Context: an optimization exercise on an open-source flow, tuned for small area. The choices shown serve that exercise and are no tape-out recipe. Only simulation tests tie the RTL to the original design; equivalence was not proved. The series may have gaps, and a smaller design here may also do less where the tests do not look.

### flow/design.v
module FA (input a, input b, input c, output s, output co);
    assign s  = a ^ b ^ c;
    assign co = (a & b) | (a & c) | (b & c);
endmodule
module HA (input a, input b, output s, output co);
    assign s  = a ^ b;
    assign co = a & b;
endmodule
module adder_tree (
    input          clk,
    input          sload_reg,
    input  [511:0] prod,
    output [31:0]  sum
    );
    reg [20:0] cs0, cs1;
    reg [20:0] d1, d2, d3, d4, d5;
    reg [5:0]  f;
    reg [31:0] s;
    wire t0;
    wire t1;
    wire t2;
    wire t3;
    wire t4;
    wire t5;
    wire t6;
    wire t7;
    wire t8;
    wire t9;
    wire t10;
    wire t11;
    wire t12;
    wire t13;
    wire t14;
    wire t15;
    wire t16;
    wire t17;
    wire t18;
    wire t19;
    wire t20;
    wire t21;
    wire t22;
    wire t23;
    wire t24;
    wire t25;
    wire t26;
    wire t27;
    wire t28;
    wire t29;
    wire t30;
    wire t31;
    wire t32;
    wire t33;
    wire t34;
    wire t35;
    wire t36;
    wire t37;
    wire t38;
    wire t39;
    wire t40;
    wire t41;
    wire t42;
    wire t43;
    wire t44;
    wire t45;
    wire t46;
    wire t47;
    wire t48;
    wire t49;
    wire t50;
    wire t51;
    wire t52;
    wire t53;
    wire t54;
    wire t55;
    wire t56;
    wire t57;
    wire t58;
    wire t59;
    wire t60;
    wire t61;
    wire t62;
    wire t63;
    wire t64;
    wire t65;
    wire t66;
    wire t67;
    wire t68;
    wire t69;
    wire t70;
    wire t71;
    wire t72;
    wire t73;
    wire t74;
    wire t75;
    wire t76;
    wire t77;
    wire t78;
    wire t79;
    wire t80;
    wire t81;
    wire t82;
    wire t83;
    wire t84;
    wire t85;
    wire t86;
    wire t87;
    wire t88;
    wire t89;
    wire t90;
    wire t91;
    wire t92;
    wire t93;
    wire t94;
    wire t95;
    wire t96;
    wire t97;
    wire t98;
    wire t99;
    wire t100;
    wire t101;
    wire t102;
    wire t103;
    wire t104;
    wire t105;
    wire t106;
    wire t107;
    wire t108;
    wire t109;
    wire t110;
    wire t111;
    wire t112;
    wire t113;
    wire t114;
    wire t115;
    wire t116;
    wire t117;
    wire t118;
    wire t119;
    wire t120;
    wire t121;
    wire t122;
    wire t123;
    wire t124;
    wire t125;
    wire t126;
    wire t127;
    wire t128;
    wire t129;
    wire t130;
    wire t131;
    wire t132;
    wire t133;
    wire t134;
    wire t135;
    wire t136;
    wire t137;
    wire t138;
    wire t139;
    wire t140;
    wire t141;
    wire t142;
    wire t143;
    wire t144;
    wire t145;
    wire t146;
    wire t147;
    wire t148;
    wire t149;
    wire t150;
    wire t151;
    wire t152;
    wire t153;
    wire t154;
    wire t155;
    wire t156;
    wire t157;
    wire t158;
    wire t159;
    wire t160;
    wire t161;
    wire t162;
    wire t163;
    wire t164;
    wire t165;
    wire t166;
    wire t167;
    wire t168;
    wire t169;
    wire t170;
    wire t171;
    wire t172;
    wire t173;
    wire t174;
    wire t175;
    wire t176;
    wire t177;
    wire t178;
    wire t179;
    wire t180;
    wire t181;
    wire t182;
    wire t183;
    wire t184;
    wire t185;
    wire t186;
    wire t187;
    wire t188;
    wire t189;
    wire t190;
    wire t191;
    wire t192;
    wire t193;
    wire t194;
    wire t195;
    wire t196;
    wire t197;
    wire t198;
    wire t199;
    wire t200;
    wire t201;
    wire t202;
    wire t203;
    wire t204;
    wire t205;
    wire t206;
    wire t207;
    wire t208;
    wire t209;
    wire t210;
    wire t211;
    wire t212;
    wire t213;
    wire t214;
    wire t215;
    wire t216;
    wire t217;
    wire t218;
    wire t219;
    wire t220;
    wire t221;
    wire t222;
    wire t223;
    wire t224;
    wire t225;
    wire t226;
    wire t227;
    wire t228;
    wire t229;
    wire t230;
    wire t231;
    wire t232;
    wire t233;
    wire t234;
    wire t235;
    wire t236;
    wire t237;
    wire t238;
    wire t239;
    wire t240;
    wire t241;
    wire t242;
    wire t243;
    wire t244;
    wire t245;
    wire t246;
    wire t247;
    wire t248;
    wire t249;
    wire t250;
    wire t251;
    wire t252;
    wire t253;
    wire t254;
    wire t255;
    wire t256;
    wire t257;
    wire t258;
    wire t259;
    wire t260;
    wire t261;
    wire t262;
    wire t263;
    wire t264;
    wire t265;
    wire t266;
    wire t267;
    wire t268;
    wire t269;
    wire t270;
    wire t271;
    wire t272;
    wire t273;
    wire t274;
    wire t275;
    wire t276;
    wire t277;
    wire t278;
    wire t279;
    wire t280;
    wire t281;
    wire t282;
    wire t283;
    wire t284;
    wire t285;
    wire t286;
    wire t287;
    wire t288;
    wire t289;
    wire t290;
    wire t291;
    wire t292;
    wire t293;
    wire t294;
    wire t295;
    wire t296;
    wire t297;
    wire t298;
    wire t299;
    wire t300;
    wire t301;
    wire t302;
    wire t303;
    wire t304;
    wire t305;
    wire t306;
    wire t307;
    wire t308;
    wire t309;
    wire t310;
    wire t311;
    wire t312;
    wire t313;
    wire t314;
    wire t315;
    wire t316;
    wire t317;
    wire t318;
    wire t319;
    wire t320;
    wire t321;
    wire t322;
    wire t323;
    wire t324;
    wire t325;
    wire t326;
    wire t327;
    wire t328;
    wire t329;
    wire t330;
    wire t331;
    wire t332;
    wire t333;
    wire t334;
    wire t335;
    wire t336;
    wire t337;
    wire t338;
    wire t339;
    wire t340;
    wire t341;
    wire t342;
    wire t343;
    wire t344;
    wire t345;
    wire t346;
    wire t347;
    wire t348;
    wire t349;
    wire t350;
    wire t351;
    wire t352;
    wire t353;
    wire t354;
    wire t355;
    wire t356;
    wire t357;
    wire t358;
    wire t359;
    wire t360;
    wire t361;
    wire t362;
    wire t363;
    wire t364;
    wire t365;
    wire t366;
    wire t367;
    wire t368;
    wire t369;
    wire t370;
    wire t371;
    wire t372;
    wire t373;
    wire t374;
    wire t375;
    wire t376;
    wire t377;
    wire t378;
    wire t379;
    wire t380;
    wire t381;
    wire t382;
    wire t383;
    wire t384;
    wire t385;
    wire t386;
    wire t387;
    wire t388;
    wire t389;
    wire t390;
    wire t391;
    wire t392;
    wire t393;
    wire t394;
    wire t395;
    wire t396;
    wire t397;
    wire t398;
    wire t399;
    wire t400;
    wire t401;
    wire t402;
    wire t403;
    wire t404;
    wire t405;
    wire t406;
    wire t407;
    wire t408;
    wire t409;
    wire t410;
    wire t411;
    wire t412;
    wire t413;
    wire t414;
    wire t415;
    wire t416;
    wire t417;
    wire t418;
    wire t419;
    wire t420;
    wire t421;
    wire t422;
    wire t423;
    wire t424;
    wire t425;
    wire t426;
    wire t427;
    wire t428;
    wire t429;
    wire t430;
    wire t431;
    wire t432;
    wire t433;
    wire t434;
    wire t435;
    wire t436;
    wire t437;
    wire t438;
    wire t439;
    wire t440;
    wire t441;
    wire t442;
    wire t443;
    wire t444;
    wire t445;
    wire t446;
    wire t447;
    wire t448;
    wire t449;
    wire t450;
    wire t451;
    wire t452;
    wire t453;
    wire t454;
    wire t455;
    wire t456;
    wire t457;
    wire t458;
    wire t459;
    wire t460;
    wire t461;
    wire t462;
    wire t463;
    wire t464;
    wire t465;
    wire t466;
    wire t467;
    wire t468;
    wire t469;
    wire t470;
    wire t471;
    wire t472;
    wire t473;
    wire t474;
    wire t475;
    wire t476;
    wire t477;
    wire t478;
    wire t479;
    wire t480;
    wire t481;
    wire t482;
    wire t483;
    wire t484;
    wire t485;
    wire t486;
    wire t487;
    wire t488;
    wire t489;
    wire t490;
    wire t491;
    wire t492;
    wire t493;
    wire t494;
    wire t495;
    wire t496;
    wire t497;
    wire t498;
    wire t499;
    wire t500;
    wire t501;
    wire t502;
    wire t503;
    wire t504;
    wire t505;
    wire t506;
    wire t507;
    wire t508;
    wire t509;
    wire t510;
    wire t511;
    wire t512;
    wire t513;
    wire t514;
    wire t515;
    wire t516;
    wire t517;
    wire t518;
    wire t519;
    wire t520;
    wire t521;
    wire t522;
    wire t523;
    wire t524;
    wire t525;
    wire t526;
    wire t527;
    wire t528;
    wire t529;
    wire t530;
    wire t531;
    wire t532;
    wire t533;
    wire t534;
    wire t535;
    wire t536;
    wire t537;
    wire t538;
    wire t539;
    wire t540;
    wire t541;
    wire t542;
    wire t543;
    wire t544;
    wire t545;
    wire t546;
    wire t547;
    wire t548;
    wire t549;
    wire t550;
    wire t551;
    wire t552;
    wire t553;
    wire t554;
    wire t555;
    wire t556;
    wire t557;
    wire t558;
    wire t559;
    wire t560;
    wire t561;
    wire t562;
    wire t563;
    wire t564;
    wire t565;
    wire t566;
    wire t567;
    wire t568;
    wire t569;
    wire t570;
    wire t571;
    wire t572;
    wire t573;
    wire t574;
    wire t575;
    wire t576;
    wire t577;
    wire t578;
    wire t579;
    wire t580;
    wire t581;
    wire t582;
    wire t583;
    wire t584;
    wire t585;
    wire t586;
    wire t587;
    wire t588;
    wire t589;
    wire t590;
    wire t591;
    wire t592;
    wire t593;
    wire t594;
    wire t595;
    wire t596;
    wire t597;
    wire t598;
    wire t599;
    wire t600;
    wire t601;
    wire t602;
    wire t603;
    wire t604;
    wire t605;
    wire t606;
    wire t607;
    wire t608;
    wire t609;
    wire t610;
    wire t611;
    wire t612;
    wire t613;
    wire t614;
    wire t615;
    wire t616;
    wire t617;
    wire t618;
    wire t619;
    wire t620;
    wire t621;
    wire t622;
    wire t623;
    wire t624;
    wire t625;
    wire t626;
    wire t627;
    wire t628;
    wire t629;
    wire t630;
    wire t631;
    wire t632;
    wire t633;
    wire t634;
    wire t635;
    wire t636;
    wire t637;
    wire t638;
    wire t639;
    wire t640;
    wire t641;
    wire t642;
    wire t643;
    wire t644;
    wire t645;
    wire t646;
    wire t647;
    wire t648;
    wire t649;
    wire t650;
    wire t651;
    wire t652;
    wire t653;
    wire t654;
    wire t655;
    wire t656;
    wire t657;
    wire t658;
    wire t659;
    wire t660;
    wire t661;
    wire t662;
    wire t663;
    wire t664;
    wire t665;
    wire t666;
    wire t667;
    wire t668;
    wire t669;
    wire t670;
    wire t671;
    wire t672;
    wire t673;
    wire t674;
    wire t675;
    wire t676;
    wire t677;
    wire t678;
    wire t679;
    wire t680;
    wire t681;
    wire t682;
    wire t683;
    wire t684;
    wire t685;
    wire t686;
    wire t687;
    wire t688;
    wire t689;
    wire t690;
    wire t691;
    wire t692;
    wire t693;
    wire t694;
    wire t695;
    wire t696;
    wire t697;
    wire t698;
    wire t699;
    wire t700;
    wire t701;
    wire t702;
    wire t703;
    wire t704;
    wire t705;
    wire t706;
    wire t707;
    wire t708;
    wire t709;
    wire t710;
    wire t711;
    wire t712;
    wire t713;
    wire t714;
    wire t715;
    wire t716;
    wire t717;
    wire t718;
    wire t719;
    wire t720;
    wire t721;
    wire t722;
    wire t723;
    wire t724;
    wire t725;
    wire t726;
    wire t727;
    wire t728;
    wire t729;
    wire t730;
    wire t731;
    wire t732;
    wire t733;
    wire t734;
    wire t735;
    wire t736;
    wire t737;
    wire t738;
    wire t739;
    wire t740;
    wire t741;
    wire t742;
    wire t743;
    wire t744;
    wire t745;
    wire t746;
    wire t747;
    wire t748;
    wire t749;
    wire t750;
    wire t751;
    wire t752;
    wire t753;
    wire t754;
    wire t755;
    wire t756;
    wire t757;
    wire t758;
    wire t759;
    wire t760;
    wire t761;
    wire t762;
    wire t763;
    wire t764;
    wire t765;
    wire t766;
    wire t767;
    wire t768;
    wire t769;
    wire t770;
    wire t771;
    wire t772;
    wire t773;
    wire t774;
    wire t775;
    wire t776;
    wire t777;
    wire t778;
    wire t779;
    wire t780;
    wire t781;
    wire t782;
    wire t783;
    wire t784;
    wire t785;
    wire t786;
    wire t787;
    wire t788;
    wire t789;
    wire t790;
    wire t791;
    wire t792;
    wire t793;
    wire t794;
    wire t795;
    wire t796;
    wire t797;
    wire t798;
    wire t799;
    wire t800;
    wire t801;
    wire t802;
    wire t803;
    wire t804;
    wire t805;
    wire t806;
    wire t807;
    wire t808;
    wire t809;
    wire t810;
    wire t811;
    wire t812;
    wire t813;
    wire t814;
    wire t815;
    wire t816;
    wire t817;
    wire t818;
    wire t819;
    wire t820;
    wire t821;
    wire t822;
    wire t823;
    wire t824;
    wire t825;
    wire t826;
    wire t827;
    wire t828;
    wire t829;
    wire t830;
    wire t831;
    wire t832;
    wire t833;
    wire t834;
    wire t835;
    wire t836;
    wire t837;
    wire t838;
    wire t839;
    wire t840;
    wire t841;
    wire t842;
    wire t843;
    wire t844;
    wire t845;
    wire t846;
    wire t847;
    wire t848;
    wire t849;
    wire t850;
    wire t851;
    wire t852;
    wire t853;
    wire t854;
    wire t855;
    wire t856;
    wire t857;
    wire t858;
    wire t859;
    wire t860;
    wire t861;
    wire t862;
    wire t863;
    wire t864;
    wire t865;
    wire t866;
    wire t867;
    wire t868;
    wire t869;
    wire t870;
    wire t871;
    wire t872;
    wire t873;
    wire t874;
    wire t875;
    wire t876;
    wire t877;
    wire t878;
    wire t879;
    wire t880;
    wire t881;
    wire t882;
    wire t883;
    wire t884;
    wire t885;
    wire t886;
    wire t887;
    wire t888;
    wire t889;
    wire t890;
    wire t891;
    wire t892;
    wire t893;
    wire t894;
    wire t895;
    wire t896;
    wire t897;
    wire t898;
    wire t899;
    wire t900;
    wire t901;
    wire t902;
    wire t903;
    wire t904;
    wire t905;
    wire t906;
    wire t907;
    wire t908;
    wire t909;
    wire t910;
    wire t911;
    wire t912;
    wire t913;
    wire t914;
    wire t915;
    wire t916;
    wire t917;
    wire t918;
    wire t919;
    wire t920;
    wire t921;
    wire t922;
    wire t923;
    wire t924;
    wire t925;
    wire t926;
    wire t927;
    wire t928;
    wire t929;
    wire t930;
    wire t931;
    wire t932;
    wire t933;
    wire t934;
    wire t935;
    wire t936;
    wire t937;
    wire t938;
    wire t939;
    wire t940;
    wire t941;
    wire t942;
    wire t943;
    wire t944;
    wire t945;
    wire t946;
    wire t947;
    wire t948;
    wire t949;
    wire t950;
    wire t951;
    wire t952;
    wire t953;
    wire t954;
    wire t955;
    wire t956;
    wire t957;
    wire t958;
    wire t959;
    wire t960;
    wire t961;
    wire t962;
    wire t963;
    wire t964;
    wire t965;
    FA u_t0 (.a(prod[0]), .b(prod[112]), .c(prod[128]), .s(t0), .co(t1));
    FA u_t2 (.a(prod[144]), .b(prod[160]), .c(prod[16]), .s(t2), .co(t3));
    FA u_t4 (.a(prod[113]), .b(prod[129]), .c(prod[145]), .s(t4), .co(t5));
    FA u_t6 (.a(prod[161]), .b(prod[177]), .c(prod[17]), .s(t6), .co(t7));
    FA u_t8 (.a(prod[193]), .b(prod[1]), .c(prod[209]), .s(t8), .co(t9));
    FA u_t10 (.a(prod[114]), .b(prod[130]), .c(prod[146]), .s(t10), .co(t11));
    FA u_t12 (.a(prod[162]), .b(prod[178]), .c(prod[18]), .s(t12), .co(t13));
    FA u_t14 (.a(prod[194]), .b(prod[210]), .c(prod[226]), .s(t14), .co(t15));
    HA u_t16 (.a(prod[242]), .b(prod[258]), .s(t16), .co(t17));
    FA u_t18 (.a(prod[115]), .b(prod[131]), .c(prod[147]), .s(t18), .co(t19));
    FA u_t20 (.a(prod[163]), .b(prod[179]), .c(prod[195]), .s(t20), .co(t21));
    FA u_t22 (.a(prod[19]), .b(prod[211]), .c(prod[227]), .s(t22), .co(t23));
    FA u_t24 (.a(prod[243]), .b(prod[259]), .c(prod[275]), .s(t24), .co(t25));
    FA u_t26 (.a(prod[100]), .b(prod[116]), .c(prod[132]), .s(t26), .co(t27));
    FA u_t28 (.a(prod[148]), .b(prod[164]), .c(prod[180]), .s(t28), .co(t29));
    FA u_t30 (.a(prod[196]), .b(prod[20]), .c(prod[212]), .s(t30), .co(t31));
    FA u_t32 (.a(prod[228]), .b(prod[244]), .c(prod[260]), .s(t32), .co(t33));
    FA u_t34 (.a(prod[101]), .b(prod[117]), .c(prod[133]), .s(t34), .co(t35));
    FA u_t36 (.a(prod[149]), .b(prod[165]), .c(prod[181]), .s(t36), .co(t37));
    FA u_t38 (.a(prod[197]), .b(prod[213]), .c(prod[21]), .s(t38), .co(t39));
    FA u_t40 (.a(prod[229]), .b(prod[245]), .c(prod[261]), .s(t40), .co(t41));
    FA u_t42 (.a(prod[102]), .b(prod[118]), .c(prod[134]), .s(t42), .co(t43));
    FA u_t44 (.a(prod[150]), .b(prod[166]), .c(prod[182]), .s(t44), .co(t45));
    FA u_t46 (.a(prod[198]), .b(prod[214]), .c(prod[22]), .s(t46), .co(t47));
    FA u_t48 (.a(prod[230]), .b(prod[246]), .c(prod[262]), .s(t48), .co(t49));
    FA u_t50 (.a(prod[103]), .b(prod[119]), .c(prod[135]), .s(t50), .co(t51));
    FA u_t52 (.a(prod[151]), .b(prod[167]), .c(prod[183]), .s(t52), .co(t53));
    FA u_t54 (.a(prod[199]), .b(prod[215]), .c(prod[231]), .s(t54), .co(t55));
    FA u_t56 (.a(prod[23]), .b(prod[247]), .c(prod[263]), .s(t56), .co(t57));
    FA u_t58 (.a(prod[104]), .b(prod[120]), .c(prod[136]), .s(t58), .co(t59));
    FA u_t60 (.a(prod[152]), .b(prod[168]), .c(prod[184]), .s(t60), .co(t61));
    FA u_t62 (.a(prod[200]), .b(prod[216]), .c(prod[232]), .s(t62), .co(t63));
    FA u_t64 (.a(prod[248]), .b(prod[24]), .c(prod[264]), .s(t64), .co(t65));
    FA u_t66 (.a(prod[105]), .b(prod[121]), .c(prod[137]), .s(t66), .co(t67));
    FA u_t68 (.a(prod[153]), .b(prod[169]), .c(prod[185]), .s(t68), .co(t69));
    FA u_t70 (.a(prod[201]), .b(prod[217]), .c(prod[233]), .s(t70), .co(t71));
    FA u_t72 (.a(prod[249]), .b(prod[25]), .c(prod[265]), .s(t72), .co(t73));
    FA u_t74 (.a(prod[106]), .b(prod[10]), .c(prod[122]), .s(t74), .co(t75));
    FA u_t76 (.a(prod[138]), .b(prod[154]), .c(prod[170]), .s(t76), .co(t77));
    FA u_t78 (.a(prod[186]), .b(prod[202]), .c(prod[218]), .s(t78), .co(t79));
    FA u_t80 (.a(prod[234]), .b(prod[250]), .c(prod[266]), .s(t80), .co(t81));
    FA u_t82 (.a(prod[107]), .b(prod[11]), .c(prod[123]), .s(t82), .co(t83));
    FA u_t84 (.a(prod[139]), .b(prod[155]), .c(prod[171]), .s(t84), .co(t85));
    FA u_t86 (.a(prod[187]), .b(prod[203]), .c(prod[219]), .s(t86), .co(t87));
    FA u_t88 (.a(prod[235]), .b(prod[251]), .c(prod[267]), .s(t88), .co(t89));
    FA u_t90 (.a(prod[108]), .b(prod[124]), .c(prod[12]), .s(t90), .co(t91));
    FA u_t92 (.a(prod[140]), .b(prod[156]), .c(prod[172]), .s(t92), .co(t93));
    FA u_t94 (.a(prod[188]), .b(prod[204]), .c(prod[220]), .s(t94), .co(t95));
    FA u_t96 (.a(prod[236]), .b(prod[252]), .c(prod[268]), .s(t96), .co(t97));
    FA u_t98 (.a(prod[109]), .b(prod[125]), .c(prod[13]), .s(t98), .co(t99));
    FA u_t100 (.a(prod[141]), .b(prod[157]), .c(prod[173]), .s(t100), .co(t101));
    FA u_t102 (.a(prod[189]), .b(prod[205]), .c(prod[221]), .s(t102), .co(t103));
    FA u_t104 (.a(prod[237]), .b(prod[253]), .c(prod[269]), .s(t104), .co(t105));
    FA u_t106 (.a(prod[110]), .b(prod[126]), .c(prod[142]), .s(t106), .co(t107));
    FA u_t108 (.a(prod[14]), .b(prod[158]), .c(prod[174]), .s(t108), .co(t109));
    FA u_t110 (.a(prod[190]), .b(prod[206]), .c(prod[222]), .s(t110), .co(t111));
    FA u_t112 (.a(prod[238]), .b(prod[254]), .c(prod[270]), .s(t112), .co(t113));
    FA u_t114 (.a(prod[111]), .b(prod[127]), .c(prod[143]), .s(t114), .co(t115));
    FA u_t116 (.a(prod[159]), .b(prod[15]), .c(prod[175]), .s(t116), .co(t117));
    FA u_t118 (.a(prod[191]), .b(prod[207]), .c(prod[223]), .s(t118), .co(t119));
    FA u_t120 (.a(prod[239]), .b(prod[255]), .c(prod[271]), .s(t120), .co(t121));
    FA u_t122 (.a(prod[176]), .b(prod[192]), .c(prod[208]), .s(t122), .co(t123));
    FA u_t124 (.a(prod[224]), .b(prod[240]), .c(prod[256]), .s(t124), .co(t125));
    FA u_t126 (.a(prod[272]), .b(prod[288]), .c(prod[304]), .s(t126), .co(t127));
    FA u_t128 (.a(prod[320]), .b(prod[32]), .c(prod[336]), .s(t128), .co(t129));
    HA u_t130 (.a(prod[352]), .b(prod[368]), .s(t130), .co(t131));
    FA u_t132 (.a(prod[225]), .b(prod[241]), .c(prod[257]), .s(t132), .co(t133));
    FA u_t134 (.a(prod[273]), .b(prod[289]), .c(prod[305]), .s(t134), .co(t135));
    FA u_t136 (.a(prod[321]), .b(prod[337]), .c(prod[33]), .s(t136), .co(t137));
    FA u_t138 (.a(prod[353]), .b(prod[369]), .c(prod[385]), .s(t138), .co(t139));
    FA u_t140 (.a(prod[401]), .b(prod[417]), .c(prod[433]), .s(t140), .co(t141));
    FA u_t142 (.a(prod[449]), .b(prod[465]), .c(prod[481]), .s(t142), .co(t143));
    FA u_t144 (.a(prod[497]), .b(prod[49]), .c(prod[65]), .s(t144), .co(t145));
    FA u_t146 (.a(prod[274]), .b(prod[290]), .c(prod[2]), .s(t146), .co(t147));
    FA u_t148 (.a(prod[306]), .b(prod[322]), .c(prod[338]), .s(t148), .co(t149));
    FA u_t150 (.a(prod[34]), .b(prod[354]), .c(prod[370]), .s(t150), .co(t151));
    FA u_t152 (.a(prod[386]), .b(prod[402]), .c(prod[418]), .s(t152), .co(t153));
    FA u_t154 (.a(prod[434]), .b(prod[450]), .c(prod[466]), .s(t154), .co(t155));
    FA u_t156 (.a(prod[482]), .b(prod[498]), .c(prod[50]), .s(t156), .co(t157));
    FA u_t158 (.a(prod[66]), .b(prod[82]), .c(prod[98]), .s(t158), .co(t159));
    FA u_t160 (.a(t16), .b(t5), .c(t7), .s(t160), .co(t161));
    FA u_t162 (.a(prod[291]), .b(prod[307]), .c(prod[323]), .s(t162), .co(t163));
    FA u_t164 (.a(prod[339]), .b(prod[355]), .c(prod[35]), .s(t164), .co(t165));
    FA u_t166 (.a(prod[371]), .b(prod[387]), .c(prod[3]), .s(t166), .co(t167));
    FA u_t168 (.a(prod[403]), .b(prod[419]), .c(prod[435]), .s(t168), .co(t169));
    FA u_t170 (.a(prod[451]), .b(prod[467]), .c(prod[483]), .s(t170), .co(t171));
    FA u_t172 (.a(prod[499]), .b(prod[51]), .c(prod[67]), .s(t172), .co(t173));
    FA u_t174 (.a(prod[83]), .b(prod[99]), .c(t17), .s(t174), .co(t175));
    FA u_t176 (.a(t11), .b(t13), .c(t15), .s(t176), .co(t177));
    HA u_t178 (.a(t18), .b(t20), .s(t178), .co(t179));
    FA u_t180 (.a(prod[276]), .b(prod[292]), .c(prod[308]), .s(t180), .co(t181));
    FA u_t182 (.a(prod[324]), .b(prod[340]), .c(prod[356]), .s(t182), .co(t183));
    FA u_t184 (.a(prod[36]), .b(prod[372]), .c(prod[388]), .s(t184), .co(t185));
    FA u_t186 (.a(prod[404]), .b(prod[420]), .c(prod[436]), .s(t186), .co(t187));
    FA u_t188 (.a(prod[452]), .b(prod[468]), .c(prod[484]), .s(t188), .co(t189));
    FA u_t190 (.a(prod[4]), .b(prod[500]), .c(prod[52]), .s(t190), .co(t191));
    FA u_t192 (.a(prod[68]), .b(prod[84]), .c(t19), .s(t192), .co(t193));
    FA u_t194 (.a(t21), .b(t23), .c(t25), .s(t194), .co(t195));
    FA u_t196 (.a(t26), .b(t28), .c(t30), .s(t196), .co(t197));
    FA u_t198 (.a(prod[277]), .b(prod[293]), .c(prod[309]), .s(t198), .co(t199));
    FA u_t200 (.a(prod[325]), .b(prod[341]), .c(prod[357]), .s(t200), .co(t201));
    FA u_t202 (.a(prod[373]), .b(prod[37]), .c(prod[389]), .s(t202), .co(t203));
    FA u_t204 (.a(prod[405]), .b(prod[421]), .c(prod[437]), .s(t204), .co(t205));
    FA u_t206 (.a(prod[453]), .b(prod[469]), .c(prod[485]), .s(t206), .co(t207));
    FA u_t208 (.a(prod[501]), .b(prod[53]), .c(prod[5]), .s(t208), .co(t209));
    FA u_t210 (.a(prod[69]), .b(prod[85]), .c(t27), .s(t210), .co(t211));
    FA u_t212 (.a(t29), .b(t31), .c(t33), .s(t212), .co(t213));
    FA u_t214 (.a(t34), .b(t36), .c(t38), .s(t214), .co(t215));
    FA u_t216 (.a(prod[278]), .b(prod[294]), .c(prod[310]), .s(t216), .co(t217));
    FA u_t218 (.a(prod[326]), .b(prod[342]), .c(prod[358]), .s(t218), .co(t219));
    FA u_t220 (.a(prod[374]), .b(prod[38]), .c(prod[390]), .s(t220), .co(t221));
    FA u_t222 (.a(prod[406]), .b(prod[422]), .c(prod[438]), .s(t222), .co(t223));
    FA u_t224 (.a(prod[454]), .b(prod[470]), .c(prod[486]), .s(t224), .co(t225));
    FA u_t226 (.a(prod[502]), .b(prod[54]), .c(prod[6]), .s(t226), .co(t227));
    FA u_t228 (.a(prod[70]), .b(prod[86]), .c(t35), .s(t228), .co(t229));
    FA u_t230 (.a(t37), .b(t39), .c(t41), .s(t230), .co(t231));
    FA u_t232 (.a(t42), .b(t44), .c(t46), .s(t232), .co(t233));
    FA u_t234 (.a(prod[279]), .b(prod[295]), .c(prod[311]), .s(t234), .co(t235));
    FA u_t236 (.a(prod[327]), .b(prod[343]), .c(prod[359]), .s(t236), .co(t237));
    FA u_t238 (.a(prod[375]), .b(prod[391]), .c(prod[39]), .s(t238), .co(t239));
    FA u_t240 (.a(prod[407]), .b(prod[423]), .c(prod[439]), .s(t240), .co(t241));
    FA u_t242 (.a(prod[455]), .b(prod[471]), .c(prod[487]), .s(t242), .co(t243));
    FA u_t244 (.a(prod[503]), .b(prod[55]), .c(prod[71]), .s(t244), .co(t245));
    FA u_t246 (.a(prod[7]), .b(prod[87]), .c(t43), .s(t246), .co(t247));
    FA u_t248 (.a(t45), .b(t47), .c(t49), .s(t248), .co(t249));
    FA u_t250 (.a(t50), .b(t52), .c(t54), .s(t250), .co(t251));
    FA u_t252 (.a(prod[280]), .b(prod[296]), .c(prod[312]), .s(t252), .co(t253));
    FA u_t254 (.a(prod[328]), .b(prod[344]), .c(prod[360]), .s(t254), .co(t255));
    FA u_t256 (.a(prod[376]), .b(prod[392]), .c(prod[408]), .s(t256), .co(t257));
    FA u_t258 (.a(prod[40]), .b(prod[424]), .c(prod[440]), .s(t258), .co(t259));
    FA u_t260 (.a(prod[456]), .b(prod[472]), .c(prod[488]), .s(t260), .co(t261));
    FA u_t262 (.a(prod[504]), .b(prod[56]), .c(prod[72]), .s(t262), .co(t263));
    FA u_t264 (.a(prod[88]), .b(prod[8]), .c(t51), .s(t264), .co(t265));
    FA u_t266 (.a(t53), .b(t55), .c(t57), .s(t266), .co(t267));
    FA u_t268 (.a(t58), .b(t60), .c(t62), .s(t268), .co(t269));
    FA u_t270 (.a(prod[281]), .b(prod[297]), .c(prod[313]), .s(t270), .co(t271));
    FA u_t272 (.a(prod[329]), .b(prod[345]), .c(prod[361]), .s(t272), .co(t273));
    FA u_t274 (.a(prod[377]), .b(prod[393]), .c(prod[409]), .s(t274), .co(t275));
    FA u_t276 (.a(prod[41]), .b(prod[425]), .c(prod[441]), .s(t276), .co(t277));
    FA u_t278 (.a(prod[457]), .b(prod[473]), .c(prod[489]), .s(t278), .co(t279));
    FA u_t280 (.a(prod[505]), .b(prod[57]), .c(prod[73]), .s(t280), .co(t281));
    FA u_t282 (.a(prod[89]), .b(prod[9]), .c(t59), .s(t282), .co(t283));
    FA u_t284 (.a(t61), .b(t63), .c(t65), .s(t284), .co(t285));
    FA u_t286 (.a(t66), .b(t68), .c(t70), .s(t286), .co(t287));
    FA u_t288 (.a(prod[26]), .b(prod[282]), .c(prod[298]), .s(t288), .co(t289));
    FA u_t290 (.a(prod[314]), .b(prod[330]), .c(prod[346]), .s(t290), .co(t291));
    FA u_t292 (.a(prod[362]), .b(prod[378]), .c(prod[394]), .s(t292), .co(t293));
    FA u_t294 (.a(prod[410]), .b(prod[426]), .c(prod[42]), .s(t294), .co(t295));
    FA u_t296 (.a(prod[442]), .b(prod[458]), .c(prod[474]), .s(t296), .co(t297));
    FA u_t298 (.a(prod[490]), .b(prod[506]), .c(prod[58]), .s(t298), .co(t299));
    FA u_t300 (.a(prod[74]), .b(prod[90]), .c(t67), .s(t300), .co(t301));
    FA u_t302 (.a(t69), .b(t71), .c(t73), .s(t302), .co(t303));
    FA u_t304 (.a(t74), .b(t76), .c(t78), .s(t304), .co(t305));
    FA u_t306 (.a(prod[27]), .b(prod[283]), .c(prod[299]), .s(t306), .co(t307));
    FA u_t308 (.a(prod[315]), .b(prod[331]), .c(prod[347]), .s(t308), .co(t309));
    FA u_t310 (.a(prod[363]), .b(prod[379]), .c(prod[395]), .s(t310), .co(t311));
    FA u_t312 (.a(prod[411]), .b(prod[427]), .c(prod[43]), .s(t312), .co(t313));
    FA u_t314 (.a(prod[443]), .b(prod[459]), .c(prod[475]), .s(t314), .co(t315));
    FA u_t316 (.a(prod[491]), .b(prod[507]), .c(prod[59]), .s(t316), .co(t317));
    FA u_t318 (.a(prod[75]), .b(prod[91]), .c(t75), .s(t318), .co(t319));
    FA u_t320 (.a(t77), .b(t79), .c(t81), .s(t320), .co(t321));
    FA u_t322 (.a(t82), .b(t84), .c(t86), .s(t322), .co(t323));
    FA u_t324 (.a(prod[284]), .b(prod[28]), .c(prod[300]), .s(t324), .co(t325));
    FA u_t326 (.a(prod[316]), .b(prod[332]), .c(prod[348]), .s(t326), .co(t327));
    FA u_t328 (.a(prod[364]), .b(prod[380]), .c(prod[396]), .s(t328), .co(t329));
    FA u_t330 (.a(prod[412]), .b(prod[428]), .c(prod[444]), .s(t330), .co(t331));
    FA u_t332 (.a(prod[44]), .b(prod[460]), .c(prod[476]), .s(t332), .co(t333));
    FA u_t334 (.a(prod[492]), .b(prod[508]), .c(prod[60]), .s(t334), .co(t335));
    FA u_t336 (.a(prod[76]), .b(prod[92]), .c(t83), .s(t336), .co(t337));
    FA u_t338 (.a(t85), .b(t87), .c(t89), .s(t338), .co(t339));
    FA u_t340 (.a(t90), .b(t92), .c(t94), .s(t340), .co(t341));
    FA u_t342 (.a(prod[285]), .b(prod[29]), .c(prod[301]), .s(t342), .co(t343));
    FA u_t344 (.a(prod[317]), .b(prod[333]), .c(prod[349]), .s(t344), .co(t345));
    FA u_t346 (.a(prod[365]), .b(prod[381]), .c(prod[397]), .s(t346), .co(t347));
    FA u_t348 (.a(prod[413]), .b(prod[429]), .c(prod[445]), .s(t348), .co(t349));
    FA u_t350 (.a(prod[45]), .b(prod[461]), .c(prod[477]), .s(t350), .co(t351));
    FA u_t352 (.a(prod[493]), .b(prod[509]), .c(prod[61]), .s(t352), .co(t353));
    FA u_t354 (.a(prod[77]), .b(prod[93]), .c(t91), .s(t354), .co(t355));
    FA u_t356 (.a(t93), .b(t95), .c(t97), .s(t356), .co(t357));
    FA u_t358 (.a(t100), .b(t102), .c(t104), .s(t358), .co(t359));
    FA u_t360 (.a(prod[286]), .b(prod[302]), .c(prod[30]), .s(t360), .co(t361));
    FA u_t362 (.a(prod[318]), .b(prod[334]), .c(prod[350]), .s(t362), .co(t363));
    FA u_t364 (.a(prod[366]), .b(prod[382]), .c(prod[398]), .s(t364), .co(t365));
    FA u_t366 (.a(prod[414]), .b(prod[430]), .c(prod[446]), .s(t366), .co(t367));
    FA u_t368 (.a(prod[462]), .b(prod[46]), .c(prod[478]), .s(t368), .co(t369));
    FA u_t370 (.a(prod[494]), .b(prod[510]), .c(prod[62]), .s(t370), .co(t371));
    FA u_t372 (.a(prod[78]), .b(prod[94]), .c(t101), .s(t372), .co(t373));
    FA u_t374 (.a(t103), .b(t105), .c(t99), .s(t374), .co(t375));
    FA u_t376 (.a(t106), .b(t108), .c(t110), .s(t376), .co(t377));
    FA u_t378 (.a(prod[287]), .b(prod[303]), .c(prod[319]), .s(t378), .co(t379));
    FA u_t380 (.a(prod[31]), .b(prod[335]), .c(prod[351]), .s(t380), .co(t381));
    FA u_t382 (.a(prod[367]), .b(prod[383]), .c(prod[399]), .s(t382), .co(t383));
    FA u_t384 (.a(prod[415]), .b(prod[431]), .c(prod[447]), .s(t384), .co(t385));
    FA u_t386 (.a(prod[463]), .b(prod[479]), .c(prod[47]), .s(t386), .co(t387));
    FA u_t388 (.a(prod[495]), .b(prod[511]), .c(prod[63]), .s(t388), .co(t389));
    FA u_t390 (.a(prod[79]), .b(prod[95]), .c(t107), .s(t390), .co(t391));
    FA u_t392 (.a(t109), .b(t111), .c(t113), .s(t392), .co(t393));
    FA u_t394 (.a(t114), .b(t116), .c(t118), .s(t394), .co(t395));
    FA u_t396 (.a(prod[384]), .b(prod[400]), .c(prod[416]), .s(t396), .co(t397));
    FA u_t398 (.a(prod[432]), .b(prod[448]), .c(prod[464]), .s(t398), .co(t399));
    FA u_t400 (.a(prod[480]), .b(prod[48]), .c(prod[496]), .s(t400), .co(t401));
    FA u_t402 (.a(prod[81]), .b(prod[97]), .c(t131), .s(t402), .co(t403));
    FA u_t404 (.a(t1), .b(t123), .c(t125), .s(t404), .co(t405));
    FA u_t406 (.a(t127), .b(t129), .c(t3), .s(t406), .co(t407));
    FA u_t408 (.a(t132), .b(t134), .c(t136), .s(t408), .co(t409));
    HA u_t410 (.a(t138), .b(t140), .s(t410), .co(t411));
    FA u_t412 (.a(t133), .b(t135), .c(t137), .s(t412), .co(t413));
    FA u_t414 (.a(t139), .b(t141), .c(t143), .s(t414), .co(t415));
    FA u_t416 (.a(t145), .b(t9), .c(t10), .s(t416), .co(t417));
    FA u_t418 (.a(t12), .b(t14), .c(t146), .s(t418), .co(t419));
    FA u_t420 (.a(t148), .b(t150), .c(t152), .s(t420), .co(t421));
    HA u_t422 (.a(t154), .b(t156), .s(t422), .co(t423));
    FA u_t424 (.a(t147), .b(t149), .c(t151), .s(t424), .co(t425));
    FA u_t426 (.a(t153), .b(t155), .c(t157), .s(t426), .co(t427));
    FA u_t428 (.a(t159), .b(t162), .c(t164), .s(t428), .co(t429));
    FA u_t430 (.a(t166), .b(t168), .c(t170), .s(t430), .co(t431));
    FA u_t432 (.a(t172), .b(t22), .c(t24), .s(t432), .co(t433));
    FA u_t434 (.a(t161), .b(t174), .c(t178), .s(t434), .co(t435));
    FA u_t436 (.a(t163), .b(t165), .c(t167), .s(t436), .co(t437));
    FA u_t438 (.a(t169), .b(t171), .c(t173), .s(t438), .co(t439));
    FA u_t440 (.a(t175), .b(t180), .c(t182), .s(t440), .co(t441));
    FA u_t442 (.a(t184), .b(t186), .c(t188), .s(t442), .co(t443));
    FA u_t444 (.a(t190), .b(t32), .c(t177), .s(t444), .co(t445));
    FA u_t446 (.a(t179), .b(t192), .c(t194), .s(t446), .co(t447));
    FA u_t448 (.a(t181), .b(t183), .c(t185), .s(t448), .co(t449));
    FA u_t450 (.a(t187), .b(t189), .c(t191), .s(t450), .co(t451));
    FA u_t452 (.a(t198), .b(t200), .c(t202), .s(t452), .co(t453));
    FA u_t454 (.a(t204), .b(t206), .c(t208), .s(t454), .co(t455));
    FA u_t456 (.a(t40), .b(t193), .c(t195), .s(t456), .co(t457));
    FA u_t458 (.a(t197), .b(t210), .c(t212), .s(t458), .co(t459));
    FA u_t460 (.a(t199), .b(t201), .c(t203), .s(t460), .co(t461));
    FA u_t462 (.a(t205), .b(t207), .c(t209), .s(t462), .co(t463));
    FA u_t464 (.a(t216), .b(t218), .c(t220), .s(t464), .co(t465));
    FA u_t466 (.a(t222), .b(t224), .c(t226), .s(t466), .co(t467));
    FA u_t468 (.a(t48), .b(t211), .c(t213), .s(t468), .co(t469));
    FA u_t470 (.a(t215), .b(t228), .c(t230), .s(t470), .co(t471));
    FA u_t472 (.a(t217), .b(t219), .c(t221), .s(t472), .co(t473));
    FA u_t474 (.a(t223), .b(t225), .c(t227), .s(t474), .co(t475));
    FA u_t476 (.a(t234), .b(t236), .c(t238), .s(t476), .co(t477));
    FA u_t478 (.a(t240), .b(t242), .c(t244), .s(t478), .co(t479));
    FA u_t480 (.a(t56), .b(t229), .c(t231), .s(t480), .co(t481));
    FA u_t482 (.a(t233), .b(t246), .c(t248), .s(t482), .co(t483));
    FA u_t484 (.a(t235), .b(t237), .c(t239), .s(t484), .co(t485));
    FA u_t486 (.a(t241), .b(t243), .c(t245), .s(t486), .co(t487));
    FA u_t488 (.a(t252), .b(t254), .c(t256), .s(t488), .co(t489));
    FA u_t490 (.a(t258), .b(t260), .c(t262), .s(t490), .co(t491));
    FA u_t492 (.a(t64), .b(t247), .c(t249), .s(t492), .co(t493));
    FA u_t494 (.a(t251), .b(t264), .c(t266), .s(t494), .co(t495));
    FA u_t496 (.a(t253), .b(t255), .c(t257), .s(t496), .co(t497));
    FA u_t498 (.a(t259), .b(t261), .c(t263), .s(t498), .co(t499));
    FA u_t500 (.a(t270), .b(t272), .c(t274), .s(t500), .co(t501));
    FA u_t502 (.a(t276), .b(t278), .c(t280), .s(t502), .co(t503));
    FA u_t504 (.a(t72), .b(t265), .c(t267), .s(t504), .co(t505));
    FA u_t506 (.a(t269), .b(t282), .c(t284), .s(t506), .co(t507));
    FA u_t508 (.a(t271), .b(t273), .c(t275), .s(t508), .co(t509));
    FA u_t510 (.a(t277), .b(t279), .c(t281), .s(t510), .co(t511));
    FA u_t512 (.a(t288), .b(t290), .c(t292), .s(t512), .co(t513));
    FA u_t514 (.a(t294), .b(t296), .c(t298), .s(t514), .co(t515));
    FA u_t516 (.a(t80), .b(t283), .c(t285), .s(t516), .co(t517));
    FA u_t518 (.a(t287), .b(t300), .c(t302), .s(t518), .co(t519));
    FA u_t520 (.a(t289), .b(t291), .c(t293), .s(t520), .co(t521));
    FA u_t522 (.a(t295), .b(t297), .c(t299), .s(t522), .co(t523));
    FA u_t524 (.a(t306), .b(t308), .c(t310), .s(t524), .co(t525));
    FA u_t526 (.a(t312), .b(t314), .c(t316), .s(t526), .co(t527));
    FA u_t528 (.a(t88), .b(t301), .c(t303), .s(t528), .co(t529));
    FA u_t530 (.a(t305), .b(t318), .c(t320), .s(t530), .co(t531));
    FA u_t532 (.a(t307), .b(t309), .c(t311), .s(t532), .co(t533));
    FA u_t534 (.a(t313), .b(t315), .c(t317), .s(t534), .co(t535));
    FA u_t536 (.a(t324), .b(t326), .c(t328), .s(t536), .co(t537));
    FA u_t538 (.a(t330), .b(t332), .c(t334), .s(t538), .co(t539));
    FA u_t540 (.a(t96), .b(t319), .c(t321), .s(t540), .co(t541));
    FA u_t542 (.a(t323), .b(t336), .c(t338), .s(t542), .co(t543));
    FA u_t544 (.a(t325), .b(t327), .c(t329), .s(t544), .co(t545));
    FA u_t546 (.a(t331), .b(t333), .c(t335), .s(t546), .co(t547));
    FA u_t548 (.a(t342), .b(t344), .c(t346), .s(t548), .co(t549));
    FA u_t550 (.a(t348), .b(t350), .c(t352), .s(t550), .co(t551));
    FA u_t552 (.a(t98), .b(t337), .c(t339), .s(t552), .co(t553));
    FA u_t554 (.a(t341), .b(t354), .c(t356), .s(t554), .co(t555));
    FA u_t556 (.a(t343), .b(t345), .c(t347), .s(t556), .co(t557));
    FA u_t558 (.a(t349), .b(t351), .c(t353), .s(t558), .co(t559));
    FA u_t560 (.a(t112), .b(t360), .c(t362), .s(t560), .co(t561));
    FA u_t562 (.a(t364), .b(t366), .c(t368), .s(t562), .co(t563));
    FA u_t564 (.a(t370), .b(t355), .c(t357), .s(t564), .co(t565));
    FA u_t566 (.a(t359), .b(t372), .c(t374), .s(t566), .co(t567));
    FA u_t568 (.a(t361), .b(t363), .c(t365), .s(t568), .co(t569));
    FA u_t570 (.a(t367), .b(t369), .c(t371), .s(t570), .co(t571));
    FA u_t572 (.a(t120), .b(t378), .c(t380), .s(t572), .co(t573));
    FA u_t574 (.a(t382), .b(t384), .c(t386), .s(t574), .co(t575));
    FA u_t576 (.a(t388), .b(t373), .c(t375), .s(t576), .co(t577));
    FA u_t578 (.a(t377), .b(t390), .c(t392), .s(t578), .co(t579));
    FA u_t580 (.a(t115), .b(t117), .c(t119), .s(t580), .co(t581));
    FA u_t582 (.a(t121), .b(t379), .c(t381), .s(t582), .co(t583));
    FA u_t584 (.a(t383), .b(t385), .c(t387), .s(t584), .co(t585));
    FA u_t586 (.a(prod[64]), .b(prod[80]), .c(prod[96]), .s(t586), .co(t587));
    FA u_t588 (.a(t130), .b(t0), .c(t122), .s(t588), .co(t589));
    FA u_t590 (.a(t397), .b(t399), .c(t401), .s(t590), .co(t591));
    FA u_t592 (.a(t142), .b(t144), .c(t4), .s(t592), .co(t593));
    FA u_t594 (.a(t6), .b(t8), .c(t402), .s(t594), .co(t595));
    FA u_t596 (.a(t158), .b(t403), .c(t405), .s(t596), .co(t597));
    FA u_t598 (.a(t407), .b(t411), .c(t422), .s(t598), .co(t599));
    FA u_t600 (.a(t160), .b(t409), .c(t412), .s(t600), .co(t601));
    HA u_t602 (.a(t414), .b(t416), .s(t602), .co(t603));
    FA u_t604 (.a(t413), .b(t415), .c(t423), .s(t604), .co(t605));
    FA u_t606 (.a(t176), .b(t417), .c(t419), .s(t606), .co(t607));
    FA u_t608 (.a(t421), .b(t424), .c(t426), .s(t608), .co(t609));
    FA u_t610 (.a(t428), .b(t430), .c(t432), .s(t610), .co(t611));
    FA u_t612 (.a(t425), .b(t427), .c(t429), .s(t612), .co(t613));
    FA u_t614 (.a(t431), .b(t433), .c(t436), .s(t614), .co(t615));
    FA u_t616 (.a(t438), .b(t196), .c(t440), .s(t616), .co(t617));
    FA u_t618 (.a(t442), .b(t435), .c(t444), .s(t618), .co(t619));
    FA u_t620 (.a(t437), .b(t439), .c(t441), .s(t620), .co(t621));
    FA u_t622 (.a(t443), .b(t448), .c(t450), .s(t622), .co(t623));
    FA u_t624 (.a(t214), .b(t445), .c(t452), .s(t624), .co(t625));
    FA u_t626 (.a(t454), .b(t456), .c(t447), .s(t626), .co(t627));
    FA u_t628 (.a(t449), .b(t451), .c(t453), .s(t628), .co(t629));
    FA u_t630 (.a(t455), .b(t460), .c(t462), .s(t630), .co(t631));
    FA u_t632 (.a(t232), .b(t457), .c(t464), .s(t632), .co(t633));
    FA u_t634 (.a(t466), .b(t468), .c(t459), .s(t634), .co(t635));
    FA u_t636 (.a(t461), .b(t463), .c(t465), .s(t636), .co(t637));
    FA u_t638 (.a(t467), .b(t472), .c(t474), .s(t638), .co(t639));
    FA u_t640 (.a(t250), .b(t469), .c(t476), .s(t640), .co(t641));
    FA u_t642 (.a(t478), .b(t480), .c(t471), .s(t642), .co(t643));
    FA u_t644 (.a(t473), .b(t475), .c(t477), .s(t644), .co(t645));
    FA u_t646 (.a(t479), .b(t484), .c(t486), .s(t646), .co(t647));
    FA u_t648 (.a(t268), .b(t481), .c(t488), .s(t648), .co(t649));
    FA u_t650 (.a(t490), .b(t492), .c(t483), .s(t650), .co(t651));
    FA u_t652 (.a(t485), .b(t487), .c(t489), .s(t652), .co(t653));
    FA u_t654 (.a(t491), .b(t496), .c(t498), .s(t654), .co(t655));
    FA u_t656 (.a(t286), .b(t493), .c(t500), .s(t656), .co(t657));
    FA u_t658 (.a(t502), .b(t504), .c(t495), .s(t658), .co(t659));
    FA u_t660 (.a(t497), .b(t499), .c(t501), .s(t660), .co(t661));
    FA u_t662 (.a(t503), .b(t508), .c(t510), .s(t662), .co(t663));
    FA u_t664 (.a(t304), .b(t505), .c(t512), .s(t664), .co(t665));
    FA u_t666 (.a(t514), .b(t516), .c(t507), .s(t666), .co(t667));
    FA u_t668 (.a(t509), .b(t511), .c(t513), .s(t668), .co(t669));
    FA u_t670 (.a(t515), .b(t520), .c(t522), .s(t670), .co(t671));
    FA u_t672 (.a(t322), .b(t517), .c(t524), .s(t672), .co(t673));
    FA u_t674 (.a(t526), .b(t528), .c(t519), .s(t674), .co(t675));
    FA u_t676 (.a(t521), .b(t523), .c(t525), .s(t676), .co(t677));
    FA u_t678 (.a(t527), .b(t532), .c(t534), .s(t678), .co(t679));
    FA u_t680 (.a(t340), .b(t529), .c(t536), .s(t680), .co(t681));
    FA u_t682 (.a(t538), .b(t540), .c(t531), .s(t682), .co(t683));
    FA u_t684 (.a(t533), .b(t535), .c(t537), .s(t684), .co(t685));
    FA u_t686 (.a(t539), .b(t544), .c(t546), .s(t686), .co(t687));
    FA u_t688 (.a(t358), .b(t541), .c(t548), .s(t688), .co(t689));
    FA u_t690 (.a(t550), .b(t552), .c(t543), .s(t690), .co(t691));
    FA u_t692 (.a(t545), .b(t547), .c(t549), .s(t692), .co(t693));
    FA u_t694 (.a(t551), .b(t556), .c(t558), .s(t694), .co(t695));
    FA u_t696 (.a(t376), .b(t553), .c(t560), .s(t696), .co(t697));
    FA u_t698 (.a(t562), .b(t564), .c(t555), .s(t698), .co(t699));
    FA u_t700 (.a(t557), .b(t559), .c(t561), .s(t700), .co(t701));
    FA u_t702 (.a(t563), .b(t568), .c(t570), .s(t702), .co(t703));
    FA u_t704 (.a(t394), .b(t565), .c(t572), .s(t704), .co(t705));
    FA u_t706 (.a(t574), .b(t576), .c(t567), .s(t706), .co(t707));
    FA u_t708 (.a(t389), .b(t391), .c(t393), .s(t708), .co(t709));
    FA u_t710 (.a(t569), .b(t571), .c(t395), .s(t710), .co(t711));
    FA u_t712 (.a(t573), .b(t575), .c(t580), .s(t712), .co(t713));
    FA u_t714 (.a(t582), .b(t584), .c(t577), .s(t714), .co(t715));
    FA u_t716 (.a(t124), .b(t126), .c(t128), .s(t716), .co(t717));
    HA u_t718 (.a(t2), .b(t396), .s(t718), .co(t719));
    FA u_t720 (.a(t587), .b(t410), .c(t404), .s(t720), .co(t721));
    FA u_t722 (.a(t406), .b(t589), .c(t590), .s(t722), .co(t723));
    HA u_t724 (.a(t408), .b(t592), .s(t724), .co(t725));
    FA u_t726 (.a(t591), .b(t593), .c(t418), .s(t726), .co(t727));
    FA u_t728 (.a(t420), .b(t595), .c(t596), .s(t728), .co(t729));
    FA u_t730 (.a(t598), .b(t602), .c(t600), .s(t730), .co(t731));
    FA u_t732 (.a(t597), .b(t599), .c(t603), .s(t732), .co(t733));
    FA u_t734 (.a(t601), .b(t604), .c(t434), .s(t734), .co(t735));
    FA u_t736 (.a(t606), .b(t608), .c(t610), .s(t736), .co(t737));
    FA u_t738 (.a(t605), .b(t607), .c(t609), .s(t738), .co(t739));
    FA u_t740 (.a(t446), .b(t611), .c(t612), .s(t740), .co(t741));
    FA u_t742 (.a(t614), .b(t616), .c(t618), .s(t742), .co(t743));
    FA u_t744 (.a(t613), .b(t615), .c(t458), .s(t744), .co(t745));
    FA u_t746 (.a(t617), .b(t620), .c(t622), .s(t746), .co(t747));
    FA u_t748 (.a(t619), .b(t624), .c(t626), .s(t748), .co(t749));
    FA u_t750 (.a(t621), .b(t623), .c(t470), .s(t750), .co(t751));
    FA u_t752 (.a(t625), .b(t628), .c(t630), .s(t752), .co(t753));
    FA u_t754 (.a(t632), .b(t627), .c(t634), .s(t754), .co(t755));
    FA u_t756 (.a(t629), .b(t631), .c(t482), .s(t756), .co(t757));
    FA u_t758 (.a(t633), .b(t636), .c(t638), .s(t758), .co(t759));
    FA u_t760 (.a(t640), .b(t635), .c(t642), .s(t760), .co(t761));
    FA u_t762 (.a(t637), .b(t639), .c(t494), .s(t762), .co(t763));
    FA u_t764 (.a(t641), .b(t644), .c(t646), .s(t764), .co(t765));
    FA u_t766 (.a(t648), .b(t643), .c(t650), .s(t766), .co(t767));
    FA u_t768 (.a(t645), .b(t647), .c(t506), .s(t768), .co(t769));
    FA u_t770 (.a(t649), .b(t652), .c(t654), .s(t770), .co(t771));
    FA u_t772 (.a(t656), .b(t651), .c(t658), .s(t772), .co(t773));
    FA u_t774 (.a(t653), .b(t655), .c(t518), .s(t774), .co(t775));
    FA u_t776 (.a(t657), .b(t660), .c(t662), .s(t776), .co(t777));
    FA u_t778 (.a(t664), .b(t659), .c(t666), .s(t778), .co(t779));
    FA u_t780 (.a(t661), .b(t663), .c(t530), .s(t780), .co(t781));
    FA u_t782 (.a(t665), .b(t668), .c(t670), .s(t782), .co(t783));
    FA u_t784 (.a(t672), .b(t667), .c(t674), .s(t784), .co(t785));
    FA u_t786 (.a(t669), .b(t671), .c(t542), .s(t786), .co(t787));
    FA u_t788 (.a(t673), .b(t676), .c(t678), .s(t788), .co(t789));
    FA u_t790 (.a(t680), .b(t675), .c(t682), .s(t790), .co(t791));
    FA u_t792 (.a(t677), .b(t679), .c(t554), .s(t792), .co(t793));
    FA u_t794 (.a(t681), .b(t684), .c(t686), .s(t794), .co(t795));
    FA u_t796 (.a(t688), .b(t683), .c(t690), .s(t796), .co(t797));
    FA u_t798 (.a(t685), .b(t687), .c(t566), .s(t798), .co(t799));
    FA u_t800 (.a(t689), .b(t692), .c(t694), .s(t800), .co(t801));
    FA u_t802 (.a(t696), .b(t691), .c(t698), .s(t802), .co(t803));
    FA u_t804 (.a(t693), .b(t695), .c(t578), .s(t804), .co(t805));
    FA u_t806 (.a(t697), .b(t700), .c(t702), .s(t806), .co(t807));
    FA u_t808 (.a(t704), .b(t699), .c(t706), .s(t808), .co(t809));
    FA u_t810 (.a(t708), .b(t579), .c(t701), .s(t810), .co(t811));
    FA u_t812 (.a(t703), .b(t705), .c(t710), .s(t812), .co(t813));
    FA u_t814 (.a(t712), .b(t714), .c(t707), .s(t814), .co(t815));
    FA u_t816 (.a(t581), .b(t583), .c(t585), .s(t816), .co(t817));
    FA u_t818 (.a(t709), .b(t711), .c(t713), .s(t818), .co(t819));
    FA u_t820 (.a(t398), .b(t400), .c(t586), .s(t820), .co(t821));
    FA u_t822 (.a(t719), .b(t717), .c(t594), .s(t822), .co(t823));
    HA u_t824 (.a(t724), .b(t720), .s(t824), .co(t825));
    FA u_t826 (.a(t725), .b(t721), .c(t723), .s(t826), .co(t827));
    FA u_t828 (.a(t726), .b(t728), .c(t730), .s(t828), .co(t829));
    FA u_t830 (.a(t727), .b(t729), .c(t732), .s(t830), .co(t831));
    FA u_t832 (.a(t731), .b(t734), .c(t736), .s(t832), .co(t833));
    FA u_t834 (.a(t733), .b(t735), .c(t738), .s(t834), .co(t835));
    FA u_t836 (.a(t737), .b(t740), .c(t742), .s(t836), .co(t837));
    FA u_t838 (.a(t739), .b(t741), .c(t744), .s(t838), .co(t839));
    FA u_t840 (.a(t746), .b(t743), .c(t748), .s(t840), .co(t841));
    FA u_t842 (.a(t745), .b(t747), .c(t750), .s(t842), .co(t843));
    FA u_t844 (.a(t752), .b(t749), .c(t754), .s(t844), .co(t845));
    FA u_t846 (.a(t751), .b(t753), .c(t756), .s(t846), .co(t847));
    FA u_t848 (.a(t758), .b(t755), .c(t760), .s(t848), .co(t849));
    FA u_t850 (.a(t757), .b(t759), .c(t762), .s(t850), .co(t851));
    FA u_t852 (.a(t764), .b(t761), .c(t766), .s(t852), .co(t853));
    FA u_t854 (.a(t763), .b(t765), .c(t768), .s(t854), .co(t855));
    FA u_t856 (.a(t770), .b(t767), .c(t772), .s(t856), .co(t857));
    FA u_t858 (.a(t769), .b(t771), .c(t774), .s(t858), .co(t859));
    FA u_t860 (.a(t776), .b(t773), .c(t778), .s(t860), .co(t861));
    FA u_t862 (.a(t775), .b(t777), .c(t780), .s(t862), .co(t863));
    FA u_t864 (.a(t782), .b(t779), .c(t784), .s(t864), .co(t865));
    FA u_t866 (.a(t781), .b(t783), .c(t786), .s(t866), .co(t867));
    FA u_t868 (.a(t788), .b(t785), .c(t790), .s(t868), .co(t869));
    FA u_t870 (.a(t787), .b(t789), .c(t792), .s(t870), .co(t871));
    FA u_t872 (.a(t794), .b(t791), .c(t796), .s(t872), .co(t873));
    FA u_t874 (.a(t793), .b(t795), .c(t798), .s(t874), .co(t875));
    FA u_t876 (.a(t800), .b(t797), .c(t802), .s(t876), .co(t877));
    FA u_t878 (.a(t799), .b(t801), .c(t804), .s(t878), .co(t879));
    FA u_t880 (.a(t806), .b(t803), .c(t808), .s(t880), .co(t881));
    FA u_t882 (.a(t805), .b(t807), .c(t810), .s(t882), .co(t883));
    FA u_t884 (.a(t812), .b(t809), .c(t814), .s(t884), .co(t885));
    FA u_t886 (.a(t816), .b(t715), .c(t811), .s(t886), .co(t887));
    FA u_t888 (.a(t813), .b(t818), .c(t815), .s(t888), .co(t889));
    HA u_t890 (.a(t718), .b(t588), .s(t890), .co(t891));
    FA u_t892 (.a(t821), .b(t722), .c(t824), .s(t892), .co(t893));
    FA u_t894 (.a(t823), .b(t825), .c(t826), .s(t894), .co(t895));
    FA u_t896 (.a(t827), .b(t829), .c(t830), .s(t896), .co(t897));
    FA u_t898 (.a(t831), .b(t834), .c(t833), .s(t898), .co(t899));
    FA u_t900 (.a(t835), .b(t838), .c(t837), .s(t900), .co(t901));
    FA u_t902 (.a(t839), .b(t842), .c(t841), .s(t902), .co(t903));
    FA u_t904 (.a(t843), .b(t846), .c(t845), .s(t904), .co(t905));
    FA u_t906 (.a(t847), .b(t850), .c(t849), .s(t906), .co(t907));
    FA u_t908 (.a(t851), .b(t854), .c(t853), .s(t908), .co(t909));
    FA u_t910 (.a(t855), .b(t858), .c(t857), .s(t910), .co(t911));
    FA u_t912 (.a(t859), .b(t862), .c(t861), .s(t912), .co(t913));
    FA u_t914 (.a(t863), .b(t866), .c(t865), .s(t914), .co(t915));
    FA u_t916 (.a(t867), .b(t870), .c(t869), .s(t916), .co(t917));
    FA u_t918 (.a(t871), .b(t874), .c(t873), .s(t918), .co(t919));
    FA u_t920 (.a(t875), .b(t878), .c(t877), .s(t920), .co(t921));
    FA u_t922 (.a(t879), .b(t882), .c(t881), .s(t922), .co(t923));
    FA u_t924 (.a(t883), .b(t886), .c(t885), .s(t924), .co(t925));
    FA u_t926 (.a(t817), .b(t819), .c(t887), .s(t926), .co(t927));
    HA u_t928 (.a(t716), .b(t820), .s(t928), .co(t929));
    FA u_t930 (.a(t891), .b(t822), .c(t892), .s(t930), .co(t931));
    FA u_t932 (.a(t893), .b(t894), .c(t828), .s(t932), .co(t933));
    FA u_t934 (.a(t895), .b(t832), .c(t896), .s(t934), .co(t935));
    FA u_t936 (.a(t897), .b(t836), .c(t898), .s(t936), .co(t937));
    FA u_t938 (.a(t899), .b(t840), .c(t900), .s(t938), .co(t939));
    FA u_t940 (.a(t844), .b(t901), .c(t902), .s(t940), .co(t941));
    FA u_t942 (.a(t848), .b(t903), .c(t904), .s(t942), .co(t943));
    FA u_t944 (.a(t852), .b(t905), .c(t906), .s(t944), .co(t945));
    FA u_t946 (.a(t856), .b(t907), .c(t908), .s(t946), .co(t947));
    FA u_t948 (.a(t860), .b(t909), .c(t910), .s(t948), .co(t949));
    FA u_t950 (.a(t864), .b(t911), .c(t912), .s(t950), .co(t951));
    FA u_t952 (.a(t868), .b(t913), .c(t914), .s(t952), .co(t953));
    FA u_t954 (.a(t872), .b(t915), .c(t916), .s(t954), .co(t955));
    FA u_t956 (.a(t876), .b(t917), .c(t918), .s(t956), .co(t957));
    FA u_t958 (.a(t880), .b(t919), .c(t920), .s(t958), .co(t959));
    FA u_t960 (.a(t884), .b(t921), .c(t922), .s(t960), .co(t961));
    FA u_t962 (.a(t888), .b(t923), .c(t924), .s(t962), .co(t963));
    FA u_t964 (.a(t889), .b(t926), .c(t925), .s(t964), .co(t965));
    always @(posedge clk) begin
        cs0 <= {1'b1, t927, t963, t961, t959, t957, t955, t953, t951, t949, t947, t945, t943, t941, t939, t937, t935, t933, t931, t929, t890};
        cs1 <= {1'b0, t965, t964, t962, t960, t958, t956, t954, t952, t950, t948, t946, t944, t942, t940, t938, t936, t934, t932, t930, t928};
        d1  <= cs0 + cs1;
        d2  <= d1;
        d3  <= d2;
        d4  <= d3;
        d5  <= d4;
        f   <= {f[4:0], sload_reg};
        s   <= (f[5] ? 32'd0 : s) + {{11{d5[20]}}, d5};
    end
    assign sum = s;
endmodule
module mac_array#(
    parameter   BATCH   = 32,
    parameter   DATA_W  = 8,
    parameter   RES_W   = 32
    )(
    input   clk,
    input   rst,
    input   new_acc,
    input   [BATCH  -1 : 0][DATA_W  -1 : 0] vec_a,
    input   [BATCH  -1 : 0][DATA_W  -1 : 0] vec_b,
    output  [BATCH  -1 : 0][RES_W   -1 : 0] vec_out,
    output  [RES_W  -1 : 0] sca_out
    );
    reg sload_reg;
    always @(posedge clk) sload_reg <= new_acc;
    wire [BATCH*16-1:0] prod_all;
    generate
        genvar i;
        for (i = 0; i < BATCH; i = i + 1) begin: ARR
    wire [7:0]  a = vec_a[i];
    wire [7:0]  b = vec_b[i];
    wire [15:0] prod;
    wire [31:0] accum_out;
    reg [7:0]  a_reg, b_reg;
    reg [15:0] mult_reg;
    reg [15:0] lo;
    reg [15:0] hi;
    reg        inc, dec;
    wire [15:0] upper;
    wire m0;
    wire m1;
    wire m2;
    wire m3;
    wire m4;
    wire m5;
    wire m6;
    wire m7;
    wire m8;
    wire m9;
    wire m10;
    wire m11;
    wire m12;
    wire m13;
    wire m14;
    wire m15;
    wire m16;
    wire m17;
    wire m18;
    wire m19;
    wire m20;
    wire m21;
    wire m22;
    wire m23;
    wire m24;
    wire m25;
    wire m26;
    wire m27;
    wire m28;
    wire m29;
    wire m30;
    wire m31;
    wire m32;
    wire m33;
    wire m34;
    wire m35;
    wire m36;
    wire m37;
    wire m38;
    wire m39;
    wire m40;
    wire m41;
    wire m42;
    wire m43;
    wire m44;
    wire m45;
    wire m46;
    wire m47;
    wire m48;
    wire m49;
    wire m50;
    wire m51;
    wire m52;
    wire m53;
    wire m54;
    wire m55;
    wire m56;
    wire m57;
    wire m58;
    wire m59;
    wire m60;
    wire m61;
    wire m62;
    wire m63;
    wire m64;
    wire m65;
    wire m66;
    wire m67;
    wire m68;
    wire m69;
    wire m70;
    wire m71;
    wire m72;
    wire m73;
    wire m74;
    wire m75;
    wire m76;
    wire m77;
    wire m78;
    wire m79;
    wire m80;
    wire m81;
    wire m82;
    wire m83;
    wire m84;
    wire m85;
    wire m86;
    wire m87;
    wire m88;
    wire m89;
    wire m90;
    wire m91;
    wire m92;
    wire m93;
    wire m94;
    wire m95;
    wire m96;
    wire m97;
    wire m98;
    wire m99;
    wire m100;
    wire m101;
    wire m102;
    wire m103;
    wire m104;
    wire m105;
    wire m106;
    wire m107;
    wire m108;
    wire m109;
    wire m110;
    wire m111;
    wire m112;
    wire m113;
    wire m114;
    wire m115;
    wire m116;
    wire m117;
    wire m118;
    wire m119;
    wire m120;
    wire m121;
    wire m122;
    wire m123;
    wire m124;
    wire m125;
    wire m126;
    wire m127;
    wire m128;
    wire m129;
    wire m130;
    wire m131;
    wire m132;
    wire m133;
    wire m134;
    wire m135;
    wire m136;
    wire m137;
    wire m138;
    wire m139;
    wire m140;
    wire m141;
    wire m142;
    wire m143;
    wire m144;
    wire m145;
    wire m146;
    wire m147;
    wire m148;
    wire m149;
    wire m150;
    wire m151;
    wire m152;
    wire m153;
    wire m154;
    wire m155;
    wire m156;
    wire m157;
    wire m158;
    wire m159;
    wire m160;
    wire m161;
    wire m162;
    wire m163;
    wire m164;
    wire m165;
    wire m166;
    wire m167;
    wire m168;
    wire m169;
    wire m170;
    wire m171;
    wire m172;
    wire m173;
    wire m174;
    wire m175;
    wire m176;
    wire m177;
    wire m178;
    wire m179;
    wire m180;
    wire m181;
    wire m182;
    wire m183;
    wire m184;
    wire m185;
    wire m186;
    wire m187;
    wire m188;
    wire m189;
    wire m190;
    wire m191;
    wire m192;
    wire m193;
    wire m194;
    wire m195;
    wire m196;
    wire m197;
    wire m198;
    wire m199;
    wire m200;
    wire m201;
    wire m202;
    wire m203;
    wire m204;
    wire m205;
    wire m206;
    wire m207;
    wire m208;
    wire m209;
    wire m210;
    wire m211;
    wire m212;
    wire m213;
    wire m214;
    wire m215;
    wire m216;
    wire m217;
    wire m218;
    wire m219;
    wire m220;
    wire m221;
    wire m222;
    wire m223;
    wire m224;
    wire m225;
    wire m226;
    wire m227;
    wire m228;
    wire m229;
    wire m230;
    wire m231;
    wire m232;
    wire m233;
    wire m234;
    wire m235;
    wire m236;
    wire m237;
    wire m238;
    wire m239;
    wire m240;
    wire m241;
    wire m242;
    wire m243;
    wire m244;
    wire m245;
    wire m246;
    wire m247;
    wire m248;
    wire m249;
    wire m250;
    wire m251;
    wire m252;
    wire m253;
    wire m254;
    wire m255;
    wire m256;
    wire m257;
    wire m258;
    wire m259;
    wire m260;
    wire m261;
    wire m262;
    wire m263;
    wire m264;
    wire m265;
    wire m266;
    wire m267;
    wire m268;
    wire m269;
    wire m270;
    wire m271;
    wire m272;
    wire m273;
    wire m274;
    wire m275;
    wire m276;
    wire m277;
    wire m278;
    wire m279;
    wire m280;
    wire m281;
    wire m282;
    wire m283;
    wire m284;
    wire m285;
    wire m286;
    wire m287;
    wire m288;
    wire m289;
    wire m290;
    wire m291;
    wire m292;
    wire m293;
    wire m294;
    wire m295;
    wire m296;
    wire m297;
    wire m298;
    wire m299;
    wire m300;
    wire m301;
    wire m302;
    wire m303;
    wire m304;
    wire m305;
    wire m306;
    wire m307;
    wire m308;
    wire m309;
    wire m310;
    wire m311;
    wire m312;
    assign m0 = ~(a_reg[0] | b_reg[0]);
    assign m1 = ~(a_reg[0] | b_reg[1]);
    assign m2 = ~(a_reg[0] | b_reg[2]);
    assign m3 = ~(a_reg[0] | b_reg[3]);
    assign m4 = ~(a_reg[0] | b_reg[4]);
    assign m5 = ~(a_reg[0] | b_reg[5]);
    assign m6 = ~(a_reg[0] | b_reg[6]);
    assign m7 = a_reg[0] | b_reg[7];
    assign m8 = ~(a_reg[1] | b_reg[0]);
    assign m9 = ~(a_reg[1] | b_reg[1]);
    assign m10 = ~(a_reg[1] | b_reg[2]);
    assign m11 = ~(a_reg[1] | b_reg[3]);
    assign m12 = ~(a_reg[1] | b_reg[4]);
    assign m13 = ~(a_reg[1] | b_reg[5]);
    assign m14 = ~(a_reg[1] | b_reg[6]);
    assign m15 = a_reg[1] | b_reg[7];
    assign m16 = ~(a_reg[2] | b_reg[0]);
    assign m17 = ~(a_reg[2] | b_reg[1]);
    assign m18 = ~(a_reg[2] | b_reg[2]);
    assign m19 = ~(a_reg[2] | b_reg[3]);
    assign m20 = ~(a_reg[2] | b_reg[4]);
    assign m21 = ~(a_reg[2] | b_reg[5]);
    assign m22 = ~(a_reg[2] | b_reg[6]);
    assign m23 = a_reg[2] | b_reg[7];
    assign m24 = ~(a_reg[3] | b_reg[0]);
    assign m25 = ~(a_reg[3] | b_reg[1]);
    assign m26 = ~(a_reg[3] | b_reg[2]);
    assign m27 = ~(a_reg[3] | b_reg[3]);
    assign m28 = ~(a_reg[3] | b_reg[4]);
    assign m29 = ~(a_reg[3] | b_reg[5]);
    assign m30 = ~(a_reg[3] | b_reg[6]);
    assign m31 = a_reg[3] | b_reg[7];
    assign m32 = ~(a_reg[4] | b_reg[0]);
    assign m33 = ~(a_reg[4] | b_reg[1]);
    assign m34 = ~(a_reg[4] | b_reg[2]);
    assign m35 = ~(a_reg[4] | b_reg[3]);
    assign m36 = ~(a_reg[4] | b_reg[4]);
    assign m37 = ~(a_reg[4] | b_reg[5]);
    assign m38 = ~(a_reg[4] | b_reg[6]);
    assign m39 = a_reg[4] | b_reg[7];
    assign m40 = ~(a_reg[5] | b_reg[0]);
    assign m41 = ~(a_reg[5] | b_reg[1]);
    assign m42 = ~(a_reg[5] | b_reg[2]);
    assign m43 = ~(a_reg[5] | b_reg[3]);
    assign m44 = ~(a_reg[5] | b_reg[4]);
    assign m45 = ~(a_reg[5] | b_reg[5]);
    assign m46 = ~(a_reg[5] | b_reg[6]);
    assign m47 = a_reg[5] | b_reg[7];
    assign m48 = ~(a_reg[6] | b_reg[0]);
    assign m49 = ~(a_reg[6] | b_reg[1]);
    assign m50 = ~(a_reg[6] | b_reg[2]);
    assign m51 = ~(a_reg[6] | b_reg[3]);
    assign m52 = ~(a_reg[6] | b_reg[4]);
    assign m53 = ~(a_reg[6] | b_reg[5]);
    assign m54 = ~(a_reg[6] | b_reg[6]);
    assign m55 = a_reg[6] | b_reg[7];
    assign m56 = a_reg[7] | b_reg[0];
    assign m57 = a_reg[7] | b_reg[1];
    assign m58 = a_reg[7] | b_reg[2];
    assign m59 = a_reg[7] | b_reg[3];
    assign m60 = a_reg[7] | b_reg[4];
    assign m61 = a_reg[7] | b_reg[5];
    assign m62 = a_reg[7] | b_reg[6];
    assign m63 = ~(a_reg[7] | b_reg[7]);
    HA u_m64 (.a(m13), .b(m20), .s(m64), .co(m65));
    FA u_m66 (.a(m14), .b(m21), .c(m28), .s(m66), .co(m67));
    HA u_m68 (.a(m35), .b(m42), .s(m68), .co(m69));
    assign m70 = ~(m15 ^ m22);
    assign m71 = m15 | m22;
    FA u_m72 (.a(m29), .b(m36), .c(m43), .s(m72), .co(m73));
    FA u_m74 (.a(m23), .b(m30), .c(m37), .s(m74), .co(m75));
    HA u_m76 (.a(m11), .b(m18), .s(m76), .co(m77));
    FA u_m78 (.a(m12), .b(m19), .c(m26), .s(m78), .co(m79));
    HA u_m80 (.a(m33), .b(m40), .s(m80), .co(m81));
    FA u_m82 (.a(m27), .b(m34), .c(m41), .s(m82), .co(m83));
    FA u_m84 (.a(m48), .b(m6), .c(m64), .s(m84), .co(m85));
    FA u_m86 (.a(m49), .b(m56), .c(m7), .s(m86), .co(m87));
    FA u_m88 (.a(m65), .b(m68), .c(m66), .s(m88), .co(m89));
    FA u_m90 (.a(m50), .b(m57), .c(m69), .s(m90), .co(m91));
    FA u_m92 (.a(m67), .b(m70), .c(m72), .s(m92), .co(m93));
    FA u_m94 (.a(m44), .b(m51), .c(m58), .s(m94), .co(m95));
    FA u_m96 (.a(m71), .b(m73), .c(m74), .s(m96), .co(m97));
    FA u_m98 (.a(m31), .b(m38), .c(m45), .s(m98), .co(m99));
    FA u_m100 (.a(m52), .b(m59), .c(m75), .s(m100), .co(m101));
    FA u_m102 (.a(m39), .b(m46), .c(m53), .s(m102), .co(m103));
    HA u_m104 (.a(m10), .b(m17), .s(m104), .co(m105));
    FA u_m106 (.a(m25), .b(m32), .c(m4), .s(m106), .co(m107));
    FA u_m108 (.a(m5), .b(m77), .c(m80), .s(m108), .co(m109));
    FA u_m110 (.a(m81), .b(m79), .c(m82), .s(m110), .co(m111));
    FA u_m112 (.a(m83), .b(m86), .c(m85), .s(m112), .co(m113));
    FA u_m114 (.a(m87), .b(m90), .c(m89), .s(m114), .co(m115));
    FA u_m116 (.a(m91), .b(m94), .c(m93), .s(m116), .co(m117));
    FA u_m118 (.a(m95), .b(m98), .c(m100), .s(m118), .co(m119));
    FA u_m120 (.a(m60), .b(m99), .c(m102), .s(m120), .co(m121));
    FA u_m122 (.a(m47), .b(m54), .c(m61), .s(m122), .co(m123));
    HA u_m124 (.a(m16), .b(m2), .s(m124), .co(m125));
    FA u_m126 (.a(m24), .b(m3), .c(m104), .s(m126), .co(m127));
    FA u_m128 (.a(m105), .b(m76), .c(m106), .s(m128), .co(m129));
    FA u_m130 (.a(m107), .b(m78), .c(m108), .s(m130), .co(m131));
    FA u_m132 (.a(m109), .b(m84), .c(m110), .s(m132), .co(m133));
    FA u_m134 (.a(m111), .b(m88), .c(m112), .s(m134), .co(m135));
    FA u_m136 (.a(m113), .b(m92), .c(m114), .s(m136), .co(m137));
    FA u_m138 (.a(m96), .b(m115), .c(m116), .s(m138), .co(m139));
    FA u_m140 (.a(m97), .b(m117), .c(m118), .s(m140), .co(m141));
    FA u_m142 (.a(m101), .b(m120), .c(m119), .s(m142), .co(m143));
    FA u_m144 (.a(m103), .b(m122), .c(m121), .s(m144), .co(m145));
    FA u_m146 (.a(m55), .b(m62), .c(m123), .s(m146), .co(m147));
    HA u_m148 (.a(m1), .b(m8), .s(m148), .co(m149));
    FA u_m150 (.a(m9), .b(m124), .c(m149), .s(m150), .co(m151));
    FA u_m152 (.a(m125), .b(m126), .c(m151), .s(m152), .co(m153));
    FA u_m154 (.a(m127), .b(m128), .c(m153), .s(m154), .co(m155));
    FA u_m156 (.a(m129), .b(m130), .c(m155), .s(m156), .co(m157));
    FA u_m158 (.a(m131), .b(m132), .c(m157), .s(m158), .co(m159));
    FA u_m160 (.a(m133), .b(m134), .c(m159), .s(m160), .co(m161));
    FA u_m162 (.a(m135), .b(m136), .c(m161), .s(m162), .co(m163));
    FA u_m164 (.a(m137), .b(m138), .c(m163), .s(m164), .co(m165));
    FA u_m166 (.a(m139), .b(m140), .c(m165), .s(m166), .co(m167));
    FA u_m168 (.a(m141), .b(m142), .c(m167), .s(m168), .co(m169));
    HA u_m170 (.a(m144), .b(m143), .s(m170), .co(m171));
    FA u_m172 (.a(m146), .b(m145), .c(m171), .s(m172), .co(m173));
    FA u_m174 (.a(m63), .b(m147), .c(m173), .s(m174), .co(m175));
    assign m176 = m170 ^ m169;
    assign m177 = m169 & m170;
    assign m178 = m172 ^ m177;
    assign m179 = m170 & m172;
    assign m180 = m169 & m179;
    assign m181 = m174 ^ m180;
    assign m182 = m179 & m174;
    assign m183 = m169 & m182;
    assign m184 = m175 ^ m183;
    assign m185 = ~mult_reg[15];
    assign m186 = lo[4] & ~sload_reg;
    assign m187 = lo[5] & ~sload_reg;
    assign m188 = lo[6] & ~sload_reg;
    assign m189 = lo[7] & ~sload_reg;
    assign m190 = lo[8] & ~sload_reg;
    assign m191 = lo[9] & ~sload_reg;
    assign m192 = lo[10] & ~sload_reg;
    assign m193 = lo[11] & ~sload_reg;
    assign m194 = lo[12] & ~sload_reg;
    assign m195 = lo[13] & ~sload_reg;
    assign m196 = lo[14] & ~sload_reg;
    assign m197 = lo[15] & ~sload_reg;
    HA u_m198 (.a(lo[0]), .b(mult_reg[0]), .s(m198), .co(m199));
    FA u_m200 (.a(lo[1]), .b(mult_reg[1]), .c(m199), .s(m200), .co(m201));
    FA u_m202 (.a(lo[2]), .b(mult_reg[2]), .c(m201), .s(m202), .co(m203));
    FA u_m204 (.a(lo[3]), .b(mult_reg[3]), .c(m203), .s(m204), .co(m205));
    assign m206 = m205 & ~sload_reg;
    FA u_m207 (.a(m186), .b(mult_reg[4]), .c(m206), .s(m207), .co(m208));
    FA u_m209 (.a(m187), .b(mult_reg[5]), .c(m208), .s(m209), .co(m210));
    FA u_m211 (.a(m188), .b(mult_reg[6]), .c(m210), .s(m211), .co(m212));
    FA u_m213 (.a(m189), .b(mult_reg[7]), .c(m212), .s(m213), .co(m214));
    FA u_m215 (.a(m190), .b(mult_reg[8]), .c(m214), .s(m215), .co(m216));
    FA u_m217 (.a(m191), .b(mult_reg[9]), .c(m216), .s(m217), .co(m218));
    FA u_m219 (.a(m192), .b(mult_reg[10]), .c(m218), .s(m219), .co(m220));
    HA u_m221 (.a(m193), .b(mult_reg[11]), .s(m221), .co(m222));
    FA u_m223 (.a(m194), .b(mult_reg[12]), .c(m222), .s(m223), .co(m224));
    FA u_m225 (.a(m195), .b(mult_reg[13]), .c(m224), .s(m225), .co(m226));
    FA u_m227 (.a(m196), .b(mult_reg[14]), .c(m226), .s(m227), .co(m228));
    FA u_m229 (.a(m197), .b(m185), .c(m228), .s(m229), .co(m230));
    assign m231 = m221 ^ m220;
    assign m232 = m220 & m221;
    assign m233 = m223 ^ m232;
    assign m234 = m221 & m223;
    assign m235 = m220 & m234;
    assign m236 = m225 ^ m235;
    assign m237 = m234 & m225;
    assign m238 = m220 & m237;
    assign m239 = m227 ^ m238;
    assign m240 = m237 & m227;
    assign m241 = m220 & m240;
    assign m242 = m229 ^ m241;
    assign m243 = m240 & m229;
    assign m244 = m230 | (m220 & m243);
    assign m245 = sload_reg ? mult_reg[0] : m198;
    assign m246 = sload_reg ? mult_reg[1] : m200;
    assign m247 = sload_reg ? mult_reg[2] : m202;
    assign m248 = sload_reg ? mult_reg[3] : m204;
    assign m249 = m244 & ~m185;
    assign m250 = ~m244 & m185;
    assign m251 = inc | dec;
    assign m252 = hi[0] ^ m251;
    assign m253 = (inc & hi[0]) | (dec & ~hi[0]);
    assign m254 = hi[1] ^ m253;
    assign m255 = hi[0] & hi[1];
    assign m256 = ~hi[0] & ~hi[1];
    assign m257 = (inc & m255) | (dec & m256);
    assign m258 = hi[2] ^ m257;
    assign m259 = m255 & hi[2];
    assign m260 = m256 & ~hi[2];
    assign m261 = (inc & m259) | (dec & m260);
    assign m262 = hi[3] ^ m261;
    assign m263 = m259 & hi[3];
    assign m264 = m260 & ~hi[3];
    assign m265 = (inc & m263) | (dec & m264);
    assign m266 = hi[4] ^ m265;
    assign m267 = m263 & hi[4];
    assign m268 = m264 & ~hi[4];
    assign m269 = (inc & m267) | (dec & m268);
    assign m270 = hi[5] ^ m269;
    assign m271 = m267 & hi[5];
    assign m272 = m268 & ~hi[5];
    assign m273 = (inc & m271) | (dec & m272);
    assign m274 = hi[6] ^ m273;
    assign m275 = m271 & hi[6];
    assign m276 = m272 & ~hi[6];
    assign m277 = (inc & m275) | (dec & m276);
    assign m278 = hi[7] ^ m277;
    assign m279 = m275 & hi[7];
    assign m280 = m276 & ~hi[7];
    assign m281 = (inc & m279) | (dec & m280);
    assign m282 = hi[8] ^ m281;
    assign m283 = m279 & hi[8];
    assign m284 = m280 & ~hi[8];
    assign m285 = (inc & m283) | (dec & m284);
    assign m286 = hi[9] ^ m285;
    assign m287 = m283 & hi[9];
    assign m288 = m284 & ~hi[9];
    assign m289 = (inc & m287) | (dec & m288);
    assign m290 = hi[10] ^ m289;
    assign m291 = m287 & hi[10];
    assign m292 = m288 & ~hi[10];
    assign m293 = (inc & m291) | (dec & m292);
    assign m294 = hi[11] ^ m293;
    assign m295 = m291 & hi[11];
    assign m296 = m292 & ~hi[11];
    assign m297 = (inc & m295) | (dec & m296);
    assign m298 = hi[12] ^ m297;
    assign m299 = m295 & hi[12];
    assign m300 = m296 & ~hi[12];
    assign m301 = (inc & m299) | (dec & m300);
    assign m302 = hi[13] ^ m301;
    assign m303 = m299 & hi[13];
    assign m304 = m300 & ~hi[13];
    assign m305 = (inc & m303) | (dec & m304);
    assign m306 = hi[14] ^ m305;
    assign m307 = m303 & hi[14];
    assign m308 = m304 & ~hi[14];
    assign m309 = (inc & m307) | (dec & m308);
    assign m310 = hi[15] ^ m309;
    assign m311 = m307 & hi[15];
    assign m312 = m308 & ~hi[15];
    assign upper = {m310, m306, m302, m298, m294, m290, m286, m282, m278, m274, m270, m266, m262, m258, m254, m252};
    always @(posedge clk) begin
        a_reg     <= ~a;
        b_reg     <= ~b;
        mult_reg  <= {m184, m181, m178, m176, m168, m166, m164, m162, m160, m158, m156, m154, m152, m150, m148, m0};
        lo        <= {m242, m239, m236, m233, m231, m219, m217, m215, m213, m211, m209, m207, m248, m247, m246, m245};
        inc       <= m249;
        dec       <= m250;
        hi        <= upper & {16{~sload_reg}};
    end
    assign prod      = mult_reg;
    assign accum_out = {upper, lo};
    assign prod_all[16*i +: 16] = prod;
    assign vec_out[i] = accum_out;
        end
    endgenerate
    adder_tree adder_tree_inst (
        .clk        (clk        ),
        .sload_reg  (sload_reg  ),
        .prod       (prod_all   ),
        .sum        (sca_out    )
    );
endmodule
### flow/flow/run.sh
#!/bin/bash
# The standard layout (standard synthesis, floorplan, placement, CTS,
# routing) with two changes:
# - the port buffers that placement inserts on every input and output use the
#   smallest buffer cell instead of a delay buffer;
# - CTS clusters more flip-flops per leaf buffer and adds no dummy loads.
set -euo pipefail
export BUFFER_PORTS_ARGS="-buffer_cell sky130_fd_sc_hd__buf_1"
export CTS_ARGS="-sink_clustering_enable -repair_clock_nets -dont_use_dummy_load -sink_clustering_size 24 -sink_clustering_max_diameter 120"
bash standard.sh > standard.log 2>&1
### flow/standard.sh
#!/bin/bash
# synth_recipe.tcl (not shown) runs the flow's synth.tcl, then flattens the netlist and writes it again
# the make line also repeats each setting of config.mk as NAME=value (left out here)
make -C /OpenROAD-flow-scripts/flow DESIGN_CONFIG=/design/flow/config.mk WORK_HOME=/design/flow/orfs CLKGATE_MAP_FILE= SYNTH_SCRIPT=/design/flow/synth_recipe.tcl "${@:-finish}"
### flow/config.mk
export PLATFORM = sky130hd
export DESIGN_NAME = mac_array
export DESIGN_NICKNAME = mac_array
export VERILOG_FILES = /design/flow/design.v
export SDC_FILE = /design/flow/constraint.sdc
export NUM_CORES = 4
export LEC_CHECK = 0
export CAP_MARGIN = 35
export CORE_MARGIN = 2
export CORE_UTILIZATION = 60
export SLEW_MARGIN = 35
export SYNTH_HIERARCHICAL = 1
### flow/constraint.sdc
create_clock -name core_clock -period 6.0 [get_ports {clk}]
set_input_delay 1.2000 -clock core_clock [delete_from_list [all_inputs] [get_ports {clk}]]
set_output_delay 1.2000 -clock core_clock [all_outputs]
set_load 0.01 [all_outputs]
==> out/results.ini, run 1 <==
[global_route]
grt_pass1_vias = 98989
grt_pass1_wl_um = 671000
grt.met1_usage = 0.469
antenna_found_initial = 54

[place]
io_buffers = 1569
gp_congestion = 0.991
dp.final_hpwl_um = 399000
pre_cts_ws_ns = 0.383

[sta]
maxSlewHeadroom = 0.320
hold_ws_ns = 0.324
setup_viol = 0
rsz0062_at_grt = no
setup_ws_ns = 0.201
tightest_slew_ns = 1.02
fin_crit_sh = 0.967

[clock_tree]
clockBufferDepth = 3
cts-resized-gates = 0
clk_latency_ns = 0.82
cts_setup_buffers = 0
htree_levels = 3

[run_status]
status = finished clean

[yosys]
synth_cells = 12863
yosys.cell_types.count = 89
yosysWarnings = 8
synth_top_family_by_area = adder cells
ys_ff_latch = 2296
yosysSeqAreaShare = 0.319

[worst_setup_path]
crit_required_ns = 6.67
crit_path_end_kind = flop
reg2reg_depth = 14
reg2reg_from = ARR[26].b_reg[2]

[cells_and_area]
drive_above_1_share = 0.0609
final_cell_mix = 2426 x fa_1, 2295 x dfxtp_1, 1866 x nor2_1, 1569 x buf_1, 967 x nor2b_1
layout.nets = 16880

[drt]
first_pass_iters = 6
drt_wl_total_um = 466000

[floorplanning]
core_area_um2 = 238000
ios = 1571
num_rows = 179

[run]
drv_cap = 0

==> run 1: per-module statistics from Yosys (local to each module, per instance) <==
module	cells	copies in the design
FA	1	2424
HA	1	331
adder_tree	559	1
mac_array	9549	1
==> run 1: synth_stat cells (all sizes together) (22+ instances only) <==
library cell / number / area (um2)
nand2: 200 / 751
and3: 54 / 338
nor4: 110 / 737
a21oi: 87 / 439
a31oi: 33 / 206
a41oi: 40 / 350
buf: 524 / 3900
mux2: 139 / 1570
a32oi: 24 / 210
nor2b: 967 / 6050
or4b: 33 / 330
or3: 37 / 246
or4: 43 / 345
or2: 464 / 2900
mux2i: 57 / 571
xnor2: 490 / 4290
inv: 669 / 2510
nand2b: 34 / 213
and4: 36 / 315
o21ai: 96 / 488
ha: 478 / 5980
fa: 2426 / 48600
nand4: 151 / 945
nand3: 155 / 776
o22ai: 22 / 138
a21boi: 39 / 293
xor2: 281 / 2460
a22oi: 44 / 330
nor3: 123 / 641
clkbuf: 618 / 2320
and2: 73 / 458
nor2: 1866 / 7000
dfxtp: 2296 / 46000
==> run 1: worst min path at each step <==
stage / start / endpoint / slack, ns / depth (start not counted)
after floorplan: adder_tree_inst.d1[0] / adder_tree_inst.d2[0] / 0.31 / 0
after global placement: adder_tree_inst.f[0] / adder_tree_inst.f[1] / 0.31 / 0
after detailed placement: adder_tree_inst.d2[5] / adder_tree_inst.d3[5] / 0.31 / 0
after CTS: adder_tree_inst.f[1] / adder_tree_inst.f[2] / 0.32 / 0
after global routing: adder_tree_inst.f[1] / adder_tree_inst.f[2] / 0.34 / 0
final: adder_tree_inst.f[1] / adder_tree_inst.f[2] / 0.32 / 0
==> run 1: worst max-delay path, delay by kind of cell, from the launching register on <==
| kind | cells | cell delay, ns |
|---|---|---|
| AND/OR/NAND/NOR | 1 | 0.11 |
| adder cells (fa/ha/maj) | 12 | 4.80 |
| flip-flops | 1 | 0.57 |
| XOR/XNOR | 1 | 0.16 |
==> run 1: cell type report <==
cell class,instances,area (um2),area share
clock buffers,105,2630,0.0174
well taps,3167,3960,0.0263
flip-flops and latches,2296,46000,0.305
repair buffers,1633,6440,0.0426
multi-input cells,8756,89400,0.592
inverters,669,2510,0.0166
diodes,29,72.6,0.000481
==> run 1: routing by layer <==
metal / share of wire / routed length, um / vias to the layer above
met2: 0.44 / 207000 / 4004
met1: 0.38 / 175000 / 48679
li1: - / - / 41018
met5: 0.00042 / 198 / -
met4: 0.084 / 39400 / 36
met3: 0.095 / 44400 / 989
==> run 1: cells by family (layout without fill, tap and decap cells) <==
kind of cell	count (synthesis)	after routing
simple gates	4382	4382
fa+ha+maj	2904	2904
flops	2296	2296
buf+inv	1811	2407
xor+xnor	771	771
compound gates	503	503
mux	196	196
other cells	0	29
==> run 1: stage by stage <==
stage          cell area (um2)   util
6_report                151000  0.633
3_3_place_gp            148000  0.622
2_1_floorplan           144000      -
5_1_grt                 151000  0.633
4_1_cts                 151000  0.633
3_5_place_dp            148000  0.622
==> run_1/floorplan.png <==
(1 px per um) Pins as bars on the die edge.
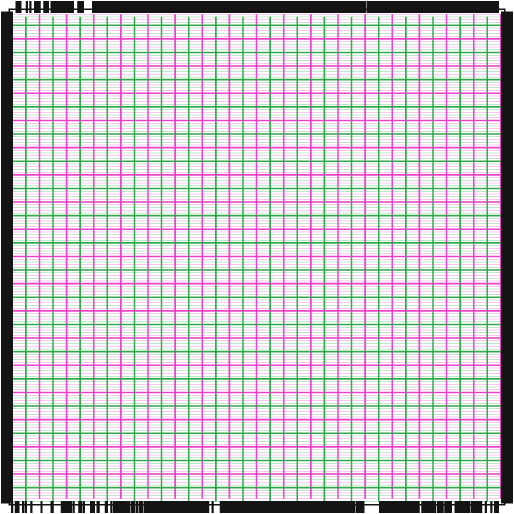
[green] VSS
[magenta] VDD
rows: 179
met4 straps: 36
met5 straps: 35
signal pins: 1571
met1 rails: 180

==> run_1/layers.png <==
(1 px per um)
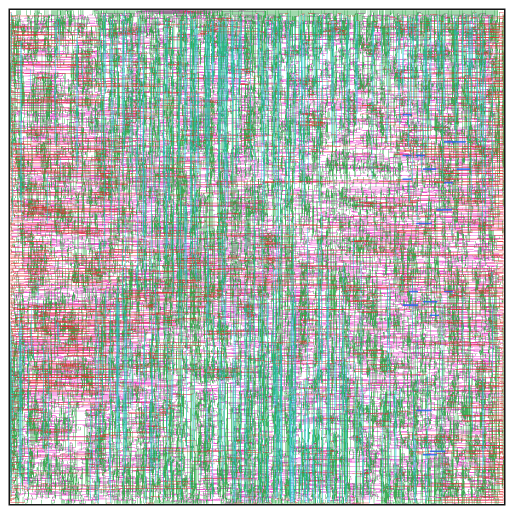
[cyan] M4 | wire length: 39.4 mm
[blue] M5 | wire length: 199 um
[red] M3 | wire length: 44.4 mm
[magenta] M1 | wire length: 175 mm
[green] M2 | wire length: 207 mm

==> run_1/congestion_map.png <==
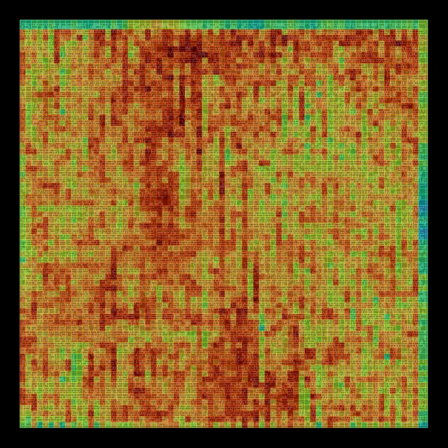
met3 Use GR: 0.117
met2 GRT Util: 0.582
final core occ: 0.633
most used routing layer: met2

==> run 2: changes to the inputs <==
--- a/flow/design.v
+++ b/flow/design.v
@@ -982,6 +982,258 @@
     wire t963;
     wire t964;
     wire t965;
+    wire t966;
+    wire t967;
+    wire t968;
+    wire t969;
+    wire t970;
+    wire t971;
+    wire t972;
+    wire t973;
+    wire t974;
+    wire t975;
+    wire t976;
+    wire t977;
+    wire t978;
+    wire t979;
+    wire t980;
+    wire t981;
+    wire t982;
+    wire t983;
+    wire t984;
+    wire t985;
+    wire t986;
+    wire t987;
+    wire t988;
+    wire t989;
+    wire t990;
+    wire t991;
+    wire t992;
+    wire t993;
+    wire t994;
+    wire t995;
+    wire t996;
+    wire t997;
+    wire t998;
+    wire t999;
+    wire t1000;
+    wire t1001;
+    wire t1002;
+    wire t1003;
+    wire t1004;
+    wire t1005;
+    wire t1006;
+    wire t1007;
+    wire t1008;
+    wire t1009;
+    wire t1010;
+    wire t1011;
+    wire t1012;
+    wire t1013;
+    wire t1014;
+    wire t1015;
+    wire t1016;
+    wire t1017;
+    wire t1018;
+    wire t1019;
+    wire t1020;
+    wire t1021;
+    wire t1022;
+    wire t1023;
+    wire t1024;
+    wire t1025;
+    wire t1026;
+    wire t1027;
+    wire t1028;
+    wire t1029;
+    wire t1030;
+    wire t1031;
+    wire t1032;
+    wire t1033;
+    wire t1034;
+    wire t1035;
+    wire t1036;
+    wire t1037;
+    wire t1038;
+    wire t1039;
+    wire t1040;
+    wire t1041;
+    wire t1042;
+    wire t1043;
+    wire t1044;
+    wire t1045;
+    wire t1046;
+    wire t1047;
+    wire t1048;
+    wire t1049;
+    wire t1050;
+    wire t1051;
+    wire t1052;
+    wire t1053;
+    wire t1054;
+    wire t1055;
+    wire t1056;
+    wire t1057;
+    wire t1058;
+    wire t1059;
+    wire t1060;
+    wire t1061;
+    wire t1062;
+    wire t1063;
+    wire t1064;
+    wire t1065;
+    wire t1066;
+    wire t1067;
+    wire t1068;
+    wire t1069;
+    wire t1070;
+    wire t1071;
+    wire t1072;
+    wire t1073;
+    wire t1074;
+    wire t1075;
+    wire t1076;
+    wire t1077;
+    wire t1078;
+    wire t1079;
+    wire t1080;
+    wire t1081;
+    wire t1082;
+    wire t1083;
+    wire t1084;
+    wire t1085;
+    wire t1086;
+    wire t1087;
+    wire t1088;
+    wire t1089;
+    wire t1090;
+    wire t1091;
+    wire t1092;
+    wire t1093;
+    wire t1094;
+    wire t1095;
+    wire t1096;
+    wire t1097;
+    wire t1098;
+    wire t1099;
+    wire t1100;
+    wire t1101;
+    wire t1102;
+    wire t1103;
+    wire t1104;
+    wire t1105;
+    wire t1106;
+    wire t1107;
+    wire t1108;
+    wire t1109;
+    wire t1110;
+    wire t1111;
+    wire t1112;
+    wire t1113;
+    wire t1114;
+    wire t1115;
+    wire t1116;
+    wire t1117;
+    wire t1118;
+    wire t1119;
+    wire t1120;
+    wire t1121;
+    wire t1122;
+    wire t1123;
+    wire t1124;
+    wire t1125;
+    wire t1126;
+    wire t1127;
+    wire t1128;
+    wire t1129;
+    wire t1130;
+    wire t1131;
+    wire t1132;
+    wire t1133;
+    wire t1134;
+    wire t1135;
+    wire t1136;
+    wire t1137;
+    wire t1138;
+    wire t1139;
+    wire t1140;
+    wire t1141;
+    wire t1142;
+    wire t1143;
+    wire t1144;
+    wire t1145;
+    wire t1146;
+    wire t1147;
+    wire t1148;
+    wire t1149;
+    wire t1150;
+    wire t1151;
+    wire t1152;
+    wire t1153;
+    wire t1154;
+    wire t1155;
+    wire t1156;
+    wire t1157;
+    wire t1158;
+    wire t1159;
+    wire t1160;
+    wire t1161;
+    wire t1162;
+    wire t1163;
+    wire t1164;
+    wire t1165;
+    wire t1166;
+    wire t1167;
+    wire t1168;
+    wire t1169;
+    wire t1170;
+    wire t1171;
+    wire t1172;
+    wire t1173;
+    wire t1174;
+    wire t1175;
+    wire t1176;
+    wire t1177;
+    wire t1178;
+    wire t1179;
+    wire t1180;
+    wire t1181;
+    wire t1182;
+    wire t1183;
+    wire t1184;
+    wire t1185;
+    wire t1186;
+    wire t1187;
+    wire t1188;
+    wire t1189;
+    wire t1190;
+    wire t1191;
+    wire t1192;
+    wire t1193;
+    wire t1194;
+    wire t1195;
+    wire t1196;
+    wire t1197;
+    wire t1198;
+    wire t1199;
+    wire t1200;
+    wire t1201;
+    wire t1202;
+    wire t1203;
+    wire t1204;
+    wire t1205;
+    wire t1206;
+    wire t1207;
+    wire t1208;
+    wire t1209;
+    wire t1210;
+    wire t1211;
+    wire t1212;
+    wire t1213;
+    wire t1214;
+    wire t1215;
+    wire [20:0] d1_n;
+    wire [31:0] s_n;
     FA u_t0 (.a(prod[0]), .b(prod[112]), .c(prod[128]), .s(t0), .co(t1));
     FA u_t2 (.a(prod[144]), .b(prod[160]), .c(prod[16]), .s(t2), .co(t3));
     FA u_t4 (.a(prod[113]), .b(prod[129]), .c(prod[145]), .s(t4), .co(t5));
@@ -1465,16 +1717,226 @@
     FA u_t960 (.a(t884), .b(t921), .c(t922), .s(t960), .co(t961));
     FA u_t962 (.a(t888), .b(t923), .c(t924), .s(t962), .co(t963));
     FA u_t964 (.a(t889), .b(t926), .c(t925), .s(t964), .co(t965));
+    HA u_t966 (.a(cs0[0]), .b(cs1[0]), .s(t966), .co(t967));
+    FA u_t968 (.a(cs0[1]), .b(cs1[1]), .c(t967), .s(t968), .co(t969));
+    FA u_t970 (.a(cs0[2]), .b(cs1[2]), .c(t969), .s(t970), .co(t971));
+    FA u_t972 (.a(cs0[3]), .b(cs1[3]), .c(t971), .s(t972), .co(t973));
+    FA u_t974 (.a(cs0[4]), .b(cs1[4]), .c(t973), .s(t974), .co(t975));
+    HA u_t976 (.a(cs0[5]), .b(cs1[5]), .s(t976), .co(t977));
+    FA u_t978 (.a(cs0[6]), .b(cs1[6]), .c(t977), .s(t978), .co(t979));
+    FA u_t980 (.a(cs0[7]), .b(cs1[7]), .c(t979), .s(t980), .co(t981));
+    FA u_t982 (.a(cs0[8]), .b(cs1[8]), .c(t981), .s(t982), .co(t983));
+    FA u_t984 (.a(cs0[9]), .b(cs1[9]), .c(t983), .s(t984), .co(t985));
+    assign t986 = t976 ^ t975;
+    assign t987 = t975 & t976;
+    assign t988 = t978 ^ t987;
+    assign t989 = t976 & t978;
+    assign t990 = t975 & t989;
+    assign t991 = t980 ^ t990;
+    assign t992 = t989 & t980;
+    assign t993 = t975 & t992;
+    assign t994 = t982 ^ t993;
+    assign t995 = t992 & t982;
+    assign t996 = t975 & t995;
+    assign t997 = t984 ^ t996;
+    assign t998 = t995 & t984;
+    assign t999 = t985 | (t975 & t998);
+    HA u_t1000 (.a(cs0[10]), .b(cs1[10]), .s(t1000), .co(t1001));
+    FA u_t1002 (.a(cs0[11]), .b(cs1[11]), .c(t1001), .s(t1002), .co(t1003));
+    FA u_t1004 (.a(cs0[12]), .b(cs1[12]), .c(t1003), .s(t1004), .co(t1005));
+    FA u_t1006 (.a(cs0[13]), .b(cs1[13]), .c(t1005), .s(t1006), .co(t1007));
+    FA u_t1008 (.a(cs0[14]), .b(cs1[14]), .c(t1007), .s(t1008), .co(t1009));
+    assign t1010 = t1000 ^ t999;
+    assign t1011 = t999 & t1000;
+    assign t1012 = t1002 ^ t1011;
+    assign t1013 = t1000 & t1002;
+    assign t1014 = t999 & t1013;
+    assign t1015 = t1004 ^ t1014;
+    assign t1016 = t1013 & t1004;
+    assign t1017 = t999 & t1016;
+    assign t1018 = t1006 ^ t1017;
+    assign t1019 = t1016 & t1006;
+    assign t1020 = t999 & t1019;
+    assign t1021 = t1008 ^ t1020;
+    assign t1022 = t1019 & t1008;
+    assign t1023 = t1009 | (t999 & t1022);
+    HA u_t1024 (.a(cs0[15]), .b(cs1[15]), .s(t1024), .co(t1025));
+    FA u_t1026 (.a(cs0[16]), .b(cs1[16]), .c(t1025), .s(t1026), .co(t1027));
+    FA u_t1028 (.a(cs0[17]), .b(cs1[17]), .c(t1027), .s(t1028), .co(t1029));
+    FA u_t1030 (.a(cs0[18]), .b(cs1[18]), .c(t1029), .s(t1030), .co(t1031));
+    FA u_t1032 (.a(cs0[19]), .b(cs1[19]), .c(t1031), .s(t1032), .co(t1033));
+    FA u_t1034 (.a(cs0[20]), .b(cs1[20]), .c(t1033), .s(t1034), .co(t1035));
+    assign t1036 = t1024 ^ t1023;
+    assign t1037 = t1023 & t1024;
+    assign t1038 = t1026 ^ t1037;
+    assign t1039 = t1024 & t1026;
+    assign t1040 = t1023 & t1039;
+    assign t1041 = t1028 ^ t1040;
+    assign t1042 = t1039 & t1028;
+    assign t1043 = t1023 & t1042;
+    assign t1044 = t1030 ^ t1043;
+    assign t1045 = t1042 & t1030;
+    assign t1046 = t1023 & t1045;
+    assign t1047 = t1032 ^ t1046;
+    assign t1048 = t1045 & t1032;
+    assign t1049 = t1023 & t1048;
+    assign t1050 = t1034 ^ t1049;
+    assign t1051 = t1048 & t1034;
+    assign t1052 = t1035 | (t1023 & t1051);
+    assign t1053 = s[0] & ~f[5];
+    assign t1054 = s[1] & ~f[5];
+    assign t1055 = s[2] & ~f[5];
+    assign t1056 = s[3] & ~f[5];
+    assign t1057 = s[4] & ~f[5];
+    assign t1058 = s[5] & ~f[5];
+    assign t1059 = s[6] & ~f[5];
+    assign t1060 = s[7] & ~f[5];
+    assign t1061 = s[8] & ~f[5];
+    assign t1062 = s[9] & ~f[5];
+    assign t1063 = s[10] & ~f[5];
+    assign t1064 = s[11] & ~f[5];
+    assign t1065 = s[12] & ~f[5];
+    assign t1066 = s[13] & ~f[5];
+    assign t1067 = s[14] & ~f[5];
+    assign t1068 = s[15] & ~f[5];
+    assign t1069 = s[16] & ~f[5];
+    assign t1070 = s[17] & ~f[5];
+    assign t1071 = s[18] & ~f[5];
+    assign t1072 = s[19] & ~f[5];
+    assign t1073 = s[20] & ~f[5];
+    assign t1074 = s[21] & ~f[5];
+    assign t1075 = s[22] & ~f[5];
+    assign t1076 = s[23] & ~f[5];
+    assign t1077 = s[24] & ~f[5];
+    assign t1078 = s[25] & ~f[5];
+    assign t1079 = s[26] & ~f[5];
+    assign t1080 = s[27] & ~f[5];
+    assign t1081 = s[28] & ~f[5];
+    assign t1082 = s[29] & ~f[5];
+    assign t1083 = s[30] & ~f[5];
+    assign t1084 = s[31] & ~f[5];
+    HA u_t1085 (.a(t1053), .b(d5[0]), .s(t1085), .co(t1086));
+    FA u_t1087 (.a(t1054), .b(d5[1]), .c(t1086), .s(t1087), .co(t1088));
+    FA u_t1089 (.a(t1055), .b(d5[2]), .c(t1088), .s(t1089), .co(t1090));
+    FA u_t1091 (.a(t1056), .b(d5[3]), .c(t1090), .s(t1091), .co(t1092));
+    FA u_t1093 (.a(t1057), .b(d5[4]), .c(t1092), .s(t1093), .co(t1094));
+    HA u_t1095 (.a(t1058), .b(d5[5]), .s(t1095), .co(t1096));
+    FA u_t1097 (.a(t1059), .b(d5[6]), .c(t1096), .s(t1097), .co(t1098));
+    FA u_t1099 (.a(t1060), .b(d5[7]), .c(t1098), .s(t1099), .co(t1100));
+    FA u_t1101 (.a(t1061), .b(d5[8]), .c(t1100), .s(t1101), .co(t1102));
+    FA u_t1103 (.a(t1062), .b(d5[9]), .c(t1102), .s(t1103), .co(t1104));
+    assign t1105 = t1095 ^ t1094;
+    assign t1106 = t1094 & t1095;
+    assign t1107 = t1097 ^ t1106;
+    assign t1108 = t1095 & t1097;
+    assign t1109 = t1094 & t1108;
+    assign t1110 = t1099 ^ t1109;
+    assign t1111 = t1108 & t1099;
+    assign t1112 = t1094 & t1111;
+    assign t1113 = t1101 ^ t1112;
+    assign t1114 = t1111 & t1101;
+    assign t1115 = t1094 & t1114;
+    assign t1116 = t1103 ^ t1115;
+    assign t1117 = t1114 & t1103;
+    assign t1118 = t1104 | (t1094 & t1117);
+    HA u_t1119 (.a(t1063), .b(d5[10]), .s(t1119), .co(t1120));
+    FA u_t1121 (.a(t1064), .b(d5[11]), .c(t1120), .s(t1121), .co(t1122));
+    FA u_t1123 (.a(t1065), .b(d5[12]), .c(t1122), .s(t1123), .co(t1124));
+    FA u_t1125 (.a(t1066), .b(d5[13]), .c(t1124), .s(t1125), .co(t1126));
+    FA u_t1127 (.a(t1067), .b(d5[14]), .c(t1126), .s(t1127), .co(t1128));
+    assign t1129 = t1119 ^ t1118;
+    assign t1130 = t1118 & t1119;
+    assign t1131 = t1121 ^ t1130;
+    assign t1132 = t1119 & t1121;
+    assign t1133 = t1118 & t1132;
+    assign t1134 = t1123 ^ t1133;
+    assign t1135 = t1132 & t1123;
+    assign t1136 = t1118 & t1135;
+    assign t1137 = t1125 ^ t1136;
+    assign t1138 = t1135 & t1125;
+    assign t1139 = t1118 & t1138;
+    assign t1140 = t1127 ^ t1139;
+    assign t1141 = t1138 & t1127;
+    assign t1142 = t1128 | (t1118 & t1141);
+    HA u_t1143 (.a(t1068), .b(d5[15]), .s(t1143), .co(t1144));
+    FA u_t1145 (.a(t1069), .b(d5[16]), .c(t1144), .s(t1145), .co(t1146));
+    FA u_t1147 (.a(t1070), .b(d5[17]), .c(t1146), .s(t1147), .co(t1148));
+    FA u_t1149 (.a(t1071), .b(d5[18]), .c(t1148), .s(t1149), .co(t1150));
+    FA u_t1151 (.a(t1072), .b(d5[19]), .c(t1150), .s(t1151), .co(t1152));
+    FA u_t1153 (.a(t1073), .b(d5[20]), .c(t1152), .s(t1153), .co(t1154));
+    assign t1155 = t1143 ^ t1142;
+    assign t1156 = t1142 & t1143;
+    assign t1157 = t1145 ^ t1156;
+    assign t1158 = t1143 & t1145;
+    assign t1159 = t1142 & t1158;
+    assign t1160 = t1147 ^ t1159;
+    assign t1161 = t1158 & t1147;
+    assign t1162 = t1142 & t1161;
+    assign t1163 = t1149 ^ t1162;
+    assign t1164 = t1161 & t1149;
+    assign t1165 = t1142 & t1164;
+    assign t1166 = t1151 ^ t1165;
+    assign t1167 = t1164 & t1151;
+    assign t1168 = t1142 & t1167;
+    assign t1169 = t1153 ^ t1168;
+    assign t1170 = t1167 & t1153;
+    assign t1171 = t1154 | (t1142 & t1170);
+    assign t1172 = t1171 & ~d5[20];
+    assign t1173 = ~t1171 & d5[20];
+    assign t1174 = t1172 | t1173;
+    assign t1175 = t1074 ^ t1174;
+    assign t1176 = (t1172 & t1074) | (t1173 & ~t1074);
+    assign t1177 = t1075 ^ t1176;
+    assign t1178 = t1074 & t1075;
+    assign t1179 = ~t1074 & ~t1075;
+    assign t1180 = (t1172 & t1178) | (t1173 & t1179);
+    assign t1181 = t1076 ^ t1180;
+    assign t1182 = t1178 & t1076;
+    assign t1183 = t1179 & ~t1076;
+    assign t1184 = (t1172 & t1182) | (t1173 & t1183);
+    assign t1185 = t1077 ^ t1184;
+    assign t1186 = t1182 & t1077;
+    assign t1187 = t1183 & ~t1077;
+    assign t1188 = (t1172 & t1186) | (t1173 & t1187);
+    assign t1189 = t1078 ^ t1188;
+    assign t1190 = t1186 & t1078;
+    assign t1191 = t1187 & ~t1078;
+    assign t1192 = (t1172 & t1190) | (t1173 & t1191);
+    assign t1193 = t1079 ^ t1192;
+    assign t1194 = t1190 & t1079;
+    assign t1195 = t1191 & ~t1079;
+    assign t1196 = (t1172 & t1194) | (t1173 & t1195);
+    assign t1197 = t1080 ^ t1196;
+    assign t1198 = t1194 & t1080;
+    assign t1199 = t1195 & ~t1080;
+    assign t1200 = (t1172 & t1198) | (t1173 & t1199);
+    assign t1201 = t1081 ^ t1200;
+    assign t1202 = t1198 & t1081;
+    assign t1203 = t1199 & ~t1081;
+    assign t1204 = (t1172 & t1202) | (t1173 & t1203);
+    assign t1205 = t1082 ^ t1204;
+    assign t1206 = t1202 & t1082;
+    assign t1207 = t1203 & ~t1082;
+    assign t1208 = (t1172 & t1206) | (t1173 & t1207);
+    assign t1209 = t1083 ^ t1208;
+    assign t1210 = t1206 & t1083;
+    assign t1211 = t1207 & ~t1083;
+    assign t1212 = (t1172 & t1210) | (t1173 & t1211);
+    assign t1213 = t1084 ^ t1212;
+    assign t1214 = t1210 & t1084;
+    assign t1215 = t1211 & ~t1084;
+    assign d1_n = {t1050, t1047, t1044, t1041, t1038, t1036, t1021, t1018, t1015, t1012, t1010, t997, t994, t991, t988, t986, t974, t972, t970, t968, t966};
+    assign s_n = {t1213, t1209, t1205, t1201, t1197, t1193, t1189, t1185, t1181, t1177, t1175, t1169, t1166, t1163, t1160, t1157, t1155, t1140, t1137, t1134, t1131, t1129, t1116, t1113, t1110, t1107, t1105, t1093, t1091, t1089, t1087, t1085};
     always @(posedge clk) begin
         cs0 <= {1'b1, t927, t963, t961, t959, t957, t955, t953, t951, t949, t947, t945, t943, t941, t939, t937, t935, t933, t931, t929, t890};
         cs1 <= {1'b0, t965, t964, t962, t960, t958, t956, t954, t952, t950, t948, t946, t944, t942, t940, t938, t936, t934, t932, t930, t928};
-        d1  <= cs0 + cs1;
+        d1  <= d1_n;
         d2  <= d1;
         d3  <= d2;
         d4  <= d3;
         d5  <= d4;
         f   <= {f[4:0], sload_reg};
-        s   <= (f[5] ? 32'd0 : s) + {{11{d5[20]}}, d5};
+        s   <= s_n;
     end
     assign sum = s;
 endmodule
--- a/flow/config.mk
+++ b/flow/config.mk
@@ -7,6 +7,6 @@
 export LEC_CHECK = 0
 export CAP_MARGIN = 35
 export CORE_MARGIN = 2
-export CORE_UTILIZATION = 60
+export CORE_UTILIZATION = 70
 export SLEW_MARGIN = 35
 export SYNTH_HIERARCHICAL = 1
==> run_2/layers.png <==
(1 px per um)
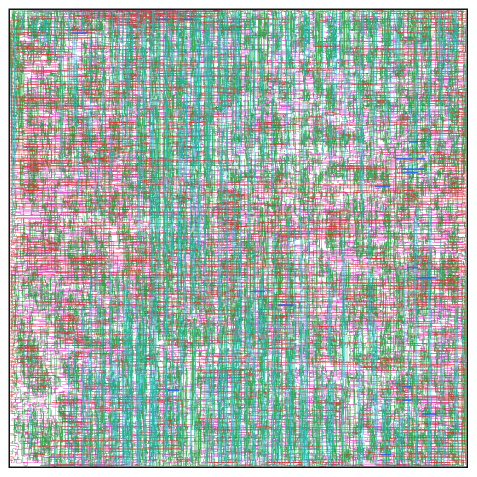
[magenta] M1 | wire length: 158 mm
[blue] M5 | wire length: 212 um
[green] M2 | wire length: 197 mm
[cyan] M4 | wire length: 54.1 mm
[red] M3 | wire length: 50.8 mm

==> run_2/congestion_map.png <==
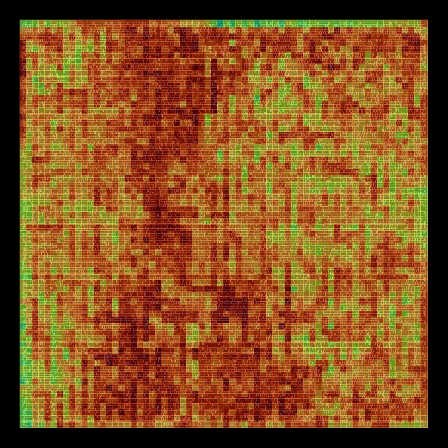
final core occ: 0.734
met2 GRT Util: 0.647
global-route track usage on met1: 0.524
met3 Use GR: 0.149

==> out/results.ini, run 2 <==
[floorplanning]
num_rows = 166  ; -7.3%
dieHeight_um = 457
ios = 1571  ; unchanged
core_area_um2 = 204000  ; -14%

[clock_tree]
clk_pin_slew_ns = 0.10
clockBufferDepth = 3  ; unchanged
cts_setup_buffers = 0  ; unchanged
clock_sinks = 2296
htree_levels = 3  ; unchanged
clk_latency_ns = 0.85  ; +0.03 ns
cts-resized-gates = 0  ; unchanged

[yosys]
synth_top_area_share = 0.343  ; +0.00604
yosysSeqAreaShare = 0.321  ; +0.00149
synthTopCellsByCount = 2458 x fa_1, 2296 x dfxtp_1, 1835 x nor2_1, 951 x nor2b_1, 665 x inv_1
synth_largest_area_cell = fa_1
synth_cells = 12702  ; -1.3%
yosysWarnings = 8  ; unchanged
synth.most_common_cell = fa_1
ys_top_cells_by_area = fa_1 34%, dfxtp_1 32%, nor2_1 4.8%
ys_ff_latch = 2296  ; unchanged
yosys.cell_types.count = 82  ; -7.9%

[place]
io_buffers = 1569  ; unchanged
gp_congestion = 1.04  ; +4.8%
dp.final_hpwl_um = 391000  ; -1.9%
placed_area_um2 = 147000  ; -0.83%

[sta]
tightest_slew_ns = 0.978  ; -0.0468 ns
setup_viol = 0  ; unchanged
hold_ws_ns = 0.300  ; -0.0248 ns
rsz0062_at_grt = no

[global_route]
grt_pass1_wl_um = 668000  ; -0.46%
track_usage = 0.446
grt_pass1_vias = 100418  ; +1.4%
antenna_found_initial = 78  ; +44%
grt_busiest_layer = met2

[cells_and_area]
layout.nets = 16723  ; -0.93%
design_area_um2 = 150000  ; -0.76%
final_cell_mix = 2458 x fa_1, 2295 x dfxtp_1, 1835 x nor2_1, 1567 x buf_1, 951 x nor2b_1

[run]
drv_cap = 0  ; unchanged

[worst_setup_path]
cp-start-kind = flop
crit_required_ns = 6.73  ; +0.06 ns
crit_path_end_kind = flop

[drt]
first_pass_iters = 6  ; unchanged

[run_status]
status = finished clean

-- run 2: changes by cell type in the layout (fill, tap and decap cells not counted), sizes merged, moves of 15 or more --
cell / previous run / this run
nor2: 1866 / 1835
diode: 29 / 63
ha: 478 / 444
a21o: 18 / 3
a21oi: 87 / 52
fa: 2426 / 2458
nor2b: 967 / 951
-- run 2: path summary, 6_finish.rpt --
path	startpoint	end	cells after the start
worst max-delay path	ARR[13].a_reg[1]	ARR[13].mult_reg[13]	14
worst min-delay path	adder_tree_inst.d2[9]	adder_tree_inst.d3[9]	0
worst max register to register	ARR[13].a_reg[1]	ARR[13].mult_reg[13]	14
worst min register to register	adder_tree_inst.d2[9]	adder_tree_inst.d3[9]	0
-- run 2: kinds of logic after synthesis --
logic type | Yosys count | share of synthesized area
other | 2 | 0.0000524
AOI/OAI and AO/OA | 405 | 0.0198
DFF | 2296 | 0.321
adders and majority gates | 2902 | 0.382
xor gates and xnor gates | 761 | 0.0465
buffers and inverters | 1807 | 0.0610
muxes | 199 | 0.0151
and+or+nand+nor | 4330 | 0.155
-- run 2: layout make-up --
type / instances / area, um2 / share of cell area
clock buffer: 105 / 2630 / 0.0175
inverter: 665 / 2500 / 0.0167
tap: 2688 / 3360 / 0.0225
timing repair buffer: 1639 / 6500 / 0.0434
multi-input combinational: 8599 / 88700 / 0.592
antenna: 63 / 158 / 0.00105
sequential: 2296 / 46000 / 0.307
-- run 2: critical path, cell delays in order (launching register included) --
cell	delay, ns
dfxtp_1	0.55
nor2_1	0.08
ha_1	0.32
fa_1	0.48
fa_1	0.44
fa_1	0.43
fa_1	0.42
fa_1	0.41
fa_1	0.41
fa_1	0.40
fa_1	0.44
fa_1	0.40
fa_1	0.43
ha_1	0.23
xor2_1	0.15
-- run 2: modules after synthesis (local to each module, per instance) --
module,area (um2),flip-flops and latches,copies in the design
adder_tree,4880,183,1
HA,12.5,0,339
FA,20.0,0,2458
mac_array,85100,2113,1
-- run 2: per-layer routing --
layer | wire (um) | share of wire | vias up
li1 | - | - | 40427
met1 | 158000 | 0.34 | 48392
met2 | 197000 | 0.43 | 5087
met3 | 50800 | 0.11 | 1482
met4 | 54100 | 0.12 | 36
met5 | 212 | 0.00046 | -
-- run 2: through the flow --
stage | setup slack [ns] | util
finish | 0.280 | 0.734
CTS | 0.322 | 0.733
floorplan | 0.720 | -
global placement | 0.403 | 0.720
detailed placement | 0.368 | 0.720
global route | 0.0970 | 0.733
--- run 3: outline of the changes from run 2 ---
flow/design.v: 2549 -> 2543 lines; modules unchanged: 3
  mac_array: edited, 607 -> 601 lines
--- a/flow/config.mk
+++ b/flow/config.mk
@@ -8,5 +8,5 @@
 export CAP_MARGIN = 35
 export CORE_MARGIN = 2
-export CORE_UTILIZATION = 70
+export CORE_UTILIZATION = 60
 export SLEW_MARGIN = 35
 export SYNTH_HIERARCHICAL = 1
==> out/results.ini, run 3 <==
[yosys]
ys_ff_latch = 2296  ; unchanged
synthTopCellsByCount = 2458 x fa_1, 2296 x dfxtp_1, 1844 x nor2_1, 953 x nor2b_1, 663 x inv_1
yosysWarnings = 8  ; unchanged
synth_largest_area_cell = fa_1
synth.most_common_cell = fa_1
synth_cells = 12611  ; -0.72%

[drt]
first_pass_iters = 8  ; +2

[floorplanning]
ios = 1571  ; unchanged
dieHeight_um = 492  ; +7.7%
core_area_um2 = 237000  ; +16%

[worst_setup_path]
max_stage_delay_ns = 0.48  ; -0.07 ns
cp_common_cell = fa_1
crit_chain = ha_1, fa_1, fa_1, fa_1, nor2b_1, fa_1, fa_1, fa_1, fa_1, fa_1, fa_1, fa_1, fa_1, and3_1, a31oi_2, and2_1
cp-start-kind = flop
crit_path_end_kind = flop
cpLargestDelayFamily = adder cells
critPathSlowestCell = fa_1

[cells_and_area]
design_area_um2 = 150000  ; about the same
layout.nets = 16642  ; -0.48%
seq_area_um2 = 46000  ; about the same

[place]
io_buffers = 1569  ; unchanged
pre_cts_ws_ns = 0.0793  ; -0.288 ns

[global_route]
antenna_found_initial = 87  ; +12%
met2_usage = 0.587  ; -0.0603
grt_busiest_layer = met2
grt.met1_usage = 0.464  ; -0.0605
grt_pass1_vias = 97658  ; -2.7%

[clock_tree]
clockBufferDepth = 3  ; unchanged
clock_sinks = 2296  ; unchanged

[run]
drv_cap = 0  ; unchanged

[run_status]
status = finished clean

[sta]
setup_viol = 0  ; unchanged

-- run 3: changes by cell type after synthesis, sizes merged, moves of 10 or more --
cell / delta
nand3: -35
a31oi: +33
a41oi: -30
a32oi: +19
xor2: -18
nand2: -17
a22oi: +10
o22ai: -10
xnor2: -10
-- run 3: stage by stage --
stage	hold WS, ns
after floorplan	0.310
after global placement	0.313
after detailed placement	0.312
after CTS	0.325
after global routing	0.333
final	0.320
-- run 3: logic make-up after synthesis --
kind of cell	after synthesis	synth area share
AND/OR/NAND/NOR	4283	0.154
adder cells (fa/ha/maj)	2902	0.384
flip-flops	2296	0.322
buffers and inverters	1803	0.0611
XOR/XNOR	733	0.0450
AO/OA/AOI/OAI	395	0.0190
multiplexers	197	0.0150
other	2	0.0000526
-- run 3: what timing repair did --
action / 4_1_cts / 5_1_grt
setup endpoints to repair: 0 / 22
gates resized for setup: 0 / 21
buffers inserted: 0 / 0
-- run 3: path summary, 6_finish.rpt --
check                                end  depth (start not counted)  slack, ns                    from
setup reg to reg              ARR[6].dec                         16        0.1            ARR[6].lo[0]
setup / recovery              ARR[6].dec                         16        0.1            ARR[6].lo[0]
hold / removal    adder_tree_inst.d2[15]                          0       0.32  adder_tree_inst.d1[15]
hold reg to reg   adder_tree_inst.d2[15]                          0       0.32  adder_tree_inst.d1[15]
-- run 3: final cells by class --
class,instances,area share
antenna,75,0.00125
clock buffer,105,0.0175
inverter,663,0.0166
multi-input combinational,8512,0.588
sequential,2296,0.307
tap,3167,0.0264
timing repair buffer,1647,0.0439
-- run 3: Yosys stat by module, one instance, submodules excluded --
module	area, um2	times used	flip-flops and latches
FA	20.0	2458	0
mac_array	84400	1	2113
HA	12.5	339	0
adder_tree	4880	1	183
-- run 3: per-layer routing --
metal  part of all wire  vias up  routed length, um
met4              0.085       24              38900
met2               0.45     3883             207000
met1               0.37    47755             168000
met5            0.00035        -                160
met3              0.099      950              45500
li1                   -    40099                  -
==> run_3/congestion_map.png <==
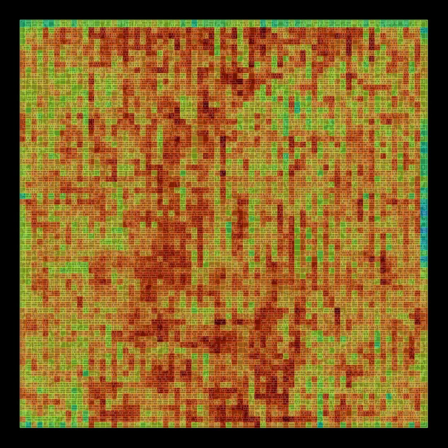
final core occ: 0.632
per-cell routed wire length: 27.9 um
gr usage total: 0.382
met3 Use GR: 0.118

==> run_3/clock_wires.png <==
(1 px per um)
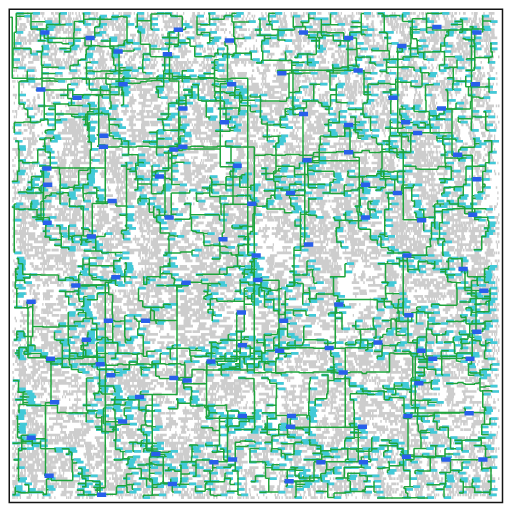
[green] clock wires | length: 26.7 mm
[cyan] flip-flops | count: 2296
[blue] clock-net drivers | count: 105
routed clock nets: 106
flops lie: all over the die
clk latency of the worst-skew pair: 0.81 ns
Final Skew: 0.0396 ns


==> notes/layouts.md <==
Pictures saved along the way, in no particular order.

Cell classes on the final placement.
(1 px per um) Fill, decap, tap and diode cells in gray.
panel A
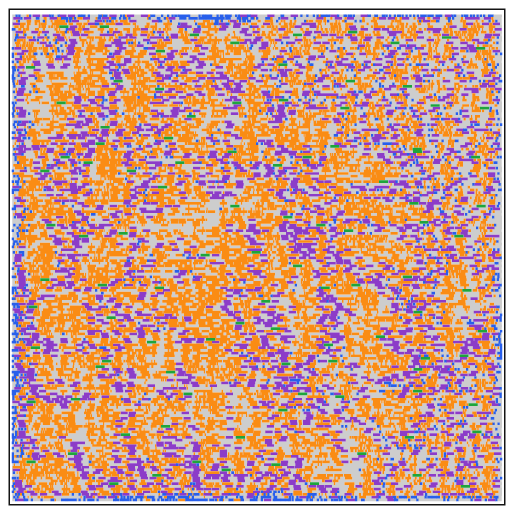
panel B
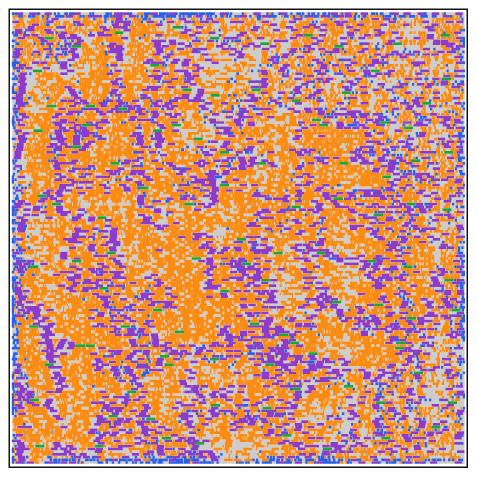
panel C
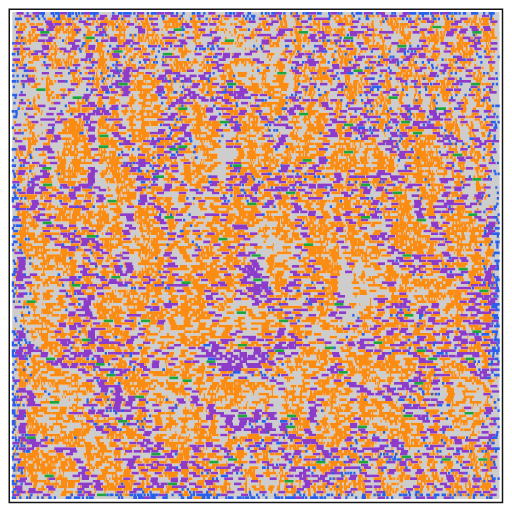
- highest utilization: panel B
- smallest die: panel B
panel B: run 2
panel C: run 3
panel A: run 1

Key to panel B:
[orange] remaining logic cells | cells: 9264 | share of their area: 62%
[purple] sequential cells | cells: 2296 | share of their area: 31%
[blue] remaining buffers and delay cells | cells: 1639 | share of their area: 4.4%
[green] clock-net drivers | cells: 105 | share of their area: 1.8%

[static timing again, ports no longer ideal]
In the flow no input, the clock included, has a driving cell. The finished layouts below were timed again as built, in two steps. Step 1 assumes that a clkbuf_16 drives the clock port and a buf_2 every other input. Step 2, shift: input delay + t, output delay - t, t = (earliest + latest rising clock arrival at the registers) / 2. This alone moves slack from input paths to output paths. Three values: no drivers, after step 1, after step 2; two values: the first two.
run | shift t [ns] | setup slack, ns | latest minus earliest clock arrival (ns) | worst register clock-pin slew, ns
run 1 | 0.905 | 0.201 / 0.201 / 0.201 | 0.057 / 0.057 | 0.11 / 0.11
run 2 | 0.922 | 0.280 / 0.280 / 0.280 | 0.074 / 0.073 | 0.11 / 0.11
run 3 | 0.907 | 0.097 / 0.097 / 0.097 | 0.051 / 0.051 | 0.12 / 0.12
After both steps setup and hold are still met in every run listed.
